Context: an optimization exercise on an open-source flow, tuned for small area. The choices shown serve that exercise and are no tape-out recipe.
At most, simulation tests tie the RTL to the original design; equivalence was not proved.
The series may have gaps, and a smaller design here may also do less where the tests do not look.
The RTL of run 5 was laid out without a check of its function.
The flow treats the clock pin as an ideal source, which a real chip does not have.

==> flow/design.v <==
module clock(input clk, input reset, output clk_2hz, output clk_1hz, output fst_tick, output clk_4hz);
  reg [13:0] counter1;
  reg [12:0] counter2;  
  reg [12:0] counter4;
  reg [4:0] counterfst;
assign clk_1hz = (counter1 == 9999)? 1'b1 : 1'b0;
assign clk_2hz = (counter2 == 4999)? 1'b1 : 1'b0;
assign fst_tick = (counterfst == 19)? 1'b1 : 1'b0;
assign clk_4hz = (counter4 >= 1250)? 1'b0 : 1'b1;
  always @(posedge clk)
    begin
      if (reset) begin
        counter1 <= 0;
        counter2 <= 0;
        counter4 <= 0;
        counterfst <= 0;
      end
      else begin
        counter1 <= (counter1 + 1) % 10000;
        counter2 <= (counter2 + 1) % 5000;
        counter4 <= (counter4 + 1) % 5000;
        counterfst <= (counterfst + 1) % 20;
      end
    end
endmodule  
module count_digit #(parameter [3:0] max_val = 4'd9) (
	input clk,
	input incr,
	input select,
	input reset,
	input pause,
	input adjust,
	output reg [3:0] value,
	output reg incr_next);
	always@(posedge clk)
	begin
		if (reset) begin
			value <= 0;
			incr_next <= 0;
		end
		else if (incr) begin
			if (value == max_val)
				incr_next <= 1;
			else
				incr_next <= 0;
			value <= (value + 1) % (max_val + 1);
		end
		else
			incr_next <= 0;
	end		
endmodule
module counter(
	clk, clk_1hz, clk_2hz, fst_tick, clk_4hz,
	pause_d, rst_d, select, adj, disNum, select_digit, 
	counter_sec);
   input clk;
   input clk_1hz;
   input clk_2hz;
   input fst_tick;
   input clk_4hz;
   input pause_d;
   input rst_d;
   input select;
   input adj;
   output reg [3:0] select_digit;
   output reg [6:0] disNum;
   wire [3:0] 	counterm10;
   wire [3:0] 	counterm1;
   wire [3:0] 	counters10;
   wire [3:0] 	counters1;
   wire s1_incr;
   wire s10_incr;
   wire m1_incr;
   wire m1_interm;
   wire m10_incr;
   wire m10_of;
   output [5:0]   counter_sec;
   reg          freeze;
   function [6:0] numToLED;
      input [3:0] num;
      begin
	 case(num)
	   4'd0: numToLED = 7'h3F;  
	   4'd1: numToLED = 7'h06;  
	   4'd2: numToLED = 7'h5B;  
	   4'd3: numToLED = 7'h4F;  
	   4'd4: numToLED = 7'h66;  
	   4'd5: numToLED = 7'h6D;  
	   4'd6: numToLED = 7'h7D;  
	   4'd7: numToLED = 7'h07;  
	   4'd8: numToLED = 7'h7F;  
	   4'd9: numToLED = 7'h6F;  
	   default: numToLED = 7'h00;
	 endcase  
      end
   endfunction  
	assign counter_sec = 6'd0;
	assign s1_incr = (adj & select)? clk_2hz : clk_1hz & ~freeze;
	count_digit #(.max_val(4'b1001)) s1(
		.clk(clk),
		.incr(s1_incr),
		.select(select),
		.reset(rst_d),
		.pause(pause_d),
		.adjust(adj),
		.value(counters1),
		.incr_next(s10_incr)
	);
	count_digit #(.max_val(4'b0101)) s10(
		.clk(clk),
		.incr(s10_incr),
		.select(select),
		.reset(rst_d),
		.pause(pause_d),
		.adjust(adj),
		.value(counters10),
		.incr_next(m1_incr)
	);
	assign m1_interm = (adj & ~select)? clk_2hz : m1_incr;
	count_digit #(.max_val(4'b1001)) m1(
		.clk(clk),
		.incr(m1_interm),
		.select(select),
		.reset(rst_d),
		.pause(pause_d),
		.adjust(adj),
		.value(counterm1),
		.incr_next(m10_incr)
	);
	count_digit #(.max_val(4'b0101)) m10(
		.clk(clk),
		.incr(m10_incr),
		.select(select),
		.reset(rst_d),
		.pause(pause_d),
		.adjust(adj),
		.value(counterm10),
		.incr_next(m10_of)
	);
	always@(posedge clk)
	begin
		if (adj || 
			pause_d || 
			(counterm10 == 5 && counterm1 == 9 && counters10 == 5 && counters1 == 9))
			freeze <= 1;
		else if (rst_d)
			freeze <= 0;
		else if (~pause_d)
			freeze <= 0;
	end
	always@(posedge clk)  
	begin
		if (rst_d) begin
			disNum <= 7'b1111111;
			select_digit <= 4'b1110;
		end
		else if (fst_tick)
		case(select_digit)
		4'b0111:
		begin
			if (adj && select && clk_4hz)
				disNum <= 7'b1111111;
			else
				disNum <= ~numToLED(counters1);  
			select_digit <= 4'b1110;
		end
		4'b1110:
		begin
			if (adj && select && clk_4hz)
				disNum <= 7'b1111111;
			else
				disNum <= ~numToLED(counters10);  
			select_digit <= 4'b1101;
		end
		4'b1101:
		begin
			if (adj && ~select && clk_4hz)
				disNum <= 7'b1111111;
			else
				disNum <= ~numToLED(counterm1);  
			select_digit <= 4'b1011;
		end
		4'b1011:
		begin
			if (adj && ~select && clk_4hz)
				disNum <= 7'b1111111;
			else
				disNum <= ~numToLED(counterm10);  
			select_digit <= 4'b0111;
		end
		endcase
	end
endmodule  
`timescale 1ns / 1ps
module top_module(
    input pause,
    input reset,
    input select,
    input adjust,
    input clk,
	output [6:0] disNum,
	output [3:0] select_digit,
	output [5:0] counter_sec,
	output clk_1hz
    );
wire clk_2hz;
wire clk_4hz;
wire fst_tick;
clock clock(
	.clk(clk), 
	.reset(reset),
	.clk_1hz(clk_1hz), 
	.clk_2hz(clk_2hz), 
	.clk_4hz(clk_4hz),
	.fst_tick(fst_tick)
	);
counter counter(
	.clk(clk), 
	.clk_1hz(clk_1hz), 
	.clk_2hz(clk_2hz), 
	.fst_tick(fst_tick),
	.clk_4hz(clk_4hz),
	.pause_d(pause), 
	.rst_d(reset), 
	.select(select), 
	.adj(adjust), 
	.disNum(disNum), 
	.select_digit(select_digit),
	.counter_sec(counter_sec));
endmodule
==> flow/run.sh <==
#!/bin/bash
# synth_recipe.tcl (not shown) runs the flow's synth.tcl, then flattens the netlist and writes it again
# the make line also repeats each setting of config.mk as NAME=value (left out here)
make -C /OpenROAD-flow-scripts/flow DESIGN_CONFIG=/design/flow/config.mk WORK_HOME=/design/flow/orfs CLKGATE_MAP_FILE= SYNTH_SCRIPT=/design/flow/synth_recipe.tcl finish
==> flow/config.mk <==
export PLATFORM = sky130hd
export DESIGN_NAME = top_module
export DESIGN_NICKNAME = top_module
export VERILOG_FILES = /design/flow/design.v
export SDC_FILE = /design/flow/constraint.sdc
export NUM_CORES = 4
export LEC_CHECK = 0
export CAP_MARGIN = 20
export CORE_MARGIN = 2
export CORE_UTILIZATION = 40
export SLEW_MARGIN = 20
==> flow/constraint.sdc <==
create_clock -name core_clock -period 10.0 [get_ports {clk}]
set_input_delay 2.0000 -clock core_clock [delete_from_list [all_inputs] [get_ports {clk}]]
set_output_delay 2.0000 -clock core_clock [all_outputs]
set_load 0.01 [all_outputs]
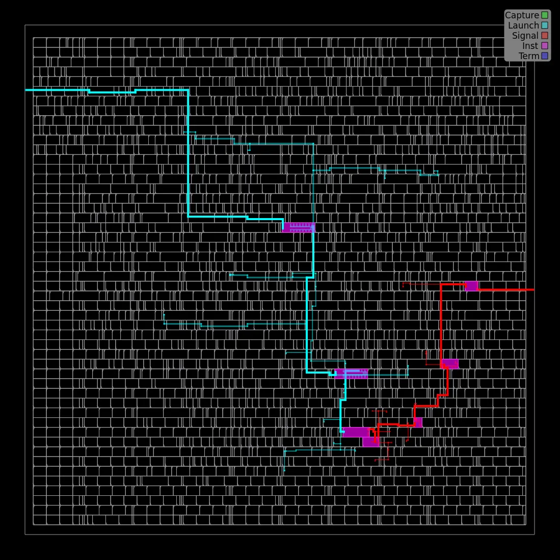
*Critical path on the layout, run 1*
Layout Utilization: 0.434
crit path time final: 4.41 ns
non-filler instance count after layout: 1186
total negative slack: 0 ns
final worst slack: 5.59 ns

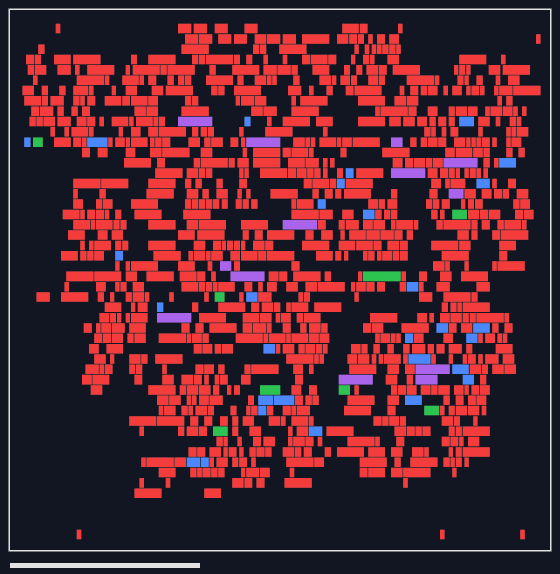
*Drive-strength map, run 1*
Bar = 50 µm.
_2 cells: shown in blue, cells 29, share 3.0%, most used or2_2. _0 and _1 cells: shown in red, cells 902, share 95%, most used dfxtp_1. _3 and _4 cells: shown in green, cells 8, share 0.84%. _6 and larger: shown in purple, cells 13, share 1.4%, most used clkbuf_16.
Finished Cell Area: 8110 µm²
area delta synth->final: 6.12%
Non-clk bufs: 18

==> results.sh, run 1 <==
export IMPL_ys_seq_area_frac=0.272
export IMPL_post_cts_setup_buffers=0
export IMPL_die_x_um=142
export IMPL_grt_max_degree=41
export IMPL_status="no timing/DRC/antenna violations"
export IMPL_drive_gt1_frac=0.0525
export IMPL_grt_setup_unrepaired="no"
export IMPL_ys_ff_latch=104
export IMPL_fillCellCount=1866
export IMPL_fmax_mhz=227
export IMPL_hold_violations=0
export IMPL_routabilityCongestion=0.862
export IMPL_die_h_um=142
export IMPL_path_class="flop to output port"
export IMPL_async_flop_share=0
export IMPL_synth_top_flop_cell="dfxtp_1"
export IMPL_synth_area_um2=7650
export IMPL_syn_mean_instance_area_um2=7.83
export IMPL_cts_path_max_buffers=2
export IMPL_firstDrtPassIters=5
export IMPL_worst_ep_required_time_ns=8.00
export IMPL_io_buffers=16
export IMPL_synth_edf_count=0
export IMPL_num_io_pins=23
export IMPL_post_cts_resized_instances=0
export IMPL_clk_pin_slew_ns=0.08
export IMPL_r2r_slack_ns=6.04
export IMPL_grt_overflow_total=0
export IMPL_cts_tree="yes"
export IMPL_drv_slew=0
export IMPL_worst_slew_pin_slew_ns=0.975
export IMPL_postRouteAntennaNets=0
export IMPL_slew_headroom=0.350
export IMPL_wl_per_cell_um=14.6
export IMPL_start_util=0.409
export IMPL_syn_instance_count=977
export IMPL_cp_data_arrival_time_ns=2.41
export IMPL_drv_cap=0
export IMPL_vias_per_cell=5.76
export IMPL_hold_path_class="flop to flop"
export IMPL_layout_commonest_cell="dfxtp_1"
export IMPL_holdBufCountCts=0
export IMPL_grt_pass1_vias=5952
export IMPL_cts_htree_levels=3
export IMPL_grt_pass1_wl_mm=29.1
export IMPL_clkSinkCount=104
export IMPL_crit_fanout=6
export IMPL_drtIter0Drc=506
export IMPL_synth_cell_types=88
export IMPL_finalSetupViolations=0
export IMPL_place_hpwl_mm=12.6
export IMPL_yosys_warnings=4
export IMPL_fin_hold_ws_ns=0.473
export IMPL_preCtsSetupSlack_ns=5.40
export IMPL_drc=0
export IMPL_grt_use_total=0.172
export IMPL_clock_latency_ns=0.36
export IMPL_root_buffer="clkbuf_16"
export IMPL_rows=50
export IMPL_core_um2=18700
export IMPL_startpoint_type="flop"
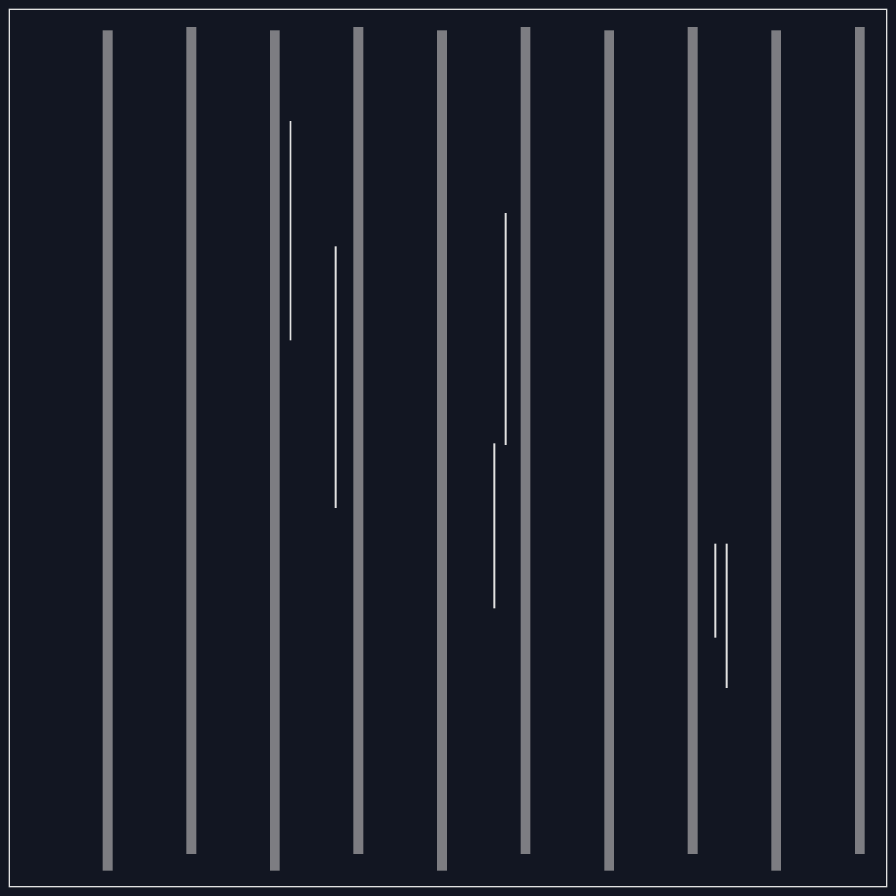
*The metal 4 layer, run 1*
Supply wires on this layer in grey.
The layer carries 180 µm of wire. The layer holds 1.0% of the routed length. 5 nets have wire on it. The wires run mostly vertical. The longest straight run is 42.2 µm.
Via Count: 6832
final WL: 17.3 mm

[run 1: cell families (layout without fill, tap and decap cells)]
family | Yosys count | count (layout) | synth area share
muxes | 16 | 16 | 0.0213
and+or+nand+nor | 367 | 367 | 0.257
buffers and inverters | 113 | 83 | 0.0637
AOI/OAI and AO/OA | 268 | 268 | 0.234
xor gates and xnor gates | 51 | 51 | 0.0584
adders and majority gates | 57 | 57 | 0.0929
DFF | 104 | 104 | 0.272
other | 1 | 6 | 0.000490
[run 1: area by class of cell]
cell class                      count  area, µm²  share of cell area
Clock buffer                        9        225              0.0278
Clock inverter                      7       63.8             0.00786
Timing Repair Buffer               18        170              0.0210
Sequential cell                   104       2080               0.257
Multi-Input combinational cell    765       5100               0.628
Inverter                           49        184              0.0227
Tap cell                          234        293              0.0361
[run 1: Yosys cell counts, types with 18 or more instances]
| library cell | number | area share |
|---|---|---|
| dfxtp_1 | 104 | 0.27 |
| nand3_1 | 38 | 0.025 |
| inv_1 | 49 | 0.024 |
| o21ai_0 | 54 | 0.035 |
| xor2_1 | 21 | 0.024 |
| a21oi_1 | 77 | 0.050 |
| nor2_1 | 78 | 0.038 |
| xnor2_1 | 30 | 0.034 |
| clkbuf_1 | 36 | 0.018 |
| nand2_1 | 75 | 0.037 |
| ha_1 | 56 | 0.092 |
| nand4_1 | 18 | 0.015 |
| nor3_1 | 27 | 0.018 |
[run 1: routing by layer]
layer	part of all wire	global-route usage	wire length (µm)
met1	0.49	0.245	8530
met2	0.45	0.270	7780
met3	0.047	0.0363	805
met4	0.010	0.0337	179
met5	0	0	0
[run 1: critical path, stage by stage (launching register included)]
cell and delay, ns:
dfxtp_1 0.41, ha_1 0.29, nand4_1 0.24, nor4_2 0.48
clkdlybuf4s50_1 0.63
[run 1: path summary, 6_finish.rpt]
check / from / to / depth (start not counted)
setup / recovery: clock.counter1[0] / clk_1hz / 4
hold / removal: counter.disNum[0] / counter.disNum[0] / 2
setup reg to reg: counter.m10.value[0] / flop / 13
hold reg to reg: counter.disNum[0] / counter.disNum[0] / 2
[run 1: stage by stage]
stage	instance area, µm²	util	cells
3_5_place_dp	7830	0.418	1170
2_1_floorplan	7660	-	982
5_1_grt	8110	0.434	1186
4_1_cts	8110	0.434	1186
3_3_place_gp	7830	0.418	1170
6_report	8110	0.434	1186
==> run 2, diff against run 1 <==
==> flow/design.v (replaced) <==
module clock(input clk, input reset, output clk_1hz, output t2, output sc,
             output bl, output [1:0] pos);
  reg [3:0] b;
  reg [6:0] v;
  reg [2:0] k;
  wire b9   = b[3] & b[0];
  wire v124 = &v[6:2];
  always @(posedge clk) begin
    if (reset) begin
      b <= 0;
      v <= 0;
      k <= 0;
    end
    else begin
      b <= b9 ? 4'd0 : b + 4'd1;
      if (b9) begin
        v <= v124 ? 7'd0 : v + 7'd1;
        if (v124)
          k <= k + 3'd1;
      end
    end
  end
  assign t2      = b9 & v124 & k[1] & k[0];
  assign clk_1hz = t2 & k[2];
  assign bl      = ~(k[1] | k[0]);
  assign sc      = b9 & (v[0] ^ k[0]);
  wire [2:0] y = v[2:0] + {k[2] ^ k[0], k[1], k[0]};
  assign pos = y[2:1];
endmodule
module counter(input clk, input reset, input pause, input adjust, input select,
               input clk_1hz, input t2, input sc, input bl, input [1:0] pos,
               output [6:0] disNum, output [3:0] select_digit);
  reg [3:0] s1, m1;
  reg [2:0] s10, m10;
  reg       freeze;
  reg [3:0] code;    
  wire s1c  = s1[3] & s1[1];
  wire s10c = s10[2] & s10[1];
  wire m1c  = m1[3] & m1[1];
  wire inc_s1 = (adjust & select) ? t2 : (clk_1hz & ~freeze);
  wire inc_m1 = (adjust & ~select) ? t2 : s10c;
  wire at_end = s1[3] & s1[0] & s10[2] & s10[0] & m1[3] & m1[0] & m10[2] & m10[0];
  always @(posedge clk) begin
    freeze <= adjust | pause | at_end;
    if (reset) begin
      s1  <= 0;
      s10 <= 0;
      m1  <= 0;
      m10 <= 0;
    end
    else begin
      s1  <= s1c  ? 4'd0 : s1 + {3'd0, inc_s1};
      s10 <= s10c ? 3'd0 : s10 + {2'd0, s1c};
      m1  <= m1c  ? 4'd0 : m1 + {3'd0, inc_m1};
      if (m1c)
        m10 <= (m10[2] & m10[0]) ? 3'd0 : m10 + 3'd1;
    end
  end
  wire [3:0] s10x = {s10c, s10[2] & ~s10[1], s10[1], s10[0]};
  reg  [3:0] dsel;
  always @(*) begin
    case (pos)
      2'd0: dsel = s10x;
      2'd1: dsel = m1;
      2'd2: dsel = {1'b0, m10};
      default: dsel = s1;
    endcase
  end
  wire secs  = ~(pos[1] ^ pos[0]);
  wire blank = adjust & bl & ~(select ^ secs);
  always @(posedge clk) begin
    if (reset)
      code <= 4'hF;
    else if (sc)
      code <= blank ? 4'hF : dsel;
  end
  assign disNum[0] = (code[2] & ~code[1] & ~code[0]) | (code[3] & code[2]) | (~code[3] & ~code[2] & ~code[1] & code[0]);
  assign disNum[1] = ~((~code[1] & ~code[0]) | (~code[2]) | (~code[3] & code[1] & code[0]));
  assign disNum[2] = (code[3] & code[2]) | (~code[3] & ~code[2] & code[1] & ~code[0]);
  assign disNum[3] = (code[2] & ~code[1] & ~code[0]) | (code[2] & code[1] & code[0]) | (~code[3] & ~code[2] & ~code[1] & code[0]);
  assign disNum[4] = (code[0]) | (code[2] & ~code[1]);
  assign disNum[5] = (code[1] & code[0]) | (~code[3] & ~code[2] & code[0]) | (~code[3] & ~code[2] & code[1]);
  assign disNum[6] = (code[2] & code[1] & code[0]) | (code[3] & code[1]) | (~code[3] & ~code[2] & ~code[1]);
  assign select_digit = ~(4'b0001 << pos);
endmodule
module top_module(
    input pause,
    input reset,
    input select,
    input adjust,
    input clk,
    output [6:0] disNum,
    output [3:0] select_digit,
    output [5:0] counter_sec,
    output clk_1hz
    );
  wire t2, sc, bl;
  wire [1:0] pos;
  clock clock(.clk(clk), .reset(reset), .clk_1hz(clk_1hz), .t2(t2), .sc(sc),
              .bl(bl), .pos(pos));
  counter counter(.clk(clk), .reset(reset), .pause(pause), .adjust(adjust),
                  .select(select), .clk_1hz(clk_1hz), .t2(t2), .sc(sc), .bl(bl),
                  .pos(pos), .disNum(disNum), .select_digit(select_digit));
  assign counter_sec = 6'd0;
endmodule
--- a/flow/config.mk
+++ b/flow/config.mk
@@ -5,6 +5,7 @@
 export SDC_FILE = /design/flow/constraint.sdc
 export NUM_CORES = 4
 export LEC_CHECK = 0
+export ABC_AREA = 1
 export CAP_MARGIN = 20
 export CORE_MARGIN = 2
 export CORE_UTILIZATION = 40
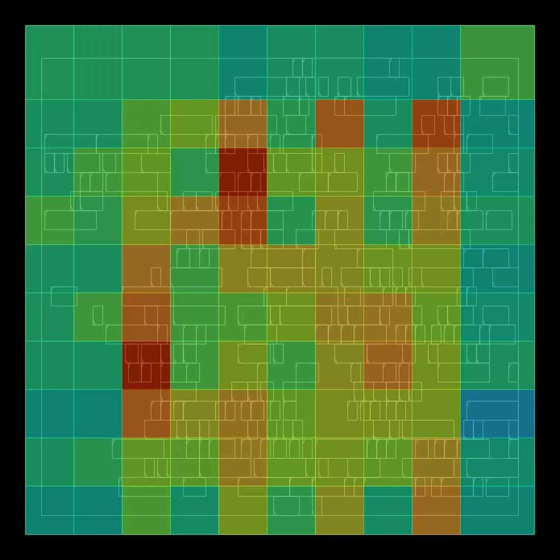
*Congestion heat map, run 2*
global routing usage on met1: 0.198
Layout Utilization: 0.484
Total GRT Usage: 0.155

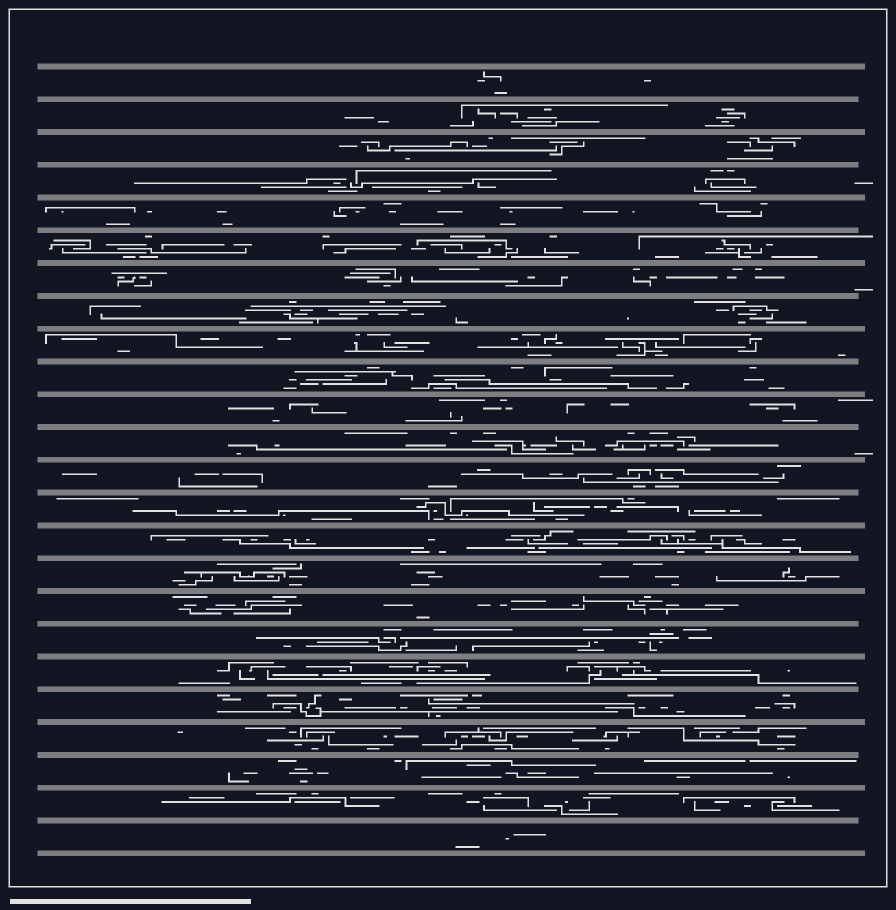
*Met1 routing, run 2*
Bar = 20 µm. Supply wires on this layer in grey.
The longest straight run is 24.6 µm. The wires run mostly horizontal. The layer holds 50% of the routed length.
Via Count: 1601
final WL: 3.59 mm

==> results.sh, run 2 <==
export IMPL_status="no timing/DRC/antenna violations"
export IMPL_syn_mean_instance_area_um2=7.23
export IMPL_synth_edf_count=0
export IMPL_clk_pin_slew_ns=0.07
export IMPL_grt_pass1_vias=1522
export IMPL_clock_skew_ns=0.00634
export IMPL_layout_commonest_cell="nand2_1"
export IMPL_synth_cell_types=25
export IMPL_routabilityCongestion=0.815
export IMPL_die_h_um=72.7
export IMPL_syn_instance_count=261
export IMPL_grt_overflow_total=0
export IMPL_startpoint_type="flop"
export IMPL_drv_cap=0
export IMPL_layout_common_cells="nand2_1 (55), inv_1 (41), dfxtp_1 (33)"
export IMPL_async_flop_share=0
export IMPL_largest_reg_flops=7
export IMPL_synth_area_leaders="dfxtp_1 (35%), ha_1 (11%), nand2_1 (11%)"
export IMPL_num_io_pins=23
export IMPL_worst_ep_required_time_ns=8.00
export IMPL_synth_area_um2=1890
export IMPL_drv_slew=0
export IMPL_nNetsFinal=304
export IMPL_placed_area_um2=2080
export IMPL_finalInstanceArea_um2=2150
export IMPL_netlist_area_leader_share=0.350
export IMPL_fin_tns_setup_ns=0
export IMPL_cts_tree="yes"
export IMPL_holdBufCountCts=0
export IMPL_antenna_cells=0
export IMPL_firstDrtPassIters=4
export IMPL_die_area_um2=5280
export IMPL_post_cts_setup_buffers=0
export IMPL_die_x_um=72.7
export IMPL_postRouteAntennaNets=0
export IMPL_core_um2=4440
export IMPL_hold_violations=0
export IMPL_clkSinkCount=33
export IMPL_grt_setup_unrepaired="no"
export IMPL_top_register="clock.v"
export IMPL_root_buffer="clkbuf_8"
export IMPL_fin_crit_ns=4.68
export IMPL_ys_ff_latch=33
export IMPL_path_class="flop to output port"
export IMPL_synthTopCellsByCount="nand2_1 (55), inv_1 (41), dfxtp_1 (33), nor2_1 (29), nand3_1 (19)"
export IMPL_rows=24
export IMPL_drtIter0Drc=57
export IMPL_ys_seq_area_frac=0.350
export IMPL_cp_data_arrival_time_ns=2.68
export IMPL_yosys_warnings=2
export IMPL_fmax_mhz=213
export IMPL_hold_path_class="flop to flop"
export IMPL_post_cts_resized_instances=0
export IMPL_cts_htree_levels=2
export IMPL_io_buffers=16
export IMPL_fin_crit_sh=0.468
export IMPL_drive_gt1_frac=0.0571
export IMPL_vias_per_cell=4.82
export IMPL_wl_per_cell_um=10.8
export IMPL_drc=0
export IMPL_cp_end_kind="output port"
export IMPL_synth_top_flop_cell="dfxtp_1"
export IMPL_clock_latency_ns=0.28
export IMPL_start_util=0.425
export IMPL_finalSetupViolations=0
export IMPL_area_delta_synth_final_pct=14.0
export IMPL_antenna_found_initial=0
export IMPL_grt_max_degree=10
export IMPL_synth_largest_area_cell="dfxtp_1"
export IMPL_numCtsBuffers=5
export IMPL_place_hpwl_mm=2.82
export IMPL_crit_fanout=5
export IMPL_grt_pass1_wl_mm=6.46
export IMPL_synth_most_common_cell="nand2_1"
export IMPL_cts_path_max_buffers=2
## run 2: cell types whose count changed in the layout (fill, tap and decap cells not counted), moves of 24 or more
cell	delta
o21ai_0	-43
a21oi_1	-59
dfxtp_1	-71
xnor2_1	-25
nor3_1	-24
ha_1	-39
nor2_1	-49
## run 2: path summary, 6_finish.rpt
kind | from | end | slack, ns | cells after the start
max | clock.k[0] | select_digit[2] | 5.32 | 8
min | clock.b[1] | clock.b[3] | 0.47 | 2
max reg2reg | clock.k[0] | counter.code[3] | 7.57 | 12
min reg2reg | clock.b[1] | clock.b[3] | 0.47 | 2
## run 2: area by class of cell
| cell class | count | area (µm²) |
|---|---|---|
| Clock buffer | 5 | 68.8 |
| Clock inverter | 1 | 5.00 |
| Fill cell | 458 | 2290 |
| Inverter | 41 | 154 |
| Multi-Input combinational cell | 184 | 1040 |
| Sequential cell | 33 | 661 |
| Tap cell | 52 | 65.1 |
| Timing Repair Buffer | 16 | 160 |
## run 2: worst max-delay path, stage by stage (launching register included)
cell and delay, ns:
dfxtp_1 0.36, ha_1 0.23, fa_1 0.43, xor2_1 0.16
xor2_1 0.26, inv_1 0.13, ha_1 0.24, inv_1 0.06
clkdlybuf4s50_1 0.53
## run 2: kinds of logic after synthesis
logic type / synth area share
AO/OA/AOI/OAI: 0.0895
flip-flops: 0.350
buffers and inverters: 0.110
other: 0.00199
XOR/XNOR: 0.0371
AND/OR/NAND/NOR: 0.288
adder cells (fa/ha/maj): 0.123
## run 2: per-layer routing
metal,wire (µm),part of all wire,global-route usage,vias to the layer above
met3,145,0.040,0.0387,6
met2,1580,0.44,0.251,32
li1,-,-,-,847
met5,0,0,0,-
met4,55,0.015,0.0617,0
met1,1810,0.50,0.198,716
## run 2: metrics by stage
stage / cells / hold slack [ns] / setup WS, ns
floorplan: 266 / 0.437 / 6.22
global placement: 326 / 0.462 / 5.66
detailed placement: 326 / 0.465 / 5.61
CTS: 332 / 0.475 / 5.29
global route: 332 / 0.492 / 5.11
finish: 332 / 0.473 / 5.32
==> run 3, diff against run 2 <==
--- a/flow/design.v
+++ b/flow/design.v
@@ -3,27 +3,27 @@
   reg [3:0] b;
   reg [6:0] v;
   reg [2:0] k;
-  wire b9   = b[3] & b[0];
-  wire v124 = &v[6:2];
+  wire [4:0]  bn = {1'b0, b} + 5'd1;
+  wire        cb = bn[4];
+  wire [7:0]  vn = {1'b0, v} + {7'd0, cb};
+  wire        cv = vn[7];
+  wire [2:0]  kn = k + {2'd0, cv};
   always @(posedge clk) begin
     if (reset) begin
-      b <= 0;
-      v <= 0;
-      k <= 0;
+      b <= 4'd6;
+      v <= 7'd3;
+      k <= 3'd1;
     end
     else begin
-      b <= b9 ? 4'd0 : b + 4'd1;
-      if (b9) begin
-        v <= v124 ? 7'd0 : v + 7'd1;
-        if (v124)
-          k <= k + 3'd1;
-      end
+      b <= bn[3:0] | {1'b0, cb, cb, 1'b0};
+      v <= vn[6:0] | {5'd0, cv, cv};
+      k <= kn;
     end
   end
-  assign t2      = b9 & v124 & k[1] & k[0];
-  assign clk_1hz = t2 & k[2];
-  assign bl      = ~(k[1] | k[0]);
-  assign sc      = b9 & (v[0] ^ k[0]);
+  assign t2      = cv & ~k[1] & ~k[0];
+  assign clk_1hz = t2 & ~k[2];
+  assign bl      = ~k[1] & k[0];
+  assign sc      = cb & (v[0] ^ k[0]);
   wire [2:0] y = v[2:0] + {k[2] ^ k[0], k[1], k[0]};
   assign pos = y[2:1];
 endmodule
==> flow/flow/run.sh (new file) <==
#!/bin/bash
# Layout flow: the standard ORFS flow (standard.sh) with
#  - synthesis: the standard flow's script, but abc maps with this folder's abc_area.script and
#    the half/full-adder extraction is skipped (ADDER_MAP_FILE empty),
#  - port buffers made from sky130_fd_sc_hd__buf_1,
#  - a small clock tree (clkbuf cells listed in CTS_ARGS, no dummy loads),
#  - one tie cell shared by the constant outputs.
set -uo pipefail
here=$(pwd)
{
  echo "proc abc {args} { set i [lsearch -exact \$args -script]; if {\$i >= 0} { lset args [expr {\$i+1}] $here/flow/abc_area.script }; yosys abc {*}\$args }"
  cat synth_recipe.tcl
} > my_synth.tcl
export BUFFER_PORTS_ARGS="-buffer_cell sky130_fd_sc_hd__buf_1"
export CTS_ARGS="-sink_clustering_enable -repair_clock_nets -buf_list sky130_fd_sc_hd__clkbuf_4 -root_buf sky130_fd_sc_hd__clkbuf_4 -dont_use_dummy_load -sink_clustering_size 50 -sink_clustering_max_diameter 200"
bash standard.sh SYNTH_SCRIPT=$here/my_synth.tcl ADDER_MAP_FILE= SKIP_REPAIR_TIE_FANOUT=1 finish > standard.log 2>&1
==> flow/flow/abc_area.script (new file) <==
strash
&get -n
&st
&dch -f
&nf -R 1000
&put
strash
&get -n
&dch -f
&nf -R 1000
&put
topo
==> flow/standard.sh (new file) <==
#!/bin/bash
# synth_recipe.tcl (not shown) runs the flow's synth.tcl, then flattens the netlist and writes it again
# the make line also repeats each setting of config.mk as NAME=value (left out here)
make -C /OpenROAD-flow-scripts/flow DESIGN_CONFIG=/design/flow/config.mk WORK_HOME=/design/flow/orfs CLKGATE_MAP_FILE= SYNTH_SCRIPT=/design/flow/synth_recipe.tcl "${@:-finish}"
removed: flow/run.sh
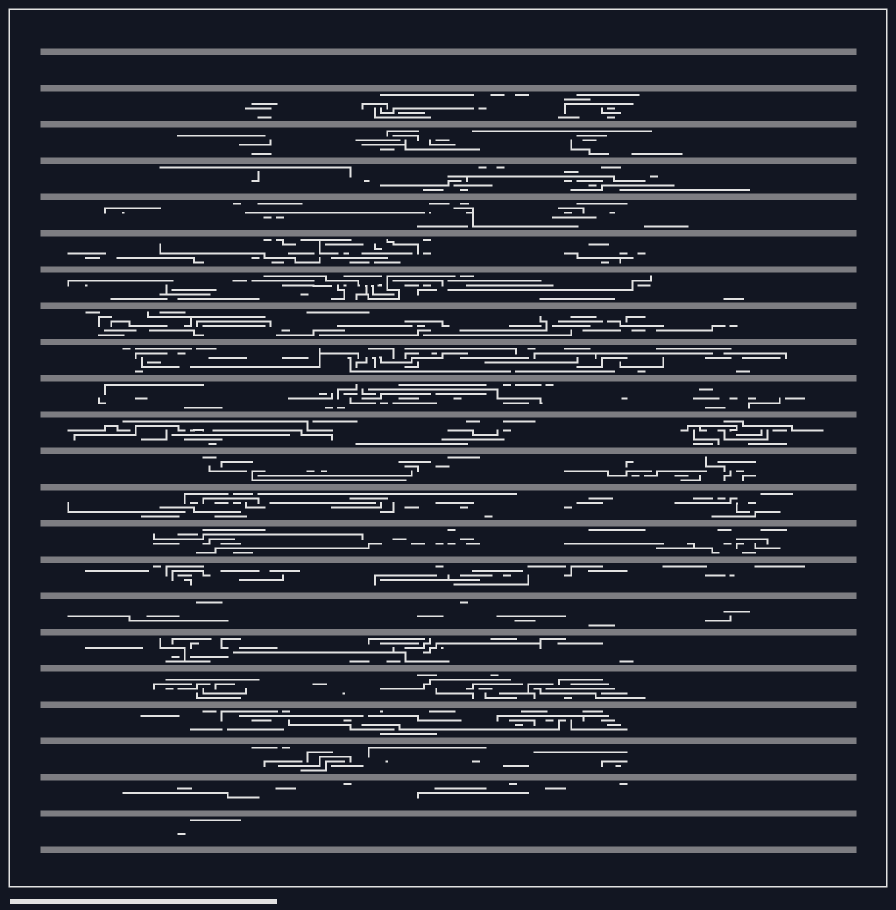
*Met1 routing, run 3*
Bar = 20 µm. Supply wires on this layer in grey.
The longest straight run is 19.3 µm. 190 nets have wire on it. The wires run mostly horizontal.
global routing usage on met1: 0.204
final WL: 3.12 mm

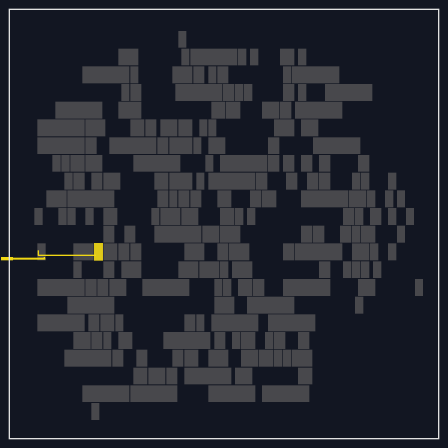
*Wires at chosen ports, followed through buffers, run 3*
clk_1hz: shown in yellow, direction output, end cells 1, wire 14.4 µm.
Top Ports: 23
IO Port Bufs: 16

==> results.sh, run 3 <==
export IMPL_largest_reg_flops=7
export IMPL_fin_crit_sh=0.443
export IMPL_cpPeakStageDelay_ns=0.39
export IMPL_multiInputGateArea_um2=798
export IMPL_hold_path_class="flop to flop"
export IMPL_placed_area_um2=1600
export IMPL_grt_use_total=0.165
export IMPL_r2r_slack_ns=7.22
export IMPL_antenna_cells=0
export IMPL_synthMuxAreaShare=0
export IMPL_synth_area_um2=1520
export IMPL_synth_edf_count=0
export IMPL_grt_pass1_vias=1302
export IMPL_fin_crit_ns=4.43
export IMPL_synthTopCellsByCount="dfxtp_1 (33), nor2_1 (25), a21oi_1 (24), nand2_1 (14), o21ai_0 (12)"
export IMPL_fin_hold_ws_ns=0.481
export IMPL_clock_latency_ns=0.33
export IMPL_synth_xor_area_frac=0.0863
export IMPL_drv_slew=0
export IMPL_syn_mean_instance_area_um2=8.14
export IMPL_worst_ep_required_time_ns=8.00
export IMPL_synth_simple_gate_area_frac=0.242
export IMPL_grt_max_degree=20
export IMPL_drv_cap=0
export IMPL_cp_end_kind="output port"
export IMPL_synth_cell_types=28
export IMPL_layout_commonest_cell="dfxtp_1"
export IMPL_area_delta_synth_final_pct=7.40
export IMPL_cts_tree="yes"
export IMPL_nNetsFinal=209
export IMPL_whs_endpoint="clock.b[0]"
export IMPL_cp_data_arrival_time_ns=2.43
export IMPL_synth_compound_area_frac=0.193
export IMPL_ys_seq_area_frac=0.434
export IMPL_place_hpwl_mm=2.32
export IMPL_seq_area_um2=661
export IMPL_syn_instance_count=187
export IMPL_clkSinkCount=33
export IMPL_root_buffer="clkbuf_4"
export IMPL_top_register="clock.v"
export IMPL_dp_cells=245
export IMPL_drive_gt1_frac=0.0248
export IMPL_crit_fanout=5
export IMPL_die_h_um=65.7
export IMPL_die_area_um2=4320
export IMPL_async_flop_share=0
export IMPL_ys_ff_latch=33
export IMPL_grt_setup_unrepaired="no"
export IMPL_hold_violations=0
export IMPL_core_um2=3660
export IMPL_rows=22
export IMPL_clk_pin_slew_ns=0.08
export IMPL_timing_rr_start="clock.b[0]"
export IMPL_startpoint_type="flop"
export IMPL_rr_endpoint="counter.m1[2]"
export IMPL_clock_skew_ns=0.00866
export IMPL_drc=0
export IMPL_start_util=0.416
export IMPL_cts_htree_levels=2
export IMPL_setup_slack_ns=5.57
export IMPL_preCtsSetupSlack_ns=5.94
export IMPL_synth_most_common_cell="dfxtp_1"
export IMPL_vias_per_cell=5.36
export IMPL_routabilityCongestion=0.843
export IMPL_grt_overflow_total=0
export IMPL_synth_top_family_by_area="simple AND/OR/NAND/NOR gates"
export IMPL_numCtsBuffers=5
export IMPL_status="no timing/DRC/antenna violations"
export IMPL_path_class="flop to output port"
export IMPL_finalSetupViolations=0
export IMPL_wl_per_cell_um=12.5
export IMPL_layout_common_cells="dfxtp_1 (33), nor2_1 (25), a21oi_1 (24)"
export IMPL_final_util=0.447
export IMPL_synth_largest_area_cell="dfxtp_1"
export IMPL_post_synth_fa_ha_maj_area_fraction=0
export IMPL_crit_chain="and3_1 -> and3_1 -> and3_1 -> and3_1 -> nand3_1 -> or3_1 -> nor2_1 -> buf_1"
export IMPL_synth_area_leaders="dfxtp_1 (43%), a21oi_1 (7.9%), nor2_1 (6.2%)"
export IMPL_holdBufCountCts=0
export IMPL_slew_headroom=0.444
export IMPL_antenna_found_initial=0
export IMPL_synth_top_flop_cell="dfxtp_1"
export IMPL_cts_path_max_buffers=2
export IMPL_postRouteAntennaNets=0
export IMPL_fin_tns_setup_ns=0
export IMPL_netlist_area_leader_share=0.434
export IMPL_cpMostUsedCell="and3_1"
export IMPL_drtIter0Drc=53
export IMPL_final_cells=250
export IMPL_finalInstanceArea_um2=1640
export IMPL_crit_path_top_delay_cell="dfxtp_1"
export IMPL_vias=1341
export IMPL_fillCellCount=379
export IMPL_worst_slew_pin_slew_ns=0.834
export IMPL_firstDrtPassIters=4
export IMPL_grt_pass1_wl_mm=5.51
export IMPL_post_cts_resized_instances=0
export IMPL_yosys_warnings=2
export IMPL_hold_depth=1
export IMPL_die_x_um=65.7
export IMPL_min_from="clock.b[0]"
export IMPL_fmax_mhz=226
export IMPL_r2r_cells=10
export IMPL_post_cts_setup_buffers=0
## run 3: per-layer routing
| metal | track usage | share of wire | vias up |
|---|---|---|---|
| li1 | - | - | 686 |
| met1 | 0.204 | 0.47 | 609 |
| met2 | 0.264 | 0.45 | 39 |
| met3 | 0.0325 | 0.057 | 7 |
| met4 | 0.102 | 0.023 | 0 |
| met5 | 0 | 0 | - |
## run 3: kinds of logic (layout without fill, tap and decap cells)
family,Yosys count,after routing
XOR/XNOR,15,15
AND/OR/NAND/NOR,77,77
other,1,1
AO/OA/AOI/OAI,50,50
flip-flops,33,33
buffers and inverters,11,26
## run 3: how the worst max path moves through the flow
stage / start / end / slack [ns] / cells after the start
finish: clock.b[0] / clk_1hz / 5.57 / 8
global placement: clock.b[0] / clk_1hz / 5.99 / 8
CTS: clock.b[0] / clk_1hz / 5.55 / 8
global route: clock.b[0] / clk_1hz / 5.34 / 8
detailed placement: clock.b[0] / clk_1hz / 5.94 / 8
floorplan: clock.b[0] / clk_1hz / 6.17 / 7
## run 3: worst max-delay path: cells and delay by family, from the launching register on
family	cells	cell delay, ns
buf+inv	1	0.15
flops	1	0.39
simple gates	7	1.55
## run 3: layout make-up
class,instances,area share
clock buffer,5,0.0230
inverter,5,0.0115
multi-input combinational,143,0.488
sequential,33,0.404
tap,48,0.0367
timing repair buffer,16,0.0367
==> run 4, diff against run 3 <==
--- a/flow/design.v
+++ b/flow/design.v
@@ -1,31 +1,29 @@
 module clock(input clk, input reset, output clk_1hz, output t2, output sc,
              output bl, output [1:0] pos);
   reg [3:0] b;
-  reg [6:0] v;
-  reg [2:0] k;
-  wire [4:0]  bn = {1'b0, b} + 5'd1;
-  wire        cb = bn[4];
-  wire [7:0]  vn = {1'b0, v} + {7'd0, cb};
-  wire        cv = vn[7];
-  wire [2:0]  kn = k + {2'd0, cv};
+  reg [2:0] yl;
+  reg [6:0] yh;
+  wire [4:0] bn = {1'b0, b} + 5'd1;
+  wire       cb = bn[4];
+  wire [7:0] hn = {1'b0, yh} + {7'd0, cb};
+  wire       ch = hn[7];
   always @(posedge clk) begin
     if (reset) begin
-      b <= 4'd6;
-      v <= 7'd3;
-      k <= 3'd1;
+      b  <= 4'd6;
+      yl <= 3'd0;
+      yh <= 7'd3;
     end
     else begin
-      b <= bn[3:0] | {1'b0, cb, cb, 1'b0};
-      v <= vn[6:0] | {5'd0, cv, cv};
-      k <= kn;
+      b  <= bn[3:0] | {1'b0, cb, cb, 1'b0};
+      yl <= yl + {2'd0, cb};
+      yh <= hn[6:0] | {5'd0, ch, ch};
     end
   end
-  assign t2      = cv & ~k[1] & ~k[0];
-  assign clk_1hz = t2 & ~k[2];
-  assign bl      = ~k[1] & k[0];
-  assign sc      = cb & (v[0] ^ k[0]);
-  wire [2:0] y = v[2:0] + {k[2] ^ k[0], k[1], k[0]};
-  assign pos = y[2:1];
+  assign t2      = ch & yl[1] & yl[0];
+  assign clk_1hz = t2 & yl[2];
+  assign sc      = cb & yl[0];
+  assign pos     = yl[2:1];
+  assign bl      = (yl[0] ^ yh[0]) & ~(yl[1] ^ yh[1] ^ yh[0]);
 endmodule
 module counter(input clk, input reset, input pause, input adjust, input select,
                input clk_1hz, input t2, input sc, input bl, input [1:0] pos,
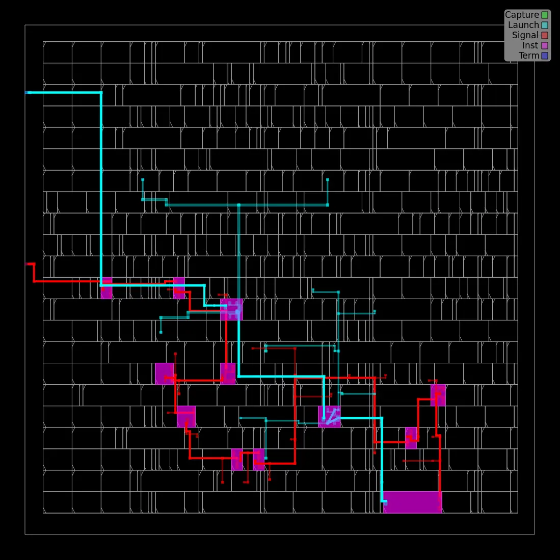
*Critical path on the layout, run 4*
final worst slack: 5.38 ns
Layout Utilization: 0.440
non-filler instance count after layout: 245
crit path time final: 4.62 ns

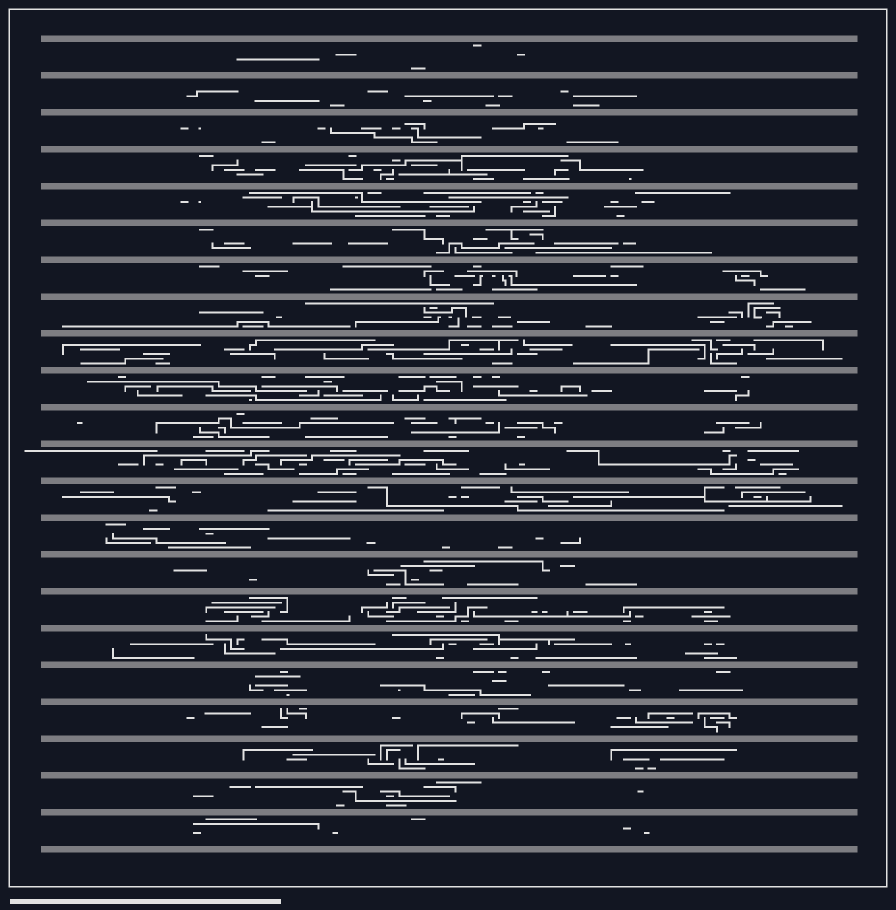
*Met1 routing, run 4*
Bar = 20 µm. Supply wires on this layer in grey.
The layer carries 1390 µm of wire. The layer holds 47% of the routed length. 182 nets have wire on it. The wires run mostly horizontal. The longest straight run is 15.2 µm.
Via Count: 1304
global routing usage on met1: 0.180
final WL: 2.95 mm

==> results.sh, run 4 <==
export IMPL_synth_most_common_cell="nor2_1"
export IMPL_synth_area_leaders="dfxtp_1 (45%), nor2_1 (9.2%), xnor2_1 (5.4%)"
export IMPL_num_io_pins=23
export IMPL_finalInstanceArea_um2=1590
export IMPL_cp_data_arrival_time_ns=2.62
export IMPL_nNetsFinal=204
export IMPL_clock_skew_ns=0.0208
export IMPL_drtIter0Drc=60
export IMPL_dp_cells=240
export IMPL_cp_end_kind="output port"
export IMPL_status="no timing/DRC/antenna violations"
export IMPL_syn_mean_instance_area_um2=8.09
export IMPL_r2r_slack_ns=7.14
export IMPL_grt_setup_unrepaired="no"
export IMPL_ys_ff_latch=33
export IMPL_crit_fanout=9
export IMPL_synth_cell_types=31
export IMPL_rows=22
export IMPL_area_delta_synth_final_pct=7.65
export IMPL_top_register="clock.yh"
export IMPL_clkSinkCount=33
export IMPL_vias_per_cell=5.32
export IMPL_synth_edf_count=0
export IMPL_core_um2=3610
export IMPL_wl_per_cell_um=12.0
export IMPL_ys_seq_area_frac=0.449
export IMPL_antenna_cells=0
export IMPL_placed_area_um2=1550
export IMPL_yosys_warnings=2
export IMPL_cts_tree="yes"
export IMPL_layout_commonest_cell="nor2_1"
export IMPL_largest_reg_flops=7
export IMPL_fmax_mhz=216
export IMPL_die_h_um=64.7
export IMPL_top_usage_layer="met2"
export IMPL_async_flop_share=0
export IMPL_grt_pass1_wl_mm=5.09
export IMPL_io_buffers=16
export IMPL_grtUsageMet3=0.0486
export IMPL_postRouteAntennaNets=0
export IMPL_holdBufCountCts=0
export IMPL_synthTopCellsByCount="nor2_1 (36), dfxtp_1 (33), a21oi_1 (14), nand2_1 (13), nor3_1 (11)"
export IMPL_cts_path_max_buffers=2
export IMPL_routabilityCongestion=0.803
export IMPL_grt_pass1_vias=1232
export IMPL_hold_path_class="flop to flop"
export IMPL_post_cts_setup_buffers=0
export IMPL_grt_max_degree=20
export IMPL_drv_slew=0
export IMPL_start_util=0.408
export IMPL_slew_headroom=0.445
export IMPL_clk_pin_slew_ns=0.10
export IMPL_numCtsBuffers=5
export IMPL_grt_use_total=0.156
export IMPL_finalSetupViolations=0
export IMPL_grt_use_met2=0.268
export IMPL_die_x_um=64.7
export IMPL_drc=0
export IMPL_post_cts_resized_instances=0
export IMPL_worst_slew_pin_slew_ns=0.833
export IMPL_fin_tns_setup_ns=0
export IMPL_clock_latency_ns=0.33
export IMPL_fin_crit_sh=0.462
export IMPL_drv_cap=0
export IMPL_worst_ep_required_time_ns=8.00
export IMPL_place_hpwl_mm=2.22
export IMPL_grt_overflow_total=0
export IMPL_synth_area_um2=1470
export IMPL_die_area_um2=4180
export IMPL_layout_common_cells="nor2_1 (36), dfxtp_1 (33), buf_1 (16)"
export IMPL_root_buffer="clkbuf_4"
export IMPL_drive_gt1_frac=0.0254
export IMPL_netlist_area_leader_share=0.449
export IMPL_cts_htree_levels=2
export IMPL_antenna_found_initial=0
export IMPL_synth_largest_area_cell="dfxtp_1"
export IMPL_path_class="flop to output port"
export IMPL_startpoint_type="flop"
export IMPL_hold_violations=0
export IMPL_synth_top_flop_cell="dfxtp_1"
export IMPL_firstDrtPassIters=6
export IMPL_syn_instance_count=182
==> run 4: changes by cell type after synthesis, sizes merged, moves of 3 or more <==
cell,change
and3,-3
o21ai,-7
a21oi,-10
xor2,-3
a31oi,+5
nor2,+11
==> run 4: kinds of logic (layout without fill, tap and decap cells) <==
| family | count (synthesis) | count (layout) | share of synthesized area |
|---|---|---|---|
| compound gates | 38 | 38 | 0.166 |
| simple gates | 87 | 87 | 0.272 |
| other cells | 1 | 1 | 0.00255 |
| flops | 33 | 33 | 0.449 |
| xor+xnor | 11 | 11 | 0.0654 |
| buf+inv | 12 | 27 | 0.0459 |
==> run 4: layout make-up <==
class	instances	area, µm²
clock buffer	5	37.5
fill	399	2020
inverter	6	22.5
multi-input combinational	137	744
sequential	33	661
tap	48	60.1
timing repair buffer	16	60.1
==> run 4: through the flow <==
stage	hold slack [ns]	setup slack [ns]	utilization
after floorplan	0.432	6.14	-
after global placement	0.443	5.88	0.429
after detailed placement	0.449	5.73	0.429
after CTS	0.470	5.35	0.440
after global routing	0.484	5.09	0.440
final	0.469	5.38	0.440
==> run 4: metal layers <==
layer	vias up	routed length [µm]
met4	0	46
met2	31	1370
met5	-	0
met1	601	1390
met3	5	148
li1	667	-
==> run 4: worst paths after layout <==
kind,startpoint,end,depth (start not counted)
setup reg to reg,clock.b[0],counter.m1[3],12
setup / recovery,clock.b[0],clk_1hz,9
hold reg to reg,clock.yh[6],clock.yh[6],1
hold / removal,clock.yh[6],clock.yh[6],1
==> run 4: critical path, cell delays in order (launching register included) <==
cell and delay, ns:
dfxtp_1 0.42, nand3_1 0.12, nor2_1 0.45, nand2_1 0.17, nor2_1 0.26, and3_1 0.25
and3_1 0.19, nand3_1 0.13, nor2_1 0.13, buf_1 0.17
## Run 5: files that changed since run 4, shown whole
==> flow/design.v <==
module clock(input clk, input reset, output clk_1hz, output t2, output sc,
             output bl, output [1:0] pos);
  reg [3:0] b;
  reg [2:0] yl;
  reg [6:0] yh;
  wire [4:0] bn = {1'b0, b} + 5'd1;
  wire       cb = bn[4];
  wire [7:0] hn = {1'b0, yh} + {7'd0, cb};
  wire       ch = hn[7];
  always @(posedge clk) begin
    if (reset) begin
      b  <= 4'd6;
      yl <= 3'd0;
      yh <= 7'd3;
    end
    else begin
      b  <= bn[3:0] | {1'b0, cb, cb, 1'b0};
      yl <= yl + {2'd0, cb};
      yh <= hn[6:0] | {5'd0, ch, ch};
    end
  end
  assign t2      = ch & yl[1] & yl[0];
  assign clk_1hz = t2 & yl[2];
  assign sc      = cb & yl[0];
  assign pos     = yl[2:1];
  assign bl      = (yl[0] ^ yh[0]) & ~(yl[1] ^ yh[1] ^ yh[0]);
endmodule
module counter(input clk, input reset, input pause, input adjust, input select,
               input clk_1hz, input t2, input sc, input bl, input [1:0] pos,
               output [6:0] disNum, output [3:0] select_digit);
  reg [3:0] s1, m1;
  reg [2:0] s10, m10;
  reg       freeze;
  reg [3:0] code;    
  wire s1c  = s1[3] & s1[1];
  wire s10c = s10[2] & s10[1];
  wire m1c  = m1[3] & m1[1];
  wire inc_s1 = (adjust & select) ? t2 : (clk_1hz & ~freeze);
  wire inc_m1 = (adjust & ~select) ? t2 : s10c;
  wire at_end = s1[3] & s1[0] & s10[2] & s10[0] & m1[3] & m1[0] & m10[2] & m10[0];
  always @(posedge clk) begin
    freeze <= adjust | pause | at_end;
    if (reset) begin
      s1  <= 0;
      s10 <= 0;
      m1  <= 0;
      m10 <= 0;
    end
    else begin
      s1  <= s1c  ? 4'd0 : s1 + {3'd0, inc_s1};
      s10 <= s10c ? 3'd0 : s10 + {2'd0, s1c};
      m1  <= m1c  ? 4'd0 : m1 + {3'd0, inc_m1};
      if (m1c)
        m10 <= (m10[2] & m10[0]) ? 3'd0 : m10 + 3'd1;
    end
  end
  reg  [3:0] dsel;
  always @(*) begin
    case (pos)
      2'd0: dsel = {1'b0, s10};
      2'd1: dsel = m1;
      2'd2: dsel = {1'b0, m10};
      default: dsel = s1;
    endcase
  end
  wire secs  = ~(pos[1] ^ pos[0]);
  wire blank = adjust & bl & ~(select ^ secs);
  always @(posedge clk) begin
    if (reset)
      code <= 4'hF;
    else if (sc)
      code <= blank ? 4'hF : dsel;
  end
  assign disNum[0] = (code[2] & ~code[1] & ~code[0]) | (code[3] & code[1]) | (~code[3] & ~code[2] & ~code[1] & code[0]);
  assign disNum[1] = ~((~code[1] & ~code[0]) | (~code[2]) | (~code[3] & code[1] & code[0]));
  assign disNum[2] = (~code[2] & code[1] & ~code[0]) | (code[3] & code[1]);
  assign disNum[3] = (code[2] & ~code[1] & ~code[0]) | (code[2] & code[1] & code[0]) | (~code[3] & ~code[2] & ~code[1] & code[0]);
  assign disNum[4] = (code[0]) | (code[2] & ~code[1]);
  assign disNum[5] = (code[1] & code[0]) | (~code[2] & code[1]) | (~code[3] & ~code[2] & code[0]);
  assign disNum[6] = (code[2] & code[1] & code[0]) | (~code[3] & ~code[2] & ~code[1]);
  assign select_digit = ~(4'b0001 << pos);
endmodule
module top_module(
    input pause,
    input reset,
    input select,
    input adjust,
    input clk,
    output [6:0] disNum,
    output [3:0] select_digit,
    output [5:0] counter_sec,
    output clk_1hz
    );
  wire t2, sc, bl;
  wire [1:0] pos;
  clock clock(.clk(clk), .reset(reset), .clk_1hz(clk_1hz), .t2(t2), .sc(sc),
              .bl(bl), .pos(pos));
  counter counter(.clk(clk), .reset(reset), .pause(pause), .adjust(adjust),
                  .select(select), .clk_1hz(clk_1hz), .t2(t2), .sc(sc), .bl(bl),
                  .pos(pos), .disNum(disNum), .select_digit(select_digit));
  assign counter_sec = 6'd0;
endmodule
==> flow/flow/run.sh <==
#!/bin/bash
# Layout flow: the standard ORFS flow (standard.sh) with
#  - synthesis: the standard flow's script, but abc maps with this folder's abc_area.script,
#    and the half/full-adder extraction is skipped (ADDER_MAP_FILE empty);
#  - port buffers made from sky130_fd_sc_hd__buf_1;
#  - one tie cell shared by the constant outputs;
#  - the clock buffered by clk_tree.tcl (a few clock buffers fed by the clock
#    port, one per compact group of flip-flops) instead of CTS's H-tree; the
#    smallest choice whose estimated clock-pin slew is within CLK_SLEW_LIMIT.
# Each tool's output goes to a log file in this folder.
set -uo pipefail
here=$(pwd)
export FLOWDIR=$here/flow
export RESULTS=$here/orfs/results/sky130hd/top_module/base
{
  echo "proc abc {args} { set i [lsearch -exact \$args -script]; if {\$i >= 0} { lset args [expr {\$i+1}] $FLOWDIR/abc_area.script }; yosys abc {*}\$args }"
  cat synth_recipe.tcl
} > my_synth.tcl
export BUFFER_PORTS_ARGS="-buffer_cell sky130_fd_sc_hd__buf_1"
export CTS_ARGS="-sink_clustering_enable -repair_clock_nets -buf_list sky130_fd_sc_hd__clkbuf_4 -root_buf sky130_fd_sc_hd__clkbuf_4 -dont_use_dummy_load"
args=(SYNTH_SCRIPT=$here/my_synth.tcl ADDER_MAP_FILE= SKIP_REPAIR_TIE_FANOUT=1)

bash standard.sh "${args[@]}" place > standard_place.log 2>&1 || exit 1

export CLK_SLEW_LIMIT=0.108
pick=""
for c in "3 clkbuf_4" "1 clkbuf_16" "2 clkbuf_8" "4 clkbuf_4" "3 clkbuf_8"; do
  set -- $c
  s=$(CLK_GROUPS=$1 CLK_BUF=$2 openroad -no_init -exit $FLOWDIR/clk_pick.tcl 2>&1 | tee -a clk_pick.log | sed -n 's/^SLEW //p')
  echo "choice $c: slew $s" >> clk_pick.log
  if [[ -n "$s" ]] && awk -v s="$s" -v l="$CLK_SLEW_LIMIT" 'BEGIN { exit !(s <= l) }'; then pick="$c"; break; fi
done
[[ -z "$pick" ]] && pick="4 clkbuf_8"
echo "picked $pick" >> clk_pick.log
set -- $pick
export CLK_GROUPS=$1 CLK_BUF=$2
export PRE_CTS_TCL=$FLOWDIR/clk_tree.tcl

bash standard.sh "${args[@]}" finish > standard.log 2>&1
==> flow/flow/abc_area.script <==
strash
&get -n
&deepsyn -T 30
&dch -f
&nf -p -R 1000
&put
topo
==> flow/flow/clk_pick.tcl <==
# Estimate, on the placed design, the worst flip-flop clock-pin slew that
# clk_tree.tcl gives with CLK_GROUPS buffers of type CLK_BUF (placement parasitics).
set P $::env(FLOW_HOME)/platforms/sky130hd
set R $::env(RESULTS)
read_lef $P/lef/sky130_fd_sc_hd.tlef
read_lef $P/lef/sky130_fd_sc_hd_merged.lef
read_liberty $P/lib/sky130_fd_sc_hd__tt_025C_1v80.lib
read_db $R/3_place.odb
read_sdc $R/3_place.sdc
source $P/setRC.tcl
source $::env(FLOWDIR)/clk_tree.tcl
set_propagated_clock [all_clocks]
estimate_parasitics -placement
set mx 0
foreach p [get_pins -hierarchical */CLK] {
  foreach s [list [get_property $p slew_max_rise] [get_property $p slew_max_fall]] { if {$s > $mx} { set mx $s } }
}
puts "SLEW $mx"
==> flow/flow/clk_tree.tcl <==
# Clock buffering (sourced before CTS): split the clock sinks into CLK_GROUPS
# compact groups (recursive median cuts on x and y) and drive each group from one
# CLK_BUF clock buffer at its centroid, fed straight from the clock port. CTS
# then finds the clock already buffered and leaves it.
set K $::env(CLK_GROUPS)
set cell sky130_fd_sc_hd__$::env(CLK_BUF)
set block [ord::get_db_block]
set sinks {}
foreach it [[$block findNet clk] getITerms] {
  set bb [[$it getInst] getBBox]
  lappend sinks [list [expr {([$bb xMin] + [$bb xMax]) / 2}] [expr {([$bb yMin] + [$bb yMax]) / 2}] [[$it getInst] getName] [[$it getMTerm] getName]]
}
proc cut {sinks k} {
  if {$k <= 1} { return [list $sinks] }
  set xs [lsort -integer [lmap s $sinks {lindex $s 0}]]
  set ys [lsort -integer [lmap s $sinks {lindex $s 1}]]
  set idx [expr {([lindex $xs end] - [lindex $xs 0]) >= ([lindex $ys end] - [lindex $ys 0]) ? 0 : 1}]
  set sorted [lsort -integer -index $idx $sinks]
  set k1 [expr {$k / 2}]
  set n1 [expr {int(round(double([llength $sinks]) * $k1 / $k))}]
  return [concat [cut [lrange $sorted 0 [expr {$n1 - 1}]] $k1] [cut [lrange $sorted $n1 end] [expr {$k - $k1}]]]
}
set g 0
foreach grp [cut $sinks $K] {
  set sx 0; set sy 0; set pins {}
  foreach s $grp {
    set sx [expr {$sx + [lindex $s 0]}]; set sy [expr {$sy + [lindex $s 1]}]
    lappend pins [get_pins "[lindex $s 2]/[lindex $s 3]"]
  }
  set m [llength $grp]
  insert_buffer -buffer_cell $cell -net clk -load_pins $pins -buffer_name clkbuf_g$g -net_name clk_g$g \
    -location [list [expr {$sx / $m / 1000.0}] [expr {$sy / $m / 1000.0}]]
  incr g
}
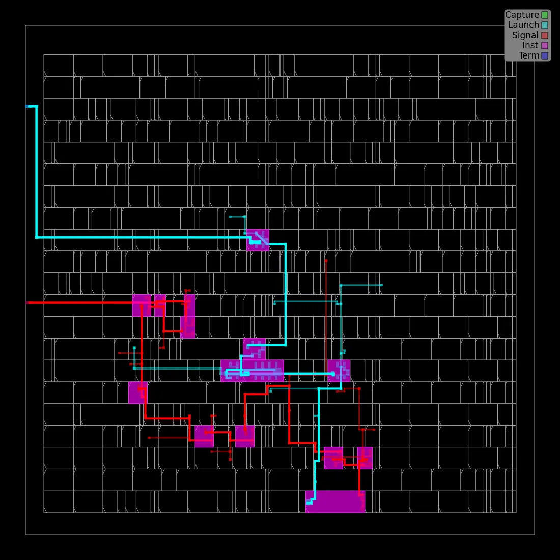
*Critical path on the layout, run 5*
Layout Utilization: 0.471
final worst slack: 5.14 ns
non-filler instance count after layout: 238

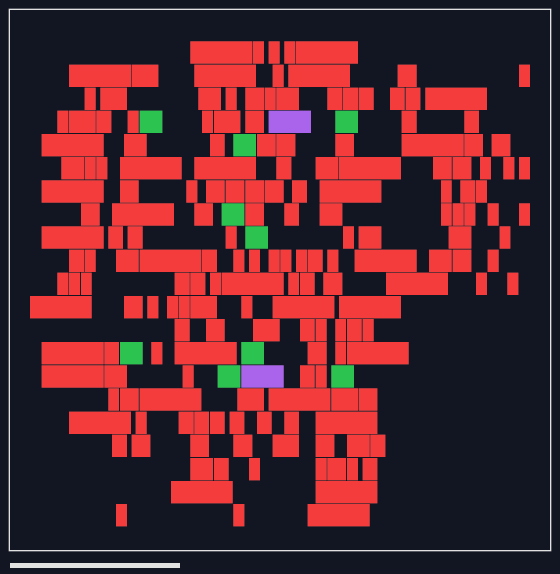
*Drive-strength map, run 5*
Bar = 20 µm.
Finished Cell Area: 1580 µm²
area delta synth->final: 11.8%

==> results.sh, run 5 <==
export IMPL_rows=21
export IMPL_timing_rr_start="clock.b[0]"
export IMPL_vias_per_cell=5.27
export IMPL_ys_seq_area_frac=0.467
export IMPL_grt_overflow_total=0
export IMPL_cp_end_kind="output port"
export IMPL_slew_headroom=0.511
export IMPL_hold_depth=1
export IMPL_grt_max_degree=18
export IMPL_postRouteAntennaNets=0
export IMPL_fin_crit_ns=4.86
export IMPL_grt_setup_unrepaired="no"
export IMPL_rr_endpoint="counter.m1[2]"
export IMPL_synth_top_family_by_area="simple AND/OR/NAND/NOR gates"
export IMPL_die_h_um=63.5
export IMPL_synth_area_leaders="dfxtp_1 (47%), nor2_1 (7.7%), a21oi_1 (4.2%)"
export IMPL_fin_crit_sh=0.486
export IMPL_num_io_pins=23
export IMPL_holdBufCountCts=0
export IMPL_post_cts_resized_instances=0
export IMPL_worst_slew_pin_slew_ns=0.734
export IMPL_drive_gt1_frac=0.0573
export IMPL_path_class="flop to output port"
export IMPL_place_hpwl_mm=2.13
export IMPL_crit_chain="nand3_1 -> nor2b_1 -> and3_1 -> and3_1 -> and3_1 -> and2_0 -> nand3_1 -> nor2_1 -> buf_1"
export IMPL_async_flop_share=0
export IMPL_wl_per_cell_um=12.4
export IMPL_grt_pass1_wl_mm=5.04
export IMPL_synth_simple_gate_area_frac=0.262
export IMPL_post_cts_setup_buffers=0
export IMPL_grt_use_total=0.160
export IMPL_cpMostUsedCell="and3_1"
export IMPL_cp_data_arrival_time_ns=2.86
export IMPL_routabilityCongestion=0.832
export IMPL_antenna_found_initial=0
export IMPL_drc=0
export IMPL_layout_common_cells="dfxtp_1 (33), nor2_1 (29), buf_1 (16)"
export IMPL_drt_total_wl_mm=2.95
export IMPL_hold_path_class="flop to flop"
export IMPL_core_um2=3360
export IMPL_crit_path_top_delay_cell="dfxtp_1"
export IMPL_worst_ep_required_time_ns=8.00
export IMPL_synth_area_um2=1420
export IMPL_syn_instance_count=171
export IMPL_netlist_area_leader_share=0.467
export IMPL_synth_most_common_cell="dfxtp_1"
export IMPL_synth_compound_area_frac=0.195
export IMPL_drv_cap=0
export IMPL_post_synth_fa_ha_maj_area_fraction=0
export IMPL_syn_mean_instance_area_um2=8.28
export IMPL_fmax_mhz=206
export IMPL_drtIter0Drc=62
export IMPL_whs_endpoint="clock.yh[6]"
export IMPL_clock_latency_ns=0.64
export IMPL_nNetsFinal=199
export IMPL_cts_tree="yes"
export IMPL_ys_ff_latch=33
export IMPL_crit_family="simple AND/OR/NAND/NOR gates"
export IMPL_fin_tns_setup_ns=0
export IMPL_synthMuxAreaShare=0
export IMPL_firstDrtPassIters=4
export IMPL_start_util=0.421
export IMPL_placed_area_um2=1490
export IMPL_antenna_cells=0
export IMPL_synth_top_flop_cell="dfxtp_1"
export IMPL_r2r_cells=12
export IMPL_startpoint_type="flop"
export IMPL_crit_fanout=7
export IMPL_yosys_warnings=2
export IMPL_vias=1254
export IMPL_cpPeakStageDelay_ns=0.41
export IMPL_synth_xor_area_frac=0.0371
export IMPL_finalSetupViolations=0
export IMPL_min_from="clock.yh[6]"
export IMPL_top_register="clock.yh"
export IMPL_clock_skew_ns=0.0255
export IMPL_io_buffers=16
export IMPL_synth_largest_area_cell="dfxtp_1"
export IMPL_cp_num_buf_inv=1
export IMPL_hold_violations=0
export IMPL_grt_pass1_vias=1227
export IMPL_synth_cell_types=28
export IMPL_r2r_slack_ns=7.19
export IMPL_layout_commonest_cell="dfxtp_1"
export IMPL_synthTopCellsByCount="dfxtp_1 (33), nor2_1 (29), a21oi_1 (12), nand2_1 (12), o21ai_0 (10)"
export IMPL_die_area_um2=4030
export IMPL_drv_slew=0
export IMPL_clk_pin_slew_ns=0.09
export IMPL_die_x_um=63.5
export IMPL_synth_edf_count=0
export IMPL_largest_reg_flops=7
export IMPL_status="no timing/DRC/antenna violations"
run 5: worst max path at each step:
stage	slack (ns)	cells past startpoint	start	end
2_1_floorplan	6.12	8	clock.b[0]	clk_1hz
3_3_place_gp	5.90	9	clock.b[0]	clk_1hz
3_5_place_dp	5.82	9	clock.b[0]	clk_1hz
4_1_cts	5.12	9	clock.b[0]	clk_1hz
5_1_grt	4.80	9	clock.b[0]	clk_1hz
6_report	5.14	9	clock.b[0]	clk_1hz
run 5: logic make-up (layout without fill, tap and decap cells):
kind of cell / count (synthesis) / count (layout)
XOR/XNOR: 6 / 6
flip-flops: 33 / 33
AO/OA/AOI/OAI: 45 / 45
AND/OR/NAND/NOR: 78 / 78
buffers and inverters: 8 / 29
other: 1 / 1
run 5: per-stage QoR:
step / hold slack [ns] / worst slack [ns] / instances
global route: 0.522 / 4.80 / 238
CTS: 0.484 / 5.12 / 238
finish: 0.478 / 5.14 / 238
detailed placement: 0.460 / 5.82 / 227
floorplan: 0.434 / 6.12 / 171
global placement: 0.451 / 5.90 / 227
run 5: area by class of cell, without the clock buffers:
class                      count  area [µm²]
inverter                       2        7.51
timing repair buffer          16        60.1
sequential                    33         661
multi-input combinational    130         702
fill                         383        1780
tap                           46        57.6
run 5: layer usage:
layer,track usage,up-vias,part of all wire
met4,0.0707,0,0.012
met3,0.0571,6,0.073
li1,-,641,-
met5,0,-,0
met1,0.177,569,0.45
met2,0.274,38,0.47
==> run 6, diff against run 5 <==
--- a/flow/design.v
+++ b/flow/design.v
@@ -35,11 +35,11 @@
   wire s1c  = s1[3] & s1[1];
   wire s10c = s10[2] & s10[1];
   wire m1c  = m1[3] & m1[1];
-  wire inc_s1 = (adjust & select) ? t2 : (clk_1hz & ~freeze);
+  wire at_end = s1[3] & s1[0] & s10[2] & s10[0] & m1[3] & m1[0] & m10[2] & m10[0];
+  wire inc_s1 = (adjust & select) ? t2 : (clk_1hz & ~freeze & ~at_end);
   wire inc_m1 = (adjust & ~select) ? t2 : s10c;
-  wire at_end = s1[3] & s1[0] & s10[2] & s10[0] & m1[3] & m1[0] & m10[2] & m10[0];
   always @(posedge clk) begin
-    freeze <= adjust | pause | at_end;
+    freeze <= adjust | pause;
     if (reset) begin
       s1  <= 0;
       s10 <= 0;
--- a/flow/flow/run.sh
+++ b/flow/flow/run.sh
@@ -17,7 +17,6 @@
   cat synth_recipe.tcl
 } > my_synth.tcl
 export BUFFER_PORTS_ARGS="-buffer_cell sky130_fd_sc_hd__buf_1"
-export CTS_ARGS="-sink_clustering_enable -repair_clock_nets -buf_list sky130_fd_sc_hd__clkbuf_4 -root_buf sky130_fd_sc_hd__clkbuf_4 -dont_use_dummy_load"
 args=(SYNTH_SCRIPT=$here/my_synth.tcl ADDER_MAP_FILE= SKIP_REPAIR_TIE_FANOUT=1)
 
 bash standard.sh "${args[@]}" place > standard_place.log 2>&1 || exit 1
@@ -35,5 +34,7 @@
 set -- $pick
 export CLK_GROUPS=$1 CLK_BUF=$2
 export PRE_CTS_TCL=$FLOWDIR/clk_tree.tcl
+# CTS leaves nets already driven by a buffer from its list
+export CTS_ARGS="-buf_list sky130_fd_sc_hd__$CLK_BUF -root_buf sky130_fd_sc_hd__$CLK_BUF -dont_use_dummy_load"
 
 bash standard.sh "${args[@]}" finish > standard.log 2>&1
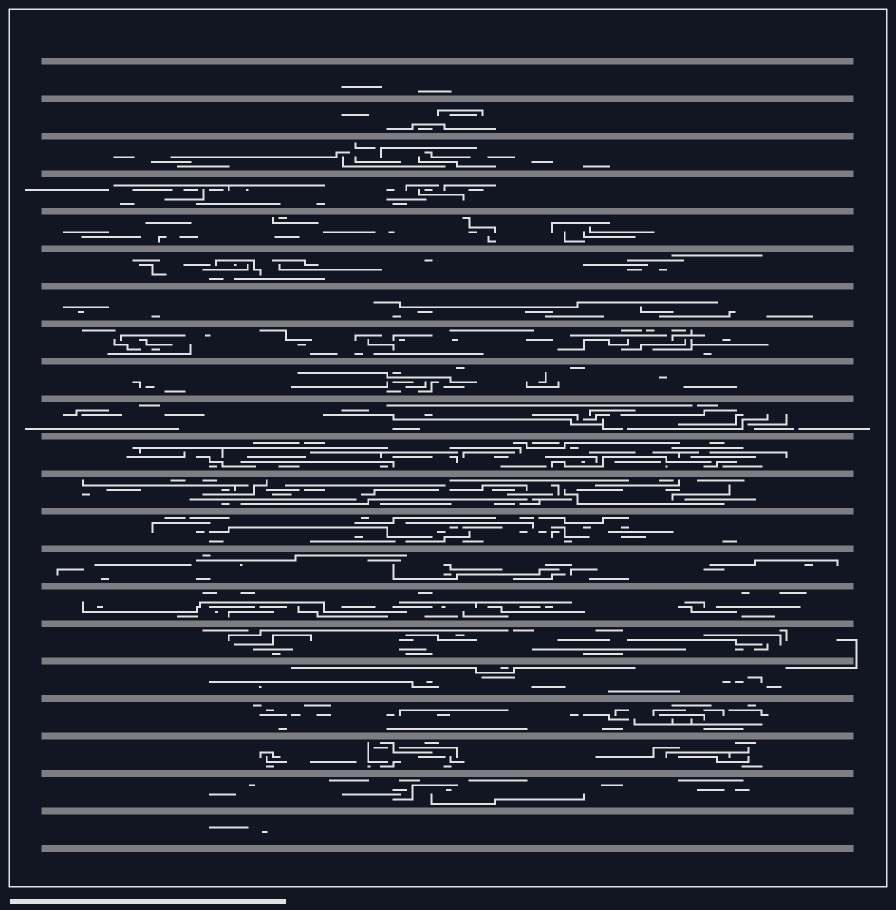
*Met1 routing, run 6*
Bar = 20 µm. Supply wires on this layer in grey.
The layer holds 49% of the routed length. The wires run mostly horizontal. 170 nets have wire on it. The longest straight run is 22.1 µm.

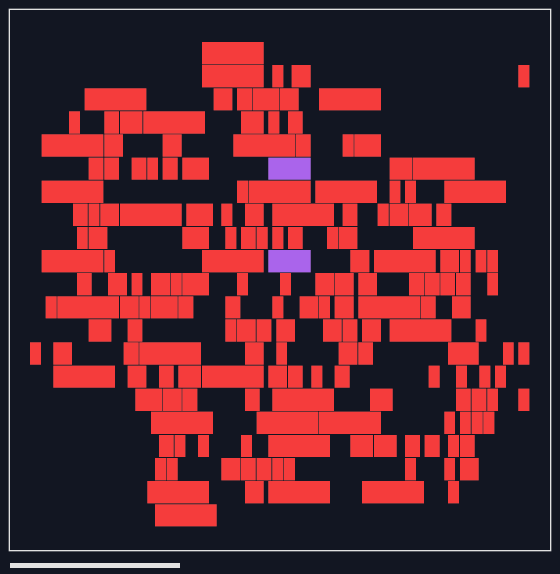
*Drive-strength map, run 6*
Bar = 20 µm.
_6 and larger: shown in purple, cells 2, share 1.1%, most used clkbuf_8. _0 and _1 cells: shown in red, cells 182, share 99%, most used dfxtp_1.

==> results.sh, run 6 <==
export IMPL_synth_edf_count=0
export IMPL_multiInputGateArea_um2=694
export IMPL_cp_end_kind="output port"
export IMPL_io_buffers=16
export IMPL_finalInstanceArea_um2=1520
export IMPL_synth_area_leaders="dfxtp_1 (47%), nor2_1 (5.8%), a21oi_1 (5.6%)"
export IMPL_fin_crit_ns=4.48
export IMPL_post_cts_resized_instances=0
export IMPL_dp_cells=228
export IMPL_grt_max_degree=18
export IMPL_crit_chain="nand3_1 -> nor2b_1 -> and3_1 -> and3_1 -> and3_1 -> and2_0 -> and3_1 -> and2_0 -> buf_1"
export IMPL_preCtsSetupSlack_ns=5.69
export IMPL_status="no timing/DRC/antenna violations"
export IMPL_largest_reg_flops=7
export IMPL_die_area_um2=4040
export IMPL_grt_pass1_wl_mm=4.80
export IMPL_drv_cap=0
export IMPL_worst_ep_required_time_ns=8.00
export IMPL_vias=1218
export IMPL_syn_instance_count=172
export IMPL_synthTopCellsByCount="dfxtp_1 (33), nor2_1 (22), a21oi_1 (16), nand2_1 (14)"
export IMPL_num_io_pins=23
export IMPL_nNetsFinal=191
export IMPL_core_um2=3360
export IMPL_post_cts_setup_buffers=0
export IMPL_area_delta_synth_final_pct=7.05
export IMPL_ys_ff_latch=33
export IMPL_grt_use_total=0.141
export IMPL_ys_seq_area_frac=0.466
export IMPL_synth_top_flop_cell="dfxtp_1"
export IMPL_crit_path_top_delay_cell="dfxtp_1"
export IMPL_path_class="flop to output port"
export IMPL_drive_gt1_frac=0.0109
export IMPL_synth_largest_area_cell="dfxtp_1"
export IMPL_startpoint_type="flop"
export IMPL_seq_area_um2=661
export IMPL_syn_mean_instance_area_um2=8.25
export IMPL_layout_commonest_cell="dfxtp_1"
export IMPL_crit_fanout=7
export IMPL_firstDrtPassIters=4
export IMPL_cpMostUsedCell="and3_1"
export IMPL_synth_area_um2=1420
export IMPL_fin_tns_setup_ns=0
export IMPL_cp_num_buf_inv=1
export IMPL_holdBufCountCts=0
export IMPL_hold_path_class="flop to flop"
export IMPL_fillCellCount=369
export IMPL_netlist_area_leader_share=0.466
export IMPL_worst_slew_pin_slew_ns=0.713
export IMPL_place_hpwl_mm=2.18
export IMPL_setup_slack_ns=5.52
export IMPL_async_flop_share=0
export IMPL_finalSetupViolations=0
export IMPL_postRouteAntennaNets=0
export IMPL_fin_crit_sh=0.448
export IMPL_vias_per_cell=5.30
export IMPL_drv_slew=0
export IMPL_wl_per_cell_um=12.2
export IMPL_slew_headroom=0.525
export IMPL_clock_latency_ns=0.16
export IMPL_grt_overflow_total=0
export IMPL_synth_most_common_cell="dfxtp_1"
export IMPL_hold_violations=0
export IMPL_rows=21
export IMPL_drtIter0Drc=96
export IMPL_antenna_found_initial=0
export IMPL_cpPeakStageDelay_ns=0.41
export IMPL_cp_data_arrival_time_ns=2.48
export IMPL_placed_area_um2=1490
export IMPL_fmax_mhz=223
export IMPL_antenna_cells=0
export IMPL_drc=0
export IMPL_top_register="clock.yh"
export IMPL_yosys_warnings=2
export IMPL_layout_common_cells="dfxtp_1 (33), nor2_1 (22), a21oi_1 (16), buf_1 (16), nand2_1 (14)"
export IMPL_grt_pass1_vias=1102
export IMPL_synth_cell_types=28
export IMPL_clock_skew_ns=0.0108
export IMPL_clk_pin_slew_ns=0.10
export IMPL_final_cells=230
export IMPL_die_x_um=63.6
export IMPL_grt_setup_unrepaired="no"
export IMPL_fin_hold_ws_ns=0.472
export IMPL_die_h_um=63.6
export IMPL_routabilityCongestion=0.807
export IMPL_crit_family="simple AND/OR/NAND/NOR gates"
export IMPL_start_util=0.422
export IMPL_drt_total_wl_mm=2.80
==> run 6: cell count changes after synthesis, sizes merged, moves of 3 or more <==
cell / delta
nor2b: -4
a21oi: +4
nor2: -7
nand3: -4
nand2b: +3
and3: +4
clkinv: +3
==> run 6: metal layers <==
metal | part of all wire | global-route usage
met1 | 0.49 | 0.201
met2 | 0.44 | 0.245
met3 | 0.062 | 0.00714
met4 | 0.0071 | 0.0109
met5 | 0 | 0
==> run 6: cell families (layout without fill, tap and decap cells) <==
logic type	after synthesis	after routing	synth area share
AND/OR/NAND/NOR	75	75	0.259
AO/OA/AOI/OAI	46	46	0.190
flip-flops	33	33	0.466
buffers and inverters	11	23	0.0450
XOR/XNOR	6	6	0.0370
other	1	1	0.00264
==> run 6: cell type report, without the clock buffers <==
class                           instances  share of cell area
Multi-Input combinational cell        128               0.457
Inverter                                5              0.0124
Tap cell                               46              0.0379
Sequential cell                        33               0.435
Timing Repair Buffer                   16              0.0395
==> run 6: worst paths after layout <==
kind	start	endpoint	slack, ns	cells past startpoint
max	clock.b[0]	clk_1hz	5.52	9
min	clock.yh[6]	clock.yh[6]	0.47	1
max reg2reg	clock.b[0]	counter.m1[2]	7.15	12
min reg2reg	clock.yh[6]	clock.yh[6]	0.47	1
==> run 6: stage by stage <==
stage	utilization
after global routing	0.452
after CTS	0.452
final	0.452
after detailed placement	0.443
after global placement	0.443
after floorplan	-
==> run 7, diff against run 6 <==
--- a/flow/design.v
+++ b/flow/design.v
@@ -3,18 +3,18 @@
   reg [3:0] b;
   reg [2:0] yl;
   reg [6:0] yh;
-  wire [4:0] bn = {1'b0, b} + 5'd1;
-  wire       cb = bn[4];
+  wire       fb = ~((b[3] & ~b[0]) | (~b[3] & b[1] & b[0]));
+  wire       cb = b[3] & ~b[2] & ~b[0];       
   wire [7:0] hn = {1'b0, yh} + {7'd0, cb};
   wire       ch = hn[7];
   always @(posedge clk) begin
     if (reset) begin
-      b  <= 4'd6;
+      b  <= 4'd0;
       yl <= 3'd0;
       yh <= 7'd3;
     end
     else begin
-      b  <= bn[3:0] | {1'b0, cb, cb, 1'b0};
+      b  <= {b[2:0], fb};
       yl <= yl + {2'd0, cb};
       yh <= hn[6:0] | {5'd0, ch, ch};
     end
--- a/flow/flow/run.sh
+++ b/flow/flow/run.sh
@@ -1,6 +1,7 @@
 #!/bin/bash
 # Layout flow: the standard ORFS flow (standard.sh) with
-#  - synthesis: the standard flow's script, but abc maps with this folder's abc_area.script,
+#  - synthesis: the standard flow's script, but abc maps with each of this folder's
+#    abc_*.script files and keeps the smallest mapping (abc_pick.tcl),
 #    and the half/full-adder extraction is skipped (ADDER_MAP_FILE empty);
 #  - port buffers made from sky130_fd_sc_hd__buf_1;
 #  - one tie cell shared by the constant outputs;
@@ -13,7 +14,7 @@
 export FLOWDIR=$here/flow
 export RESULTS=$here/orfs/results/sky130hd/top_module/base
 {
-  echo "proc abc {args} { set i [lsearch -exact \$args -script]; if {\$i >= 0} { lset args [expr {\$i+1}] $FLOWDIR/abc_area.script }; yosys abc {*}\$args }"
+  cat $FLOWDIR/abc_pick.tcl
   cat synth_recipe.tcl
 } > my_synth.tcl
 export BUFFER_PORTS_ARGS="-buffer_cell sky130_fd_sc_hd__buf_1"
==> flow/flow/abc_ds1.script (new file) <==
strash
&get -n
&deepsyn -T 30 -S 1
&dch -f
&nf -p -R 1000
&put
topo
==> flow/flow/abc_ds2.script (new file) <==
strash
&get -n
&deepsyn -T 30 -S 2
&dch -f
&nf -p -R 1000
&put
topo
==> flow/flow/abc_ds3.script (new file) <==
strash
&get -n
&deepsyn -T 30 -S 3
&dch -f
&nf -p -R 1000
&put
topo
==> flow/flow/abc_ds4.script (new file) <==
strash
&get -n
&deepsyn -T 30 -S 4
&dch -f
&nf -p -R 1000
&put
topo
==> flow/flow/abc_nf.script (new file) <==
strash
&get -n
&st
&dch -f
&nf -p -R 1000
&put
strash
&get -n
&dch -f
&nf -p -R 1000
&put
topo
==> flow/flow/abc_pick.tcl (new file) <==
# Sourced before the standard flow's synthesis script: abc maps the design once with each of
# this folder's abc_*.script files and keeps the mapping with the smallest area.
proc abc {args} {
  set si [lsearch -exact $args -script]
  set lib [lindex $args [expr {[lsearch -exact $args -liberty] + 1}]]
  design -save abc_pre
  set best_area 1e18
  foreach s [lsort [glob $::env(FLOWDIR)/abc_*.script]] {
    design -load abc_pre
    lset args [expr {$si + 1}] $s
    yosys abc {*}$args
    set st [tee -q -s result.string stat -liberty $lib]
    if {![regexp {Chip area for module '[^']*': ([0-9.]+)} $st -> a]} { continue }
    puts "abc with [file tail $s]: area $a"
    if {$a < $best_area} {
      set best_area $a
      design -save abc_best
    }
  }
  design -load abc_best
  puts "abc kept area $best_area"
}
removed: flow/flow/abc_area.script
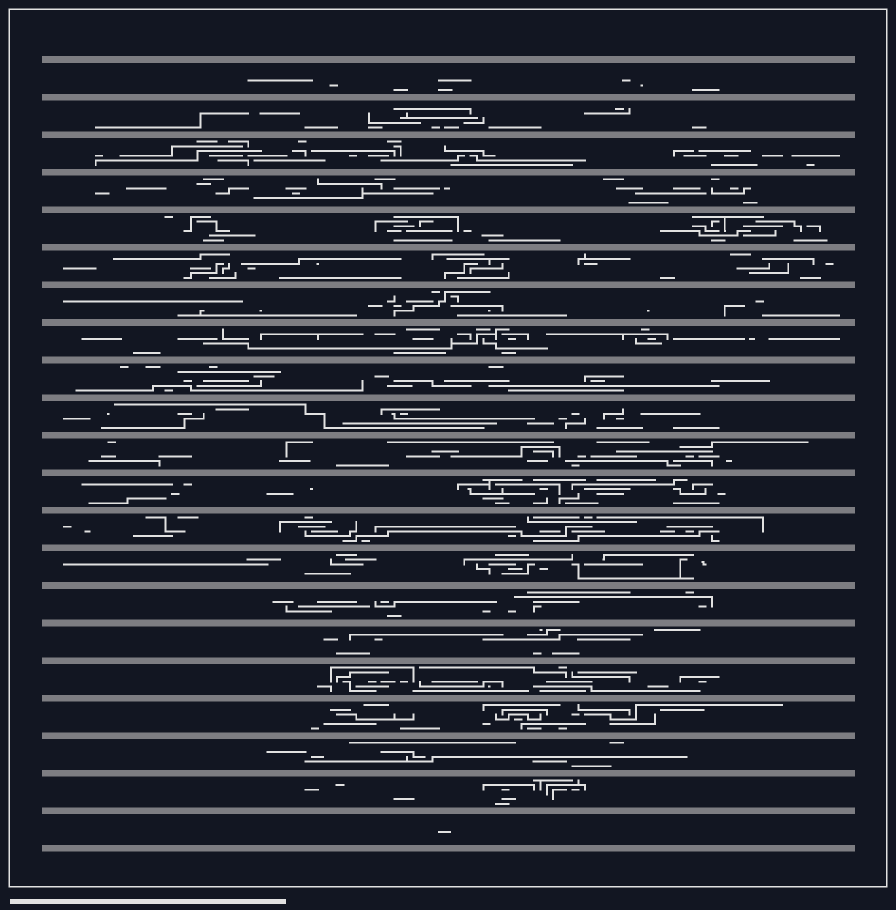
*Met1 routing, run 7*
Bar = 20 µm. Supply wires on this layer in grey.
The layer carries 1310 µm of wire. The layer holds 47% of the routed length. The longest straight run is 18.4 µm. The wires run mostly horizontal. 164 nets have wire on it.

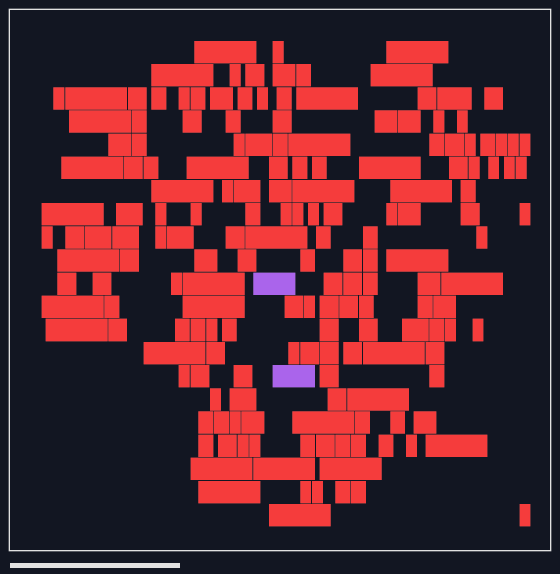
*Drive-strength map, run 7*
Bar = 20 µm.
Finished Cell Area: 1510 µm²
final worst slack: 5.66 ns
area delta synth->final: 7.09%

==> results.sh, run 7 <==
export IMPL_clock_latency_ns=0.16
export IMPL_firstDrtPassIters=4
export IMPL_cp_num_buf_inv=1
export IMPL_fin_crit_ns=4.34
export IMPL_layout_commonest_cell="dfxtp_1"
export IMPL_grtUsageMet3=0.00893
export IMPL_grt_met1_usage=0.186
export IMPL_status="no timing/DRC/antenna violations"
export IMPL_synth_top_family_by_area="simple AND/OR/NAND/NOR gates"
export IMPL_synth_most_common_cell="dfxtp_1"
export IMPL_largest_reg_flops=7
export IMPL_fin_crit_sh=0.434
export IMPL_wl_per_cell_um=12.7
export IMPL_grt_use_met2=0.254
export IMPL_grt_overflow_total=0
export IMPL_grt_pass1_vias=1123
export IMPL_vias_per_cell=5.27
export IMPL_seq_area_um2=661
export IMPL_grt_max_degree=21
export IMPL_fillCellCount=379
export IMPL_preCtsSetupSlack_ns=5.85
export IMPL_post_cts_resized_instances=0
export IMPL_worst_slew_pin_slew_ns=0.894
export IMPL_synth_area_um2=1410
export IMPL_core_um2=3360
export IMPL_netlist_area_leader_share=0.468
export IMPL_post_synth_fa_ha_maj_area_fraction=0
export IMPL_post_cts_setup_buffers=0
export IMPL_synthTopCellsByCount="dfxtp_1 (33), a21oi_1 (17), nor2_1 (14), nor3_1 (12), nand2_1 (10)"
export IMPL_fin_tns_setup_ns=0
export IMPL_start_util=0.420
export IMPL_num_io_pins=23
export IMPL_synth_cell_types=29
export IMPL_grt_setup_unrepaired="no"
export IMPL_clock_skew_ns=0.00591
export IMPL_top_usage_layer="met2"
export IMPL_multiInputGateArea_um2=703
export IMPL_antenna_cells=0
export IMPL_syn_mean_instance_area_um2=8.61
export IMPL_die_area_um2=4020
export IMPL_holdBufCountCts=0
export IMPL_drc=0
export IMPL_hold_path_class="flop to flop"
export IMPL_drt_total_wl_mm=2.81
export IMPL_synth_xor_area_frac=0.0310
export IMPL_hold_violations=0
export IMPL_grt_use_total=0.142
export IMPL_synth_compound_area_frac=0.200
export IMPL_cp_data_arrival_time_ns=2.34
export IMPL_fmax_mhz=230
export IMPL_antenna_found_initial=0
export IMPL_yosys_warnings=2
export IMPL_io_buffers=16
export IMPL_die_h_um=63.4
export IMPL_rows=21
export IMPL_drtIter0Drc=63
export IMPL_clk_pin_slew_ns=0.10
export IMPL_vias=1170
export IMPL_syn_instance_count=164
export IMPL_async_flop_share=0
export IMPL_placed_area_um2=1490
export IMPL_worst_ep_required_time_ns=8.00
export IMPL_synthMuxAreaShare=0
export IMPL_cpPeakStageDelay_ns=0.47
export IMPL_crit_path_top_delay_cell="nor2b_1"
export IMPL_drv_slew=0
export IMPL_routabilityCongestion=0.847
export IMPL_layout_common_cells="dfxtp_1 (33), a21oi_1 (17), buf_1 (16)"
export IMPL_grt_pass1_wl_mm=4.82
export IMPL_path_class="flop to output port"
export IMPL_ys_ff_latch=33
export IMPL_startpoint_type="flop"
export IMPL_cpMostUsedCell="nor2b_1"
export IMPL_finalSetupViolations=0
export IMPL_die_x_um=63.4
export IMPL_slew_headroom=0.404
export IMPL_cp_end_kind="output port"
export IMPL_synth_edf_count=0
export IMPL_drive_gt1_frac=0.0114
export IMPL_drv_cap=0
export IMPL_ys_seq_area_frac=0.468
export IMPL_crit_chain="nor2b_1 -> nor2b_1 -> and4_1 -> and3_1 -> and2_0 -> nand3_1 -> nor2b_1 -> buf_1"
export IMPL_crit_fanout=8
export IMPL_crit_family="simple AND/OR/NAND/NOR gates"
export IMPL_nNetsFinal=183
export IMPL_place_hpwl_mm=2.10
export IMPL_synth_simple_gate_area_frac=0.264
export IMPL_top_register="clock.yh"
export IMPL_synth_top_flop_cell="dfxtp_1"
export IMPL_postRouteAntennaNets=0
export IMPL_synth_largest_area_cell="dfxtp_1"
export IMPL_synth_area_leaders="dfxtp_1 (47%), a21oi_1 (6.0%), nor3_1 (4.3%)"
run 7: cell types whose count changed in the layout (fill, tap and decap cells not counted), moves of 3 or more:
cell	change
nor2b_1	+5
nand2_1	-4
nand2b_1	+5
nor2_1	-8
and3_1	-3
clkinv_1	-4
run 7: per-layer routing:
metal	vias to the layer above	wire (µm)
met5	-	0
met4	0	53
met3	6	122
met2	27	1330
met1	529	1310
li1	608	-
run 7: metrics by stage:
step / std cells / hold WS (ns) / util
3_3_place_gp: 220 / 0.454 / 0.442
6_report: 222 / 0.471 / 0.450
4_1_cts: 222 / 0.460 / 0.450
2_1_floorplan: 164 / 0.430 / -
3_5_place_dp: 220 / 0.461 / 0.442
5_1_grt: 222 / 0.492 / 0.450
run 7: worst paths after layout:
path	slack, ns	to	from	cells after the start
worst max-delay path	5.66	clk_1hz	clock.b[3]	8
worst max register to register	7.08	counter.m1[2]	clock.b[3]	10
worst min-delay path	0.47	clock.b[2]	clock.b[1]	1
worst min register to register	0.47	clock.b[2]	clock.b[1]	1
run 7: area by class of cell, without the clock buffers:
cell class	count	area share
tap	46	0.0380
sequential	33	0.437
timing repair buffer	16	0.0397
inverter	1	0.00248
multi-input combinational	124	0.465
run 7: worst reg2reg max path: cells and delay by family (launching register included):
kind	cells	cell delay, ns
and+or+nand+nor	7	1.86
AOI/OAI and AO/OA	3	0.67
DFF	1	0.34
run 7: cell families after synthesis:
family,Yosys count
AND/OR/NAND/NOR,71
other,1
buffers and inverters,7
AO/OA/AOI/OAI,47
flip-flops,33
XOR/XNOR,5
==> run 8, diff against run 7 <==
==> flow/flow/abc_ds5.script (new file) <==
strash
&get -n
&deepsyn -T 30 -S 5
&dch -f
&nf -p -R 1000
&put
topo
==> flow/flow/abc_ds6.script (new file) <==
strash
&get -n
&deepsyn -T 30 -S 6
&dch -f
&nf -p -R 1000
&put
topo
==> flow/flow/abc_ds7.script (new file) <==
strash
&get -n
&deepsyn -T 30 -S 7
&dch -f
&nf -p -R 1000
&put
topo
==> flow/flow/abc_ds8.script (new file) <==
strash
&get -n
&deepsyn -T 30 -S 8
&dch -f
&nf -p -R 1000
&put
topo
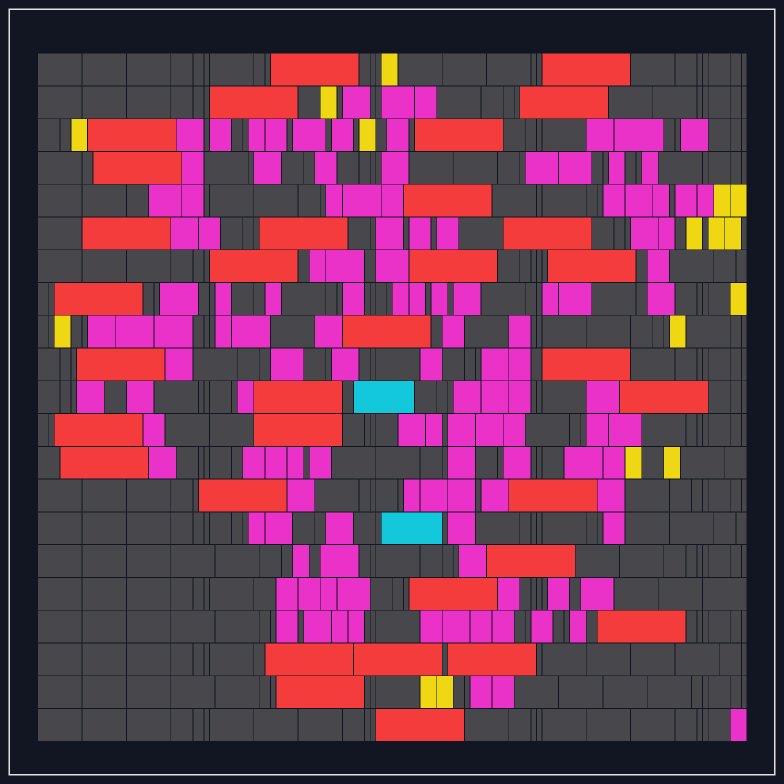
*Cells coloured by class, run 8*
Fill, decap, tap and diode cells in grey.
combinational and other logic: shown in magenta, cells 125. other buffers and delay cells: shown in yellow, cells 16. flops: shown in red, cells 33. clock drivers: shown in cyan, cells 2.

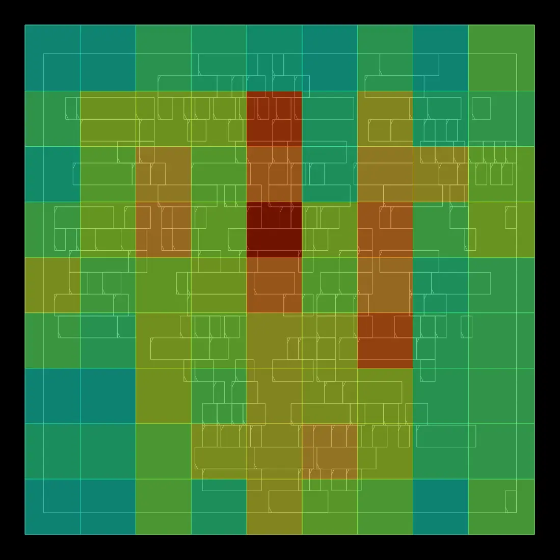
*Congestion heat map, run 8*
met2 Usage GRT: 0.254
Layout Utilization: 0.450
drt wl/cell: 12.7 µm
met3 global-route usage: 0.00893
global routing usage on met1: 0.186

==> results.sh, run 8 <==
export IMPL_cpMostUsedCell="nor2b_1"
export IMPL_grt_pass1_vias=1123
export IMPL_async_flop_share=0
export IMPL_fmax_mhz=230
export IMPL_num_io_pins=23
export IMPL_vias=1170
export IMPL_hold_path_class="flop to flop"
export IMPL_ys_seq_area_frac=0.468
export IMPL_post_cts_resized_instances=0
export IMPL_antenna_found_initial=0
export IMPL_path_class="flop to output port"
export IMPL_die_x_um=63.4
export IMPL_grt_pass1_wl_mm=4.82
export IMPL_post_cts_setup_buffers=0
export IMPL_ys_ff_latch=33
export IMPL_antenna_cells=0
export IMPL_nNetsFinal=183
export IMPL_synth_top_flop_cell="dfxtp_1"
export IMPL_place_hpwl_mm=2.10
export IMPL_postRouteAntennaNets=0
export IMPL_crit_path_top_delay_cell="nor2b_1"
export IMPL_clock_latency_ns=0.16
export IMPL_grt_use_total=0.142
export IMPL_finalSetupViolations=0
export IMPL_drc=0
export IMPL_clk_pin_slew_ns=0.10
export IMPL_syn_instance_count=164
export IMPL_vias_per_cell=5.27
export IMPL_cpPeakStageDelay_ns=0.47
export IMPL_synth_largest_area_cell="dfxtp_1"
export IMPL_top_register="clock.yh"
export IMPL_firstDrtPassIters=4
export IMPL_post_synth_fa_ha_maj_area_fraction=0
export IMPL_crit_family="simple AND/OR/NAND/NOR gates"
export IMPL_worst_ep_required_time_ns=8.00
export IMPL_hold_violations=0
export IMPL_clock_skew_ns=0.00591
export IMPL_drt_total_wl_mm=2.81
export IMPL_synth_xor_area_frac=0.0310
export IMPL_yosys_warnings=2
export IMPL_dp_cells=220
export IMPL_synth_area_um2=1410
export IMPL_drive_gt1_frac=0.0114
export IMPL_cp_num_buf_inv=1
export IMPL_grt_max_degree=21
export IMPL_worst_slew_pin_slew_ns=0.894
export IMPL_drtIter0Drc=63
export IMPL_holdBufCountCts=0
export IMPL_syn_mean_instance_area_um2=8.61
export IMPL_die_area_um2=4020
export IMPL_fillCellCount=379
export IMPL_rows=21
export IMPL_synth_compound_area_frac=0.200
export IMPL_layout_commonest_cell="dfxtp_1"
export IMPL_synth_edf_count=0
export IMPL_io_buffers=16
export IMPL_core_um2=3360
export IMPL_synth_cell_types=29
export IMPL_crit_fanout=8
export IMPL_synth_simple_gate_area_frac=0.264
export IMPL_synthMuxAreaShare=0
export IMPL_grt_overflow_total=0
export IMPL_netlist_area_leader_share=0.468
export IMPL_cp_end_kind="output port"
export IMPL_drv_cap=0
export IMPL_fin_crit_sh=0.434
export IMPL_synth_most_common_cell="dfxtp_1"
export IMPL_routabilityCongestion=0.847
export IMPL_die_h_um=63.4
export IMPL_start_util=0.420
export IMPL_synth_top_family_by_area="simple AND/OR/NAND/NOR gates"
export IMPL_largest_reg_flops=7
export IMPL_synth_area_leaders="dfxtp_1 (47%), a21oi_1 (6.0%), nor3_1 (4.3%)"
export IMPL_fin_tns_setup_ns=0
export IMPL_cp_data_arrival_time_ns=2.34
export IMPL_startpoint_type="flop"
export IMPL_drv_slew=0
export IMPL_layout_common_cells="dfxtp_1 (33), a21oi_1 (17), buf_1 (16)"
export IMPL_top_usage_layer="met2"
export IMPL_synthTopCellsByCount="dfxtp_1 (33), a21oi_1 (17), nor2_1 (14), nor3_1 (12), nand2_1 (10)"
export IMPL_grt_setup_unrepaired="no"
export IMPL_status="no timing/DRC/antenna violations"
export IMPL_crit_chain="nor2b_1 -> nor2b_1 -> and4_1 -> and3_1 -> and2_0 -> nand3_1 -> nor2b_1 -> buf_1"
export IMPL_area_delta_synth_final_pct=7.09
export IMPL_final_cells=222
export IMPL_slew_headroom=0.404
export IMPL_fin_crit_ns=4.34
-- run 8: cell counts after synthesis --
Identical to the previous run, type by type.
-- run 8: kinds of logic (layout without fill, tap and decap cells) --
family | count (synthesis) | in the layout
AO/OA/AOI/OAI | 47 | 47
XOR/XNOR | 5 | 5
buffers and inverters | 7 | 19
flip-flops | 33 | 33
other | 1 | 1
AND/OR/NAND/NOR | 71 | 71
-- run 8: metrics by stage --
step | hold slack [ns] | instance area, µm² | setup slack [ns]
after CTS | 0.460 | 1510 | 5.84
after global placement | 0.454 | 1490 | 5.96
final | 0.471 | 1510 | 5.66
after global routing | 0.492 | 1510 | 5.32
after floorplan | 0.430 | 1410 | 6.18
after detailed placement | 0.461 | 1490 | 5.85
-- run 8: cell type report, without the clock buffers --
cell class | instances | area [µm²] | share of cell area
Tap cell | 46 | 57.6 | 0.0380
Timing Repair Buffer | 16 | 60.1 | 0.0397
Sequential cell | 33 | 661 | 0.437
Multi-Input combinational cell | 124 | 703 | 0.465
Inverter | 1 | 3.75 | 0.00248
-- run 8: routing by layer --
layer	vias up	wire, µm
met2	27	1330
met4	0	53
li1	608	-
met5	-	0
met1	529	1310
met3	6	122
-- run 8: worst paths after layout --
kind / startpoint / end / slack [ns] / cells after the start
max: clock.b[3] / clk_1hz / 5.66 / 8
min: clock.b[1] / clock.b[2] / 0.47 / 1
max reg2reg: clock.b[3] / counter.m1[2] / 7.08 / 10
min reg2reg: clock.b[1] / clock.b[2] / 0.47 / 1
==> run 9, diff against run 8 <==
--- a/flow/design.v
+++ b/flow/design.v
@@ -23,7 +23,7 @@
   assign clk_1hz = t2 & yl[2];
   assign sc      = cb & yl[0];
   assign pos     = yl[2:1];
-  assign bl      = (yl[0] ^ yh[0]) & ~(yl[1] ^ yh[1] ^ yh[0]);
+  assign bl      = ~yh[0] & ~(yl[1] ^ yh[1]);
 endmodule
 module counter(input clk, input reset, input pause, input adjust, input select,
                input clk_1hz, input t2, input sc, input bl, input [1:0] pos,
--- a/flow/flow/run.sh
+++ b/flow/flow/run.sh
@@ -22,7 +22,7 @@
 
 bash standard.sh "${args[@]}" place > standard_place.log 2>&1 || exit 1
 
-export CLK_SLEW_LIMIT=0.108
+export CLK_SLEW_LIMIT=0.112
 pick=""
 for c in "3 clkbuf_4" "1 clkbuf_16" "2 clkbuf_8" "4 clkbuf_4" "3 clkbuf_8"; do
   set -- $c
--- a/flow/config.mk
+++ b/flow/config.mk
@@ -9,4 +9,5 @@
 export CAP_MARGIN = 20
 export CORE_MARGIN = 2
 export CORE_UTILIZATION = 40
+export PLACE_DENSITY = 0.9
 export SLEW_MARGIN = 20
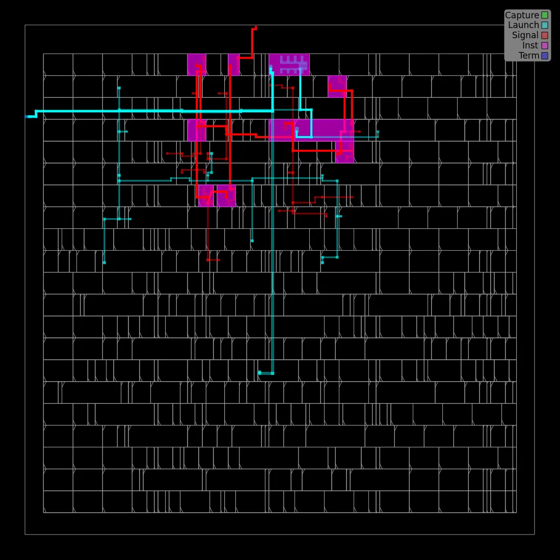
*Critical path on the layout, run 9*
final worst slack: 5.64 ns
non-filler instance count after layout: 222
crit path time final: 4.36 ns

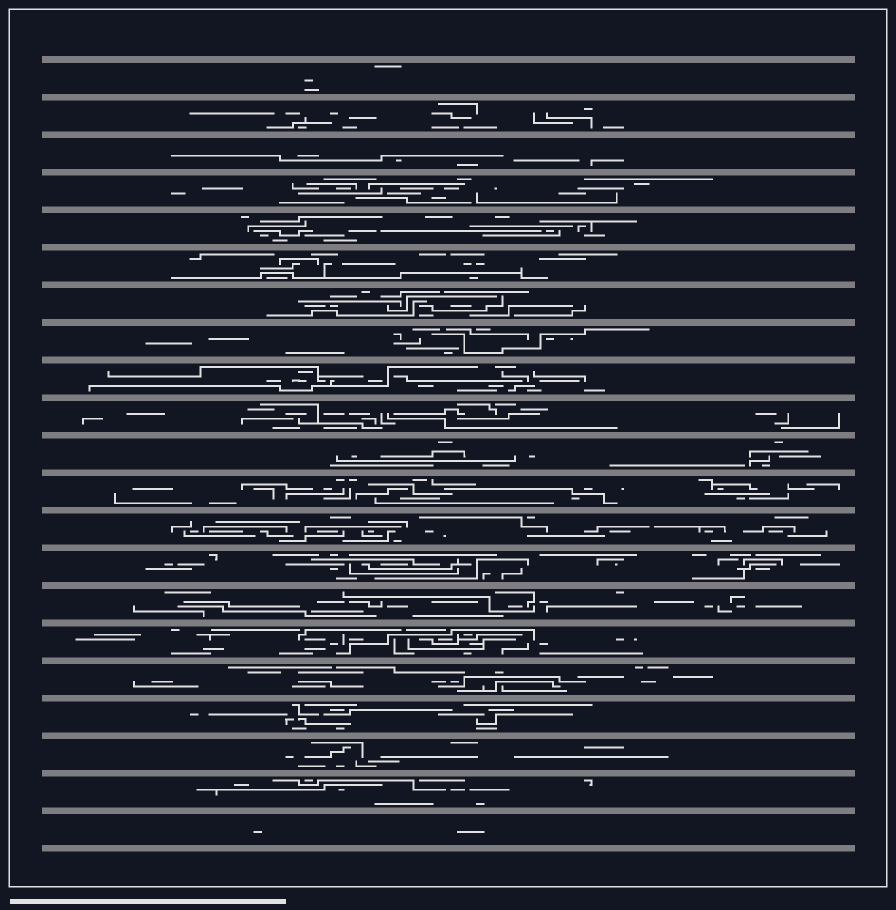
*Met1 routing, run 9*
Bar = 20 µm. Supply wires on this layer in grey.
The layer holds 50% of the routed length. The layer carries 1280 µm of wire. The wires run mostly horizontal.

==> results.sh, run 9 <==
export IMPL_synth_top_family_by_area="simple AND/OR/NAND/NOR gates"
export IMPL_synth_edf_count=0
export IMPL_post_cts_setup_buffers=0
export IMPL_postRouteAntennaNets=0
export IMPL_hold_path_class="flop to flop"
export IMPL_fin_tns_setup_ns=0
export IMPL_start_util=0.420
export IMPL_die_area_um2=4020
export IMPL_post_synth_fa_ha_maj_area_fraction=0
export IMPL_yosys_warnings=2
export IMPL_synth_area_leaders="dfxtp_1 (47%), a21oi_1 (6.0%), nor3_1 (4.3%)"
export IMPL_drive_gt1_frac=0.0114
export IMPL_die_x_um=63.4
export IMPL_drv_slew=0
export IMPL_antenna_cells=0
export IMPL_clock_latency_ns=0.16
export IMPL_fin_crit_sh=0.436
export IMPL_timing_rr_start="clock.b[3]"
export IMPL_rows=21
export IMPL_r2r_cells=10
export IMPL_num_io_pins=23
export IMPL_routabilityCongestion=0.782
export IMPL_crit_family="simple AND/OR/NAND/NOR gates"
export IMPL_startpoint_type="flop"
export IMPL_r2r_slack_ns=7.18
export IMPL_post_cts_resized_instances=0
export IMPL_synth_compound_area_frac=0.200
export IMPL_hold_depth=1
export IMPL_die_h_um=63.4
export IMPL_slew_headroom=0.434
export IMPL_largest_reg_flops=7
export IMPL_drt_total_wl_mm=2.57
export IMPL_rr_endpoint="counter.m1[2]"
export IMPL_async_flop_share=0
export IMPL_crit_chain="nor2b_1 -> nor2b_1 -> and4_1 -> and3_1 -> and2_0 -> nand3_1 -> nor2b_1 -> buf_1"
export IMPL_synth_cell_types=29
export IMPL_grt_pass1_vias=1057
export IMPL_layout_common_cells="dfxtp_1 (33), a21oi_1 (17), buf_1 (16)"
export IMPL_grt_pass1_wl_mm=4.57
export IMPL_grt_overflow_total=0
export IMPL_grt_max_degree=21
export IMPL_firstDrtPassIters=4
export IMPL_synthTopCellsByCount="dfxtp_1 (33), a21oi_1 (17), nor2_1 (14), nor3_1 (12), nand2_1 (10)"
export IMPL_path_class="flop to output port"
export IMPL_drtIter0Drc=24
export IMPL_drc=0
export IMPL_grt_setup_unrepaired="no"
export IMPL_synth_top_flop_cell="dfxtp_1"
export IMPL_worst_slew_pin_slew_ns=0.850
export IMPL_synth_xor_area_frac=0.0310
export IMPL_crit_fanout=8
export IMPL_cp_data_arrival_time_ns=2.36
export IMPL_preCtsSetupSlack_ns=5.81
export IMPL_synth_area_um2=1410
export IMPL_syn_instance_count=164
export IMPL_clk_pin_slew_ns=0.09
export IMPL_min_from="clock.b[0]"
export IMPL_antenna_found_initial=0
export IMPL_netlist_area_leader_share=0.468
export IMPL_io_buffers=16
export IMPL_hold_violations=0
export IMPL_clock_skew_ns=0.00847
export IMPL_place_hpwl_mm=1.93
export IMPL_cpMostUsedCell="nor2b_1"
export IMPL_ys_seq_area_frac=0.468
export IMPL_vias_per_cell=5.15
export IMPL_synth_most_common_cell="dfxtp_1"
export IMPL_crit_path_top_delay_cell="nor2b_1"
export IMPL_area_delta_synth_final_pct=7.09
export IMPL_grt_use_total=0.131
export IMPL_layout_commonest_cell="dfxtp_1"
export IMPL_synth_simple_gate_area_frac=0.264
export IMPL_wl_per_cell_um=11.6
export IMPL_top_register="clock.yh"
export IMPL_worst_ep_required_time_ns=8.00
export IMPL_holdBufCountCts=0
export IMPL_finalSetupViolations=0
export IMPL_synth_largest_area_cell="dfxtp_1"
export IMPL_syn_mean_instance_area_um2=8.61
export IMPL_status="no timing/DRC/antenna violations"
export IMPL_core_um2=3360
export IMPL_synthMuxAreaShare=0
export IMPL_nNetsFinal=183
export IMPL_vias=1143
export IMPL_drv_cap=0
export IMPL_cpPeakStageDelay_ns=0.45
export IMPL_fmax_mhz=229
export IMPL_cp_num_buf_inv=1
export IMPL_fin_hold_ws_ns=0.479
export IMPL_ys_ff_latch=33
export IMPL_cp_end_kind="output port"
export IMPL_whs_endpoint="clock.b[1]"
==> run 9: cell counts in the layout (fill, tap and decap cells not counted) <==
No cell type changed its count.
==> run 9: cells by family after synthesis <==
| group | after synthesis |
|---|---|
| simple gates | 71 |
| compound gates | 47 |
| flops | 33 |
| buf+inv | 7 |
| xor+xnor | 5 |
| other cells | 1 |
==> run 9: area by class of cell, without the clock buffers <==
class | instances | area, µm²
Sequential cell | 33 | 661
Inverter | 1 | 3.75
Timing Repair Buffer | 16 | 60.1
Fill cell | 357 | 1850
Multi-Input combinational cell | 124 | 703
Tap cell | 46 | 57.6
==> run 9: per-stage QoR <==
| stage | cells | cell area (µm²) | util |
|---|---|---|---|
| 2_1_floorplan | 164 | 1410 | - |
| 3_3_place_gp | 220 | 1490 | 0.442 |
| 3_5_place_dp | 220 | 1490 | 0.442 |
| 4_1_cts | 222 | 1510 | 0.450 |
| 5_1_grt | 222 | 1510 | 0.450 |
| 6_report | 222 | 1510 | 0.450 |
==> run 9: how the worst max path moves through the flow <==
stage	to	depth (start not counted)	start	slack (ns)
3_5_place_dp	clk_1hz	8	clock.b[3]	5.81
2_1_floorplan	clk_1hz	7	clock.b[3]	6.18
6_report	clk_1hz	8	clock.b[3]	5.64
4_1_cts	clk_1hz	8	clock.b[3]	5.80
5_1_grt	clk_1hz	8	clock.b[3]	5.36
3_3_place_gp	clk_1hz	8	clock.b[3]	5.93
==> run 9: layer usage <==
metal  global-route usage  vias up  share of wire
met5                    0        -              0
met3              0.00714        3          0.032
met1                0.179      521           0.50
li1                     -      606              -
met2                0.233       13           0.46
met4               0.0163        0          0.014
==> run 10, diff against run 9 <==
--- a/flow/flow/run.sh
+++ b/flow/flow/run.sh
@@ -22,9 +22,9 @@
 
 bash standard.sh "${args[@]}" place > standard_place.log 2>&1 || exit 1
 
-export CLK_SLEW_LIMIT=0.112
+export CLK_SLEW_LIMIT=0.118
 pick=""
-for c in "3 clkbuf_4" "1 clkbuf_16" "2 clkbuf_8" "4 clkbuf_4" "3 clkbuf_8"; do
+for c in "4 clkbuf_2" "3 clkbuf_4" "1 clkbuf_16" "2 clkbuf_8" "4 clkbuf_4" "3 clkbuf_8"; do
   set -- $c
   s=$(CLK_GROUPS=$1 CLK_BUF=$2 openroad -no_init -exit $FLOWDIR/clk_pick.tcl 2>&1 | tee -a clk_pick.log | sed -n 's/^SLEW //p')
   echo "choice $c: slew $s" >> clk_pick.log
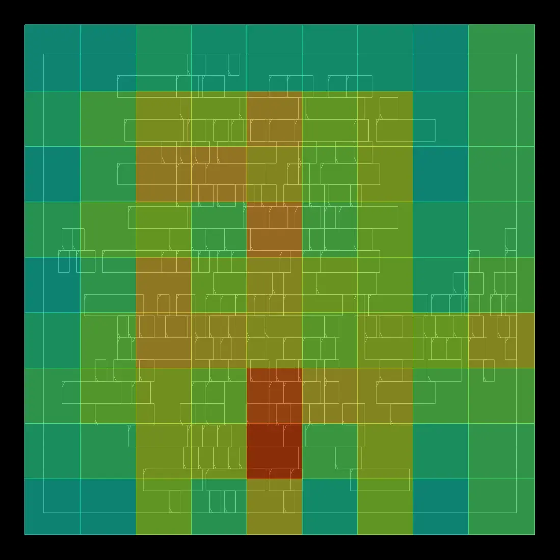
*Congestion heat map, run 10*
global routing usage on met1: 0.178
met2 Usage GRT: 0.233
Total GRT Usage: 0.130
GRT Max-Usage Layer: met2

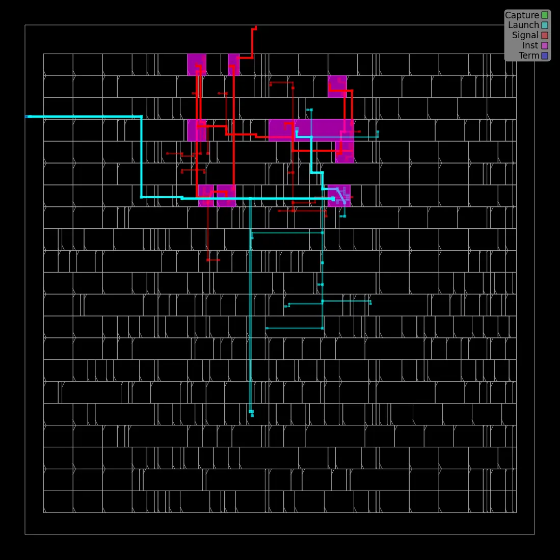
*Critical path on the layout, run 10*
crit path time final: 4.38 ns
final worst slack: 5.62 ns
Layout Utilization: 0.448

==> results.sh, run 10 <==
export IMPL_layout_commonest_cell="dfxtp_1"
export IMPL_place_hpwl_mm=1.93
export IMPL_cp_end_kind="output port"
export IMPL_clk_pin_slew_ns=0.10
export IMPL_r2r_cells=10
export IMPL_cp_data_arrival_time_ns=2.38
export IMPL_synth_area_um2=1410
export IMPL_status="no timing/DRC/antenna violations"
export IMPL_synth_most_common_cell="dfxtp_1"
export IMPL_crit_path_top_delay_cell="nor2b_1"
export IMPL_synthTopCellsByCount="dfxtp_1 (33), a21oi_1 (17), nor2_1 (14), nor3_1 (12), nand2_1 (10)"
export IMPL_synth_largest_area_cell="dfxtp_1"
export IMPL_fillCellCount=361
export IMPL_largest_reg_flops=7
export IMPL_hold_violations=0
export IMPL_finalSetupViolations=0
export IMPL_async_flop_share=0
export IMPL_post_cts_resized_instances=0
export IMPL_routabilityCongestion=0.782
export IMPL_postRouteAntennaNets=0
export IMPL_firstDrtPassIters=4
export IMPL_drv_cap=0
export IMPL_clock_latency_ns=0.17
export IMPL_hold_depth=1
export IMPL_finalInstanceArea_um2=1510
export IMPL_syn_mean_instance_area_um2=8.61
export IMPL_syn_instance_count=164
export IMPL_synth_edf_count=0
export IMPL_drt_total_wl_mm=2.54
export IMPL_rr_endpoint="counter.m1[2]"
export IMPL_fmax_mhz=228
export IMPL_die_x_um=63.4
export IMPL_dp_cells=220
export IMPL_placed_area_um2=1490
export IMPL_clock_skew_ns=0.00486
export IMPL_fin_hold_ws_ns=0.479
export IMPL_num_io_pins=23
export IMPL_hold_path_class="flop to flop"
export IMPL_start_util=0.420
export IMPL_antenna_cells=0
export IMPL_whs_endpoint="clock.b[3]"
export IMPL_drc=0
export IMPL_crit_chain="nor2b_1 -> nor2b_1 -> and4_1 -> and3_1 -> and2_0 -> nand3_1 -> nor2b_1 -> buf_1"
export IMPL_die_h_um=63.4
export IMPL_drive_gt1_frac=0.0169
export IMPL_synth_cell_types=29
export IMPL_grt_pass1_wl_mm=4.57
export IMPL_final_cells=223
export IMPL_area_delta_synth_final_pct=6.73
export IMPL_holdBufCountCts=0
export IMPL_nNetsFinal=184
export IMPL_grt_overflow_total=0
export IMPL_grt_setup_unrepaired="no"
export IMPL_worst_ep_required_time_ns=8.00
export IMPL_top_register="clock.yh"
export IMPL_io_buffers=16
export IMPL_min_from="clock.b[2]"
export IMPL_fin_crit_sh=0.438
export IMPL_netlist_area_leader_share=0.468
export IMPL_slew_headroom=0.432
export IMPL_cpMostUsedCell="nor2b_1"
export IMPL_synth_top_flop_cell="dfxtp_1"
export IMPL_r2r_slack_ns=7.17
export IMPL_wl_per_cell_um=11.4
export IMPL_grt_max_degree=21
export IMPL_vias=1151
export IMPL_grt_pass1_vias=1068
export IMPL_die_area_um2=4020
export IMPL_startpoint_type="flop"
export IMPL_worst_slew_pin_slew_ns=0.852
export IMPL_ys_ff_latch=33
export IMPL_ys_seq_area_frac=0.468
export IMPL_path_class="flop to output port"
export IMPL_antenna_found_initial=0
export IMPL_yosys_warnings=2
export IMPL_layout_common_cells="dfxtp_1 (33), a21oi_1 (17), buf_1 (16)"
export IMPL_timing_rr_start="clock.b[3]"
export IMPL_core_um2=3360
export IMPL_fin_tns_setup_ns=0
export IMPL_drv_slew=0
export IMPL_drtIter0Drc=24
export IMPL_crit_fanout=8
export IMPL_post_cts_setup_buffers=0
export IMPL_synth_area_leaders="dfxtp_1 (47%), a21oi_1 (6.0%), nor3_1 (4.3%)"
export IMPL_rows=21
export IMPL_cpPeakStageDelay_ns=0.46
export IMPL_vias_per_cell=5.16
export IMPL_preCtsSetupSlack_ns=5.81
## run 10: cell counts after synthesis
No cell type changed its count.
## run 10: cell type report, without the clock buffers
cell class / instances / area, µm² / share of cell area
tap: 46 / 57.6 / 0.0382
timing repair buffer: 16 / 60.1 / 0.0398
multi-input combinational: 124 / 703 / 0.466
sequential: 33 / 661 / 0.438
inverter: 1 / 3.75 / 0.00249
## run 10: critical path: cells and delay by family, from the launching register on
kind	cells	cell delay [ns]
flops	1	0.33
buf+inv	1	0.16
simple gates	7	1.72
## run 10: worst max path at each step
stage | from | end | slack (ns) | depth (start not counted)
after detailed placement | clock.b[3] | clk_1hz | 5.81 | 8
final | clock.b[3] | clk_1hz | 5.62 | 8
after CTS | clock.b[3] | clk_1hz | 5.80 | 8
after global placement | clock.b[3] | clk_1hz | 5.93 | 8
after floorplan | clock.b[3] | clk_1hz | 6.18 | 7
after global routing | clock.b[3] | clk_1hz | 5.33 | 8
## run 10: cell families after synthesis
family | count (synthesis) | synth area share
and+or+nand+nor | 71 | 0.264
DFF | 33 | 0.468
other | 1 | 0.00265
xor gates and xnor gates | 5 | 0.0310
buffers and inverters | 7 | 0.0345
AOI/OAI and AO/OA | 47 | 0.200
## run 10: metal layers
| layer | global-route usage | part of all wire |
|---|---|---|
| met4 | 0.0136 | 0.010 |
| met5 | 0 | 0 |
| met3 | 0.00893 | 0.035 |
| met2 | 0.233 | 0.46 |
| met1 | 0.178 | 0.49 |

==> screenshots <==
Met1 routing.
picture 1
Bar = 20 µm. Supply wires on this layer in grey.
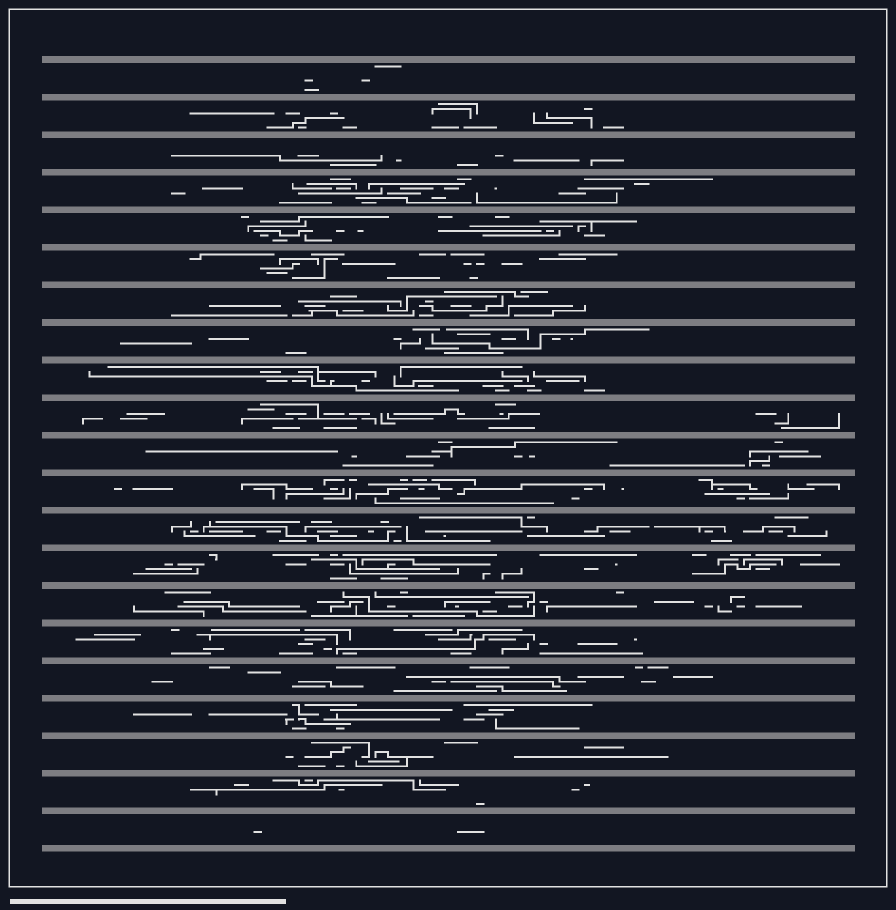
picture 2
Bar = 20 µm. Supply wires on this layer in grey.
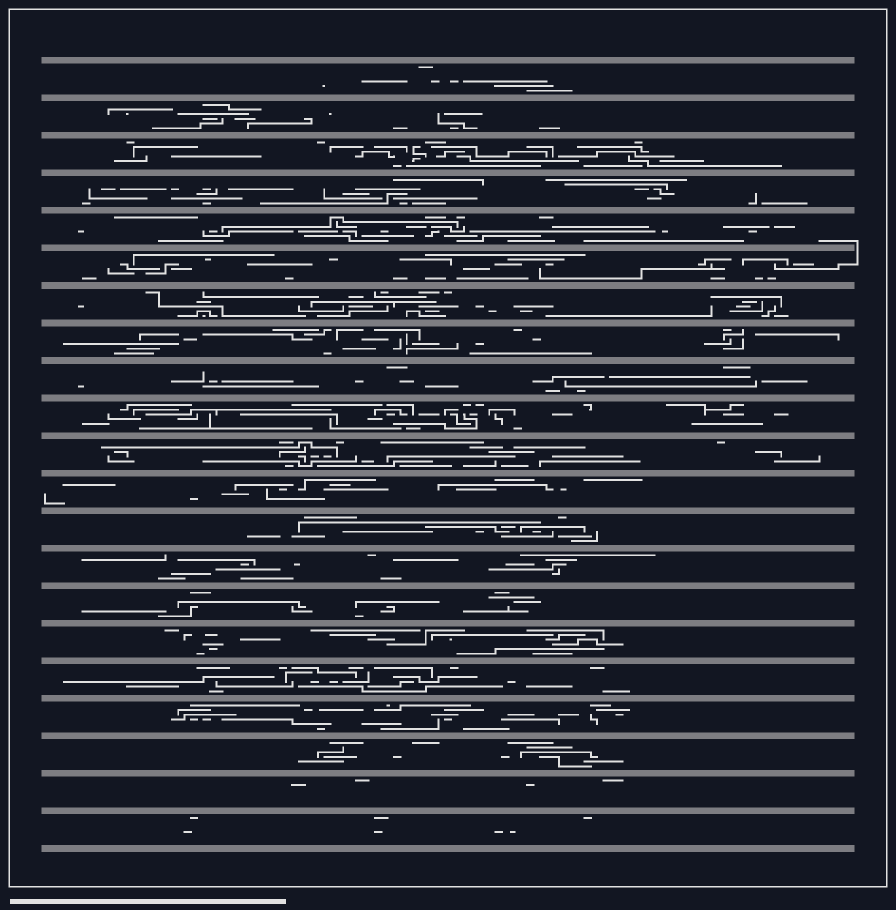
picture 3
Bar = 50 µm. Supply wires on this layer in grey.
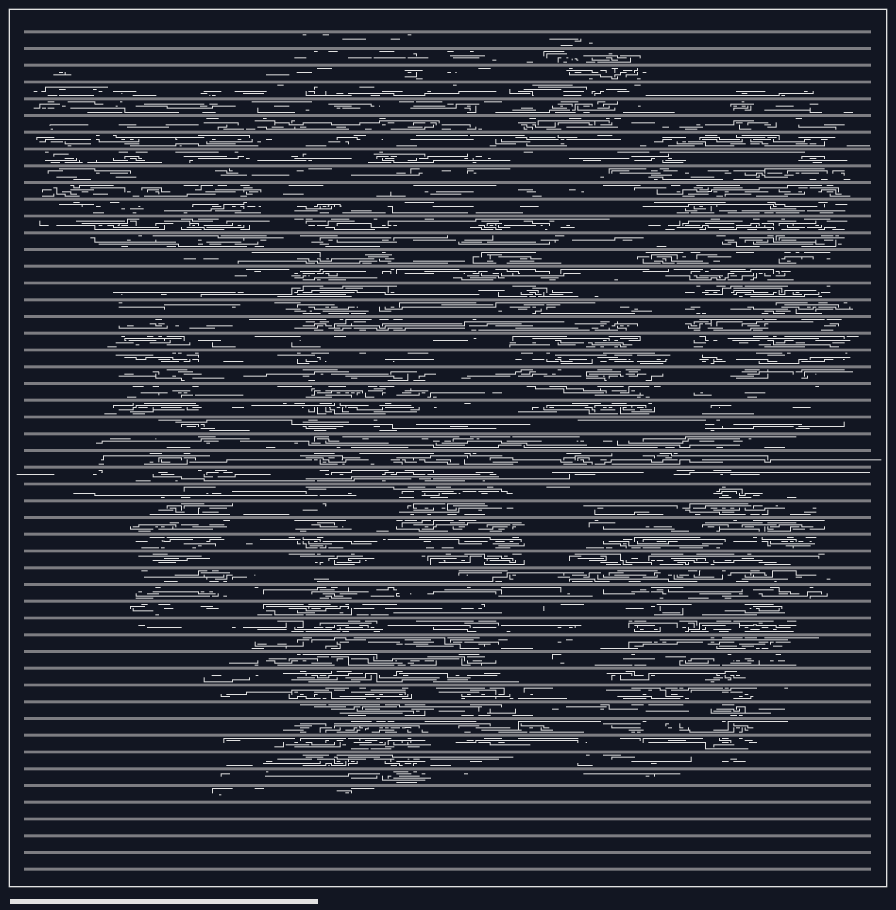
The one with the largest die is picture 3.
For run 10, see picture 1.
For run 5, see picture 2.
For run 1, see picture 3.


==> screenshots <==
Congestion heat map.
Plate I
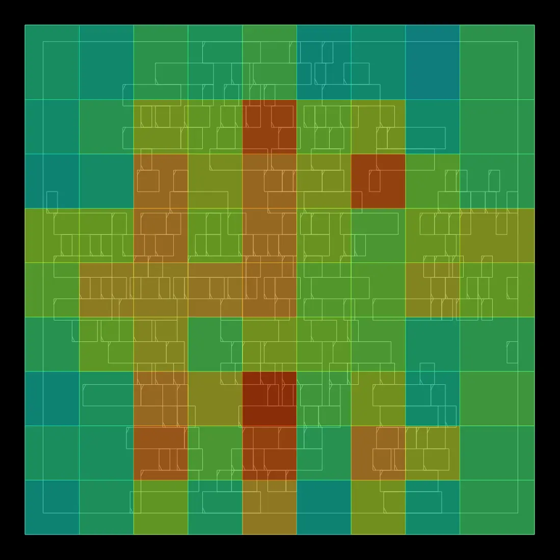
Plate II
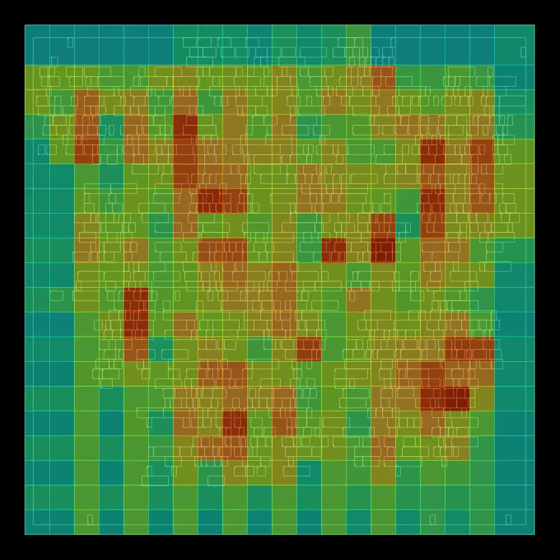
Plate III
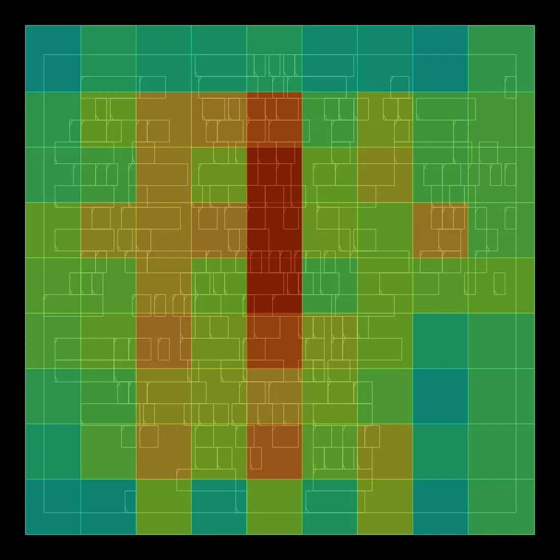
Plate IV
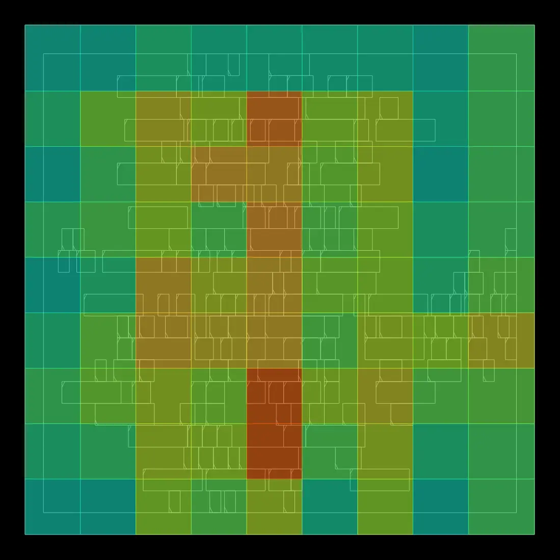
Of these, lowest track usage: Plate IV
Plate II -> run 1
Plate III -> run 5
Plate IV -> run 9
Plate I -> run 4

==> static timing again, ports no longer ideal <==
How much do the figures lean on ideal ports? The routed layouts below were timed once more, with nothing changed but the port constraints. Step 1 sets driving cells, clkbuf_16 on the clock port and buf_2 on the other inputs (assumed; they add their load-dependent delay and slew). Step 2 also shifts input and output timing later by t, the mid clock arrival at the registers, as if the neighbouring blocks saw the same clock. Three values: ideal, step 1, step 2; two values: the first two.
| run | t, ns | setup WS [ns] | cell pins on the clock port's net |
|---|---|---|---|
| run 1 | 0.396 | 5.589 / 5.547 / 5.323 | 1 |
| run 2 | 0.306 | 5.315 / 5.291 / 5.597 | 1 |
| run 3 | 0.348 | 5.570 / 5.547 / 5.895 | 1 |
| run 4 | 0.344 | 5.381 / 5.358 / 5.701 | 1 |
| run 5 | 0.649 | 5.140 / 5.119 / 5.768 | 1 |
| run 6 | 0.186 | 5.517 / 5.485 / 5.671 | 2 |
| run 7 | 0.184 | 5.657 / 5.626 / 5.811 | 2 |
| run 8 | 0.184 | 5.657 / 5.626 / 5.811 | 2 |
| run 9 | 0.192 | 5.639 / 5.601 / 5.793 | 2 |
| run 10 | 0.200 | 5.623 / 5.589 / 5.788 | 3 |
After both steps setup and hold are still met in every run listed. The setup slack of run 1, which loses most, moves by -0.042 ns with the drivers and by -0.266 ns with both steps.
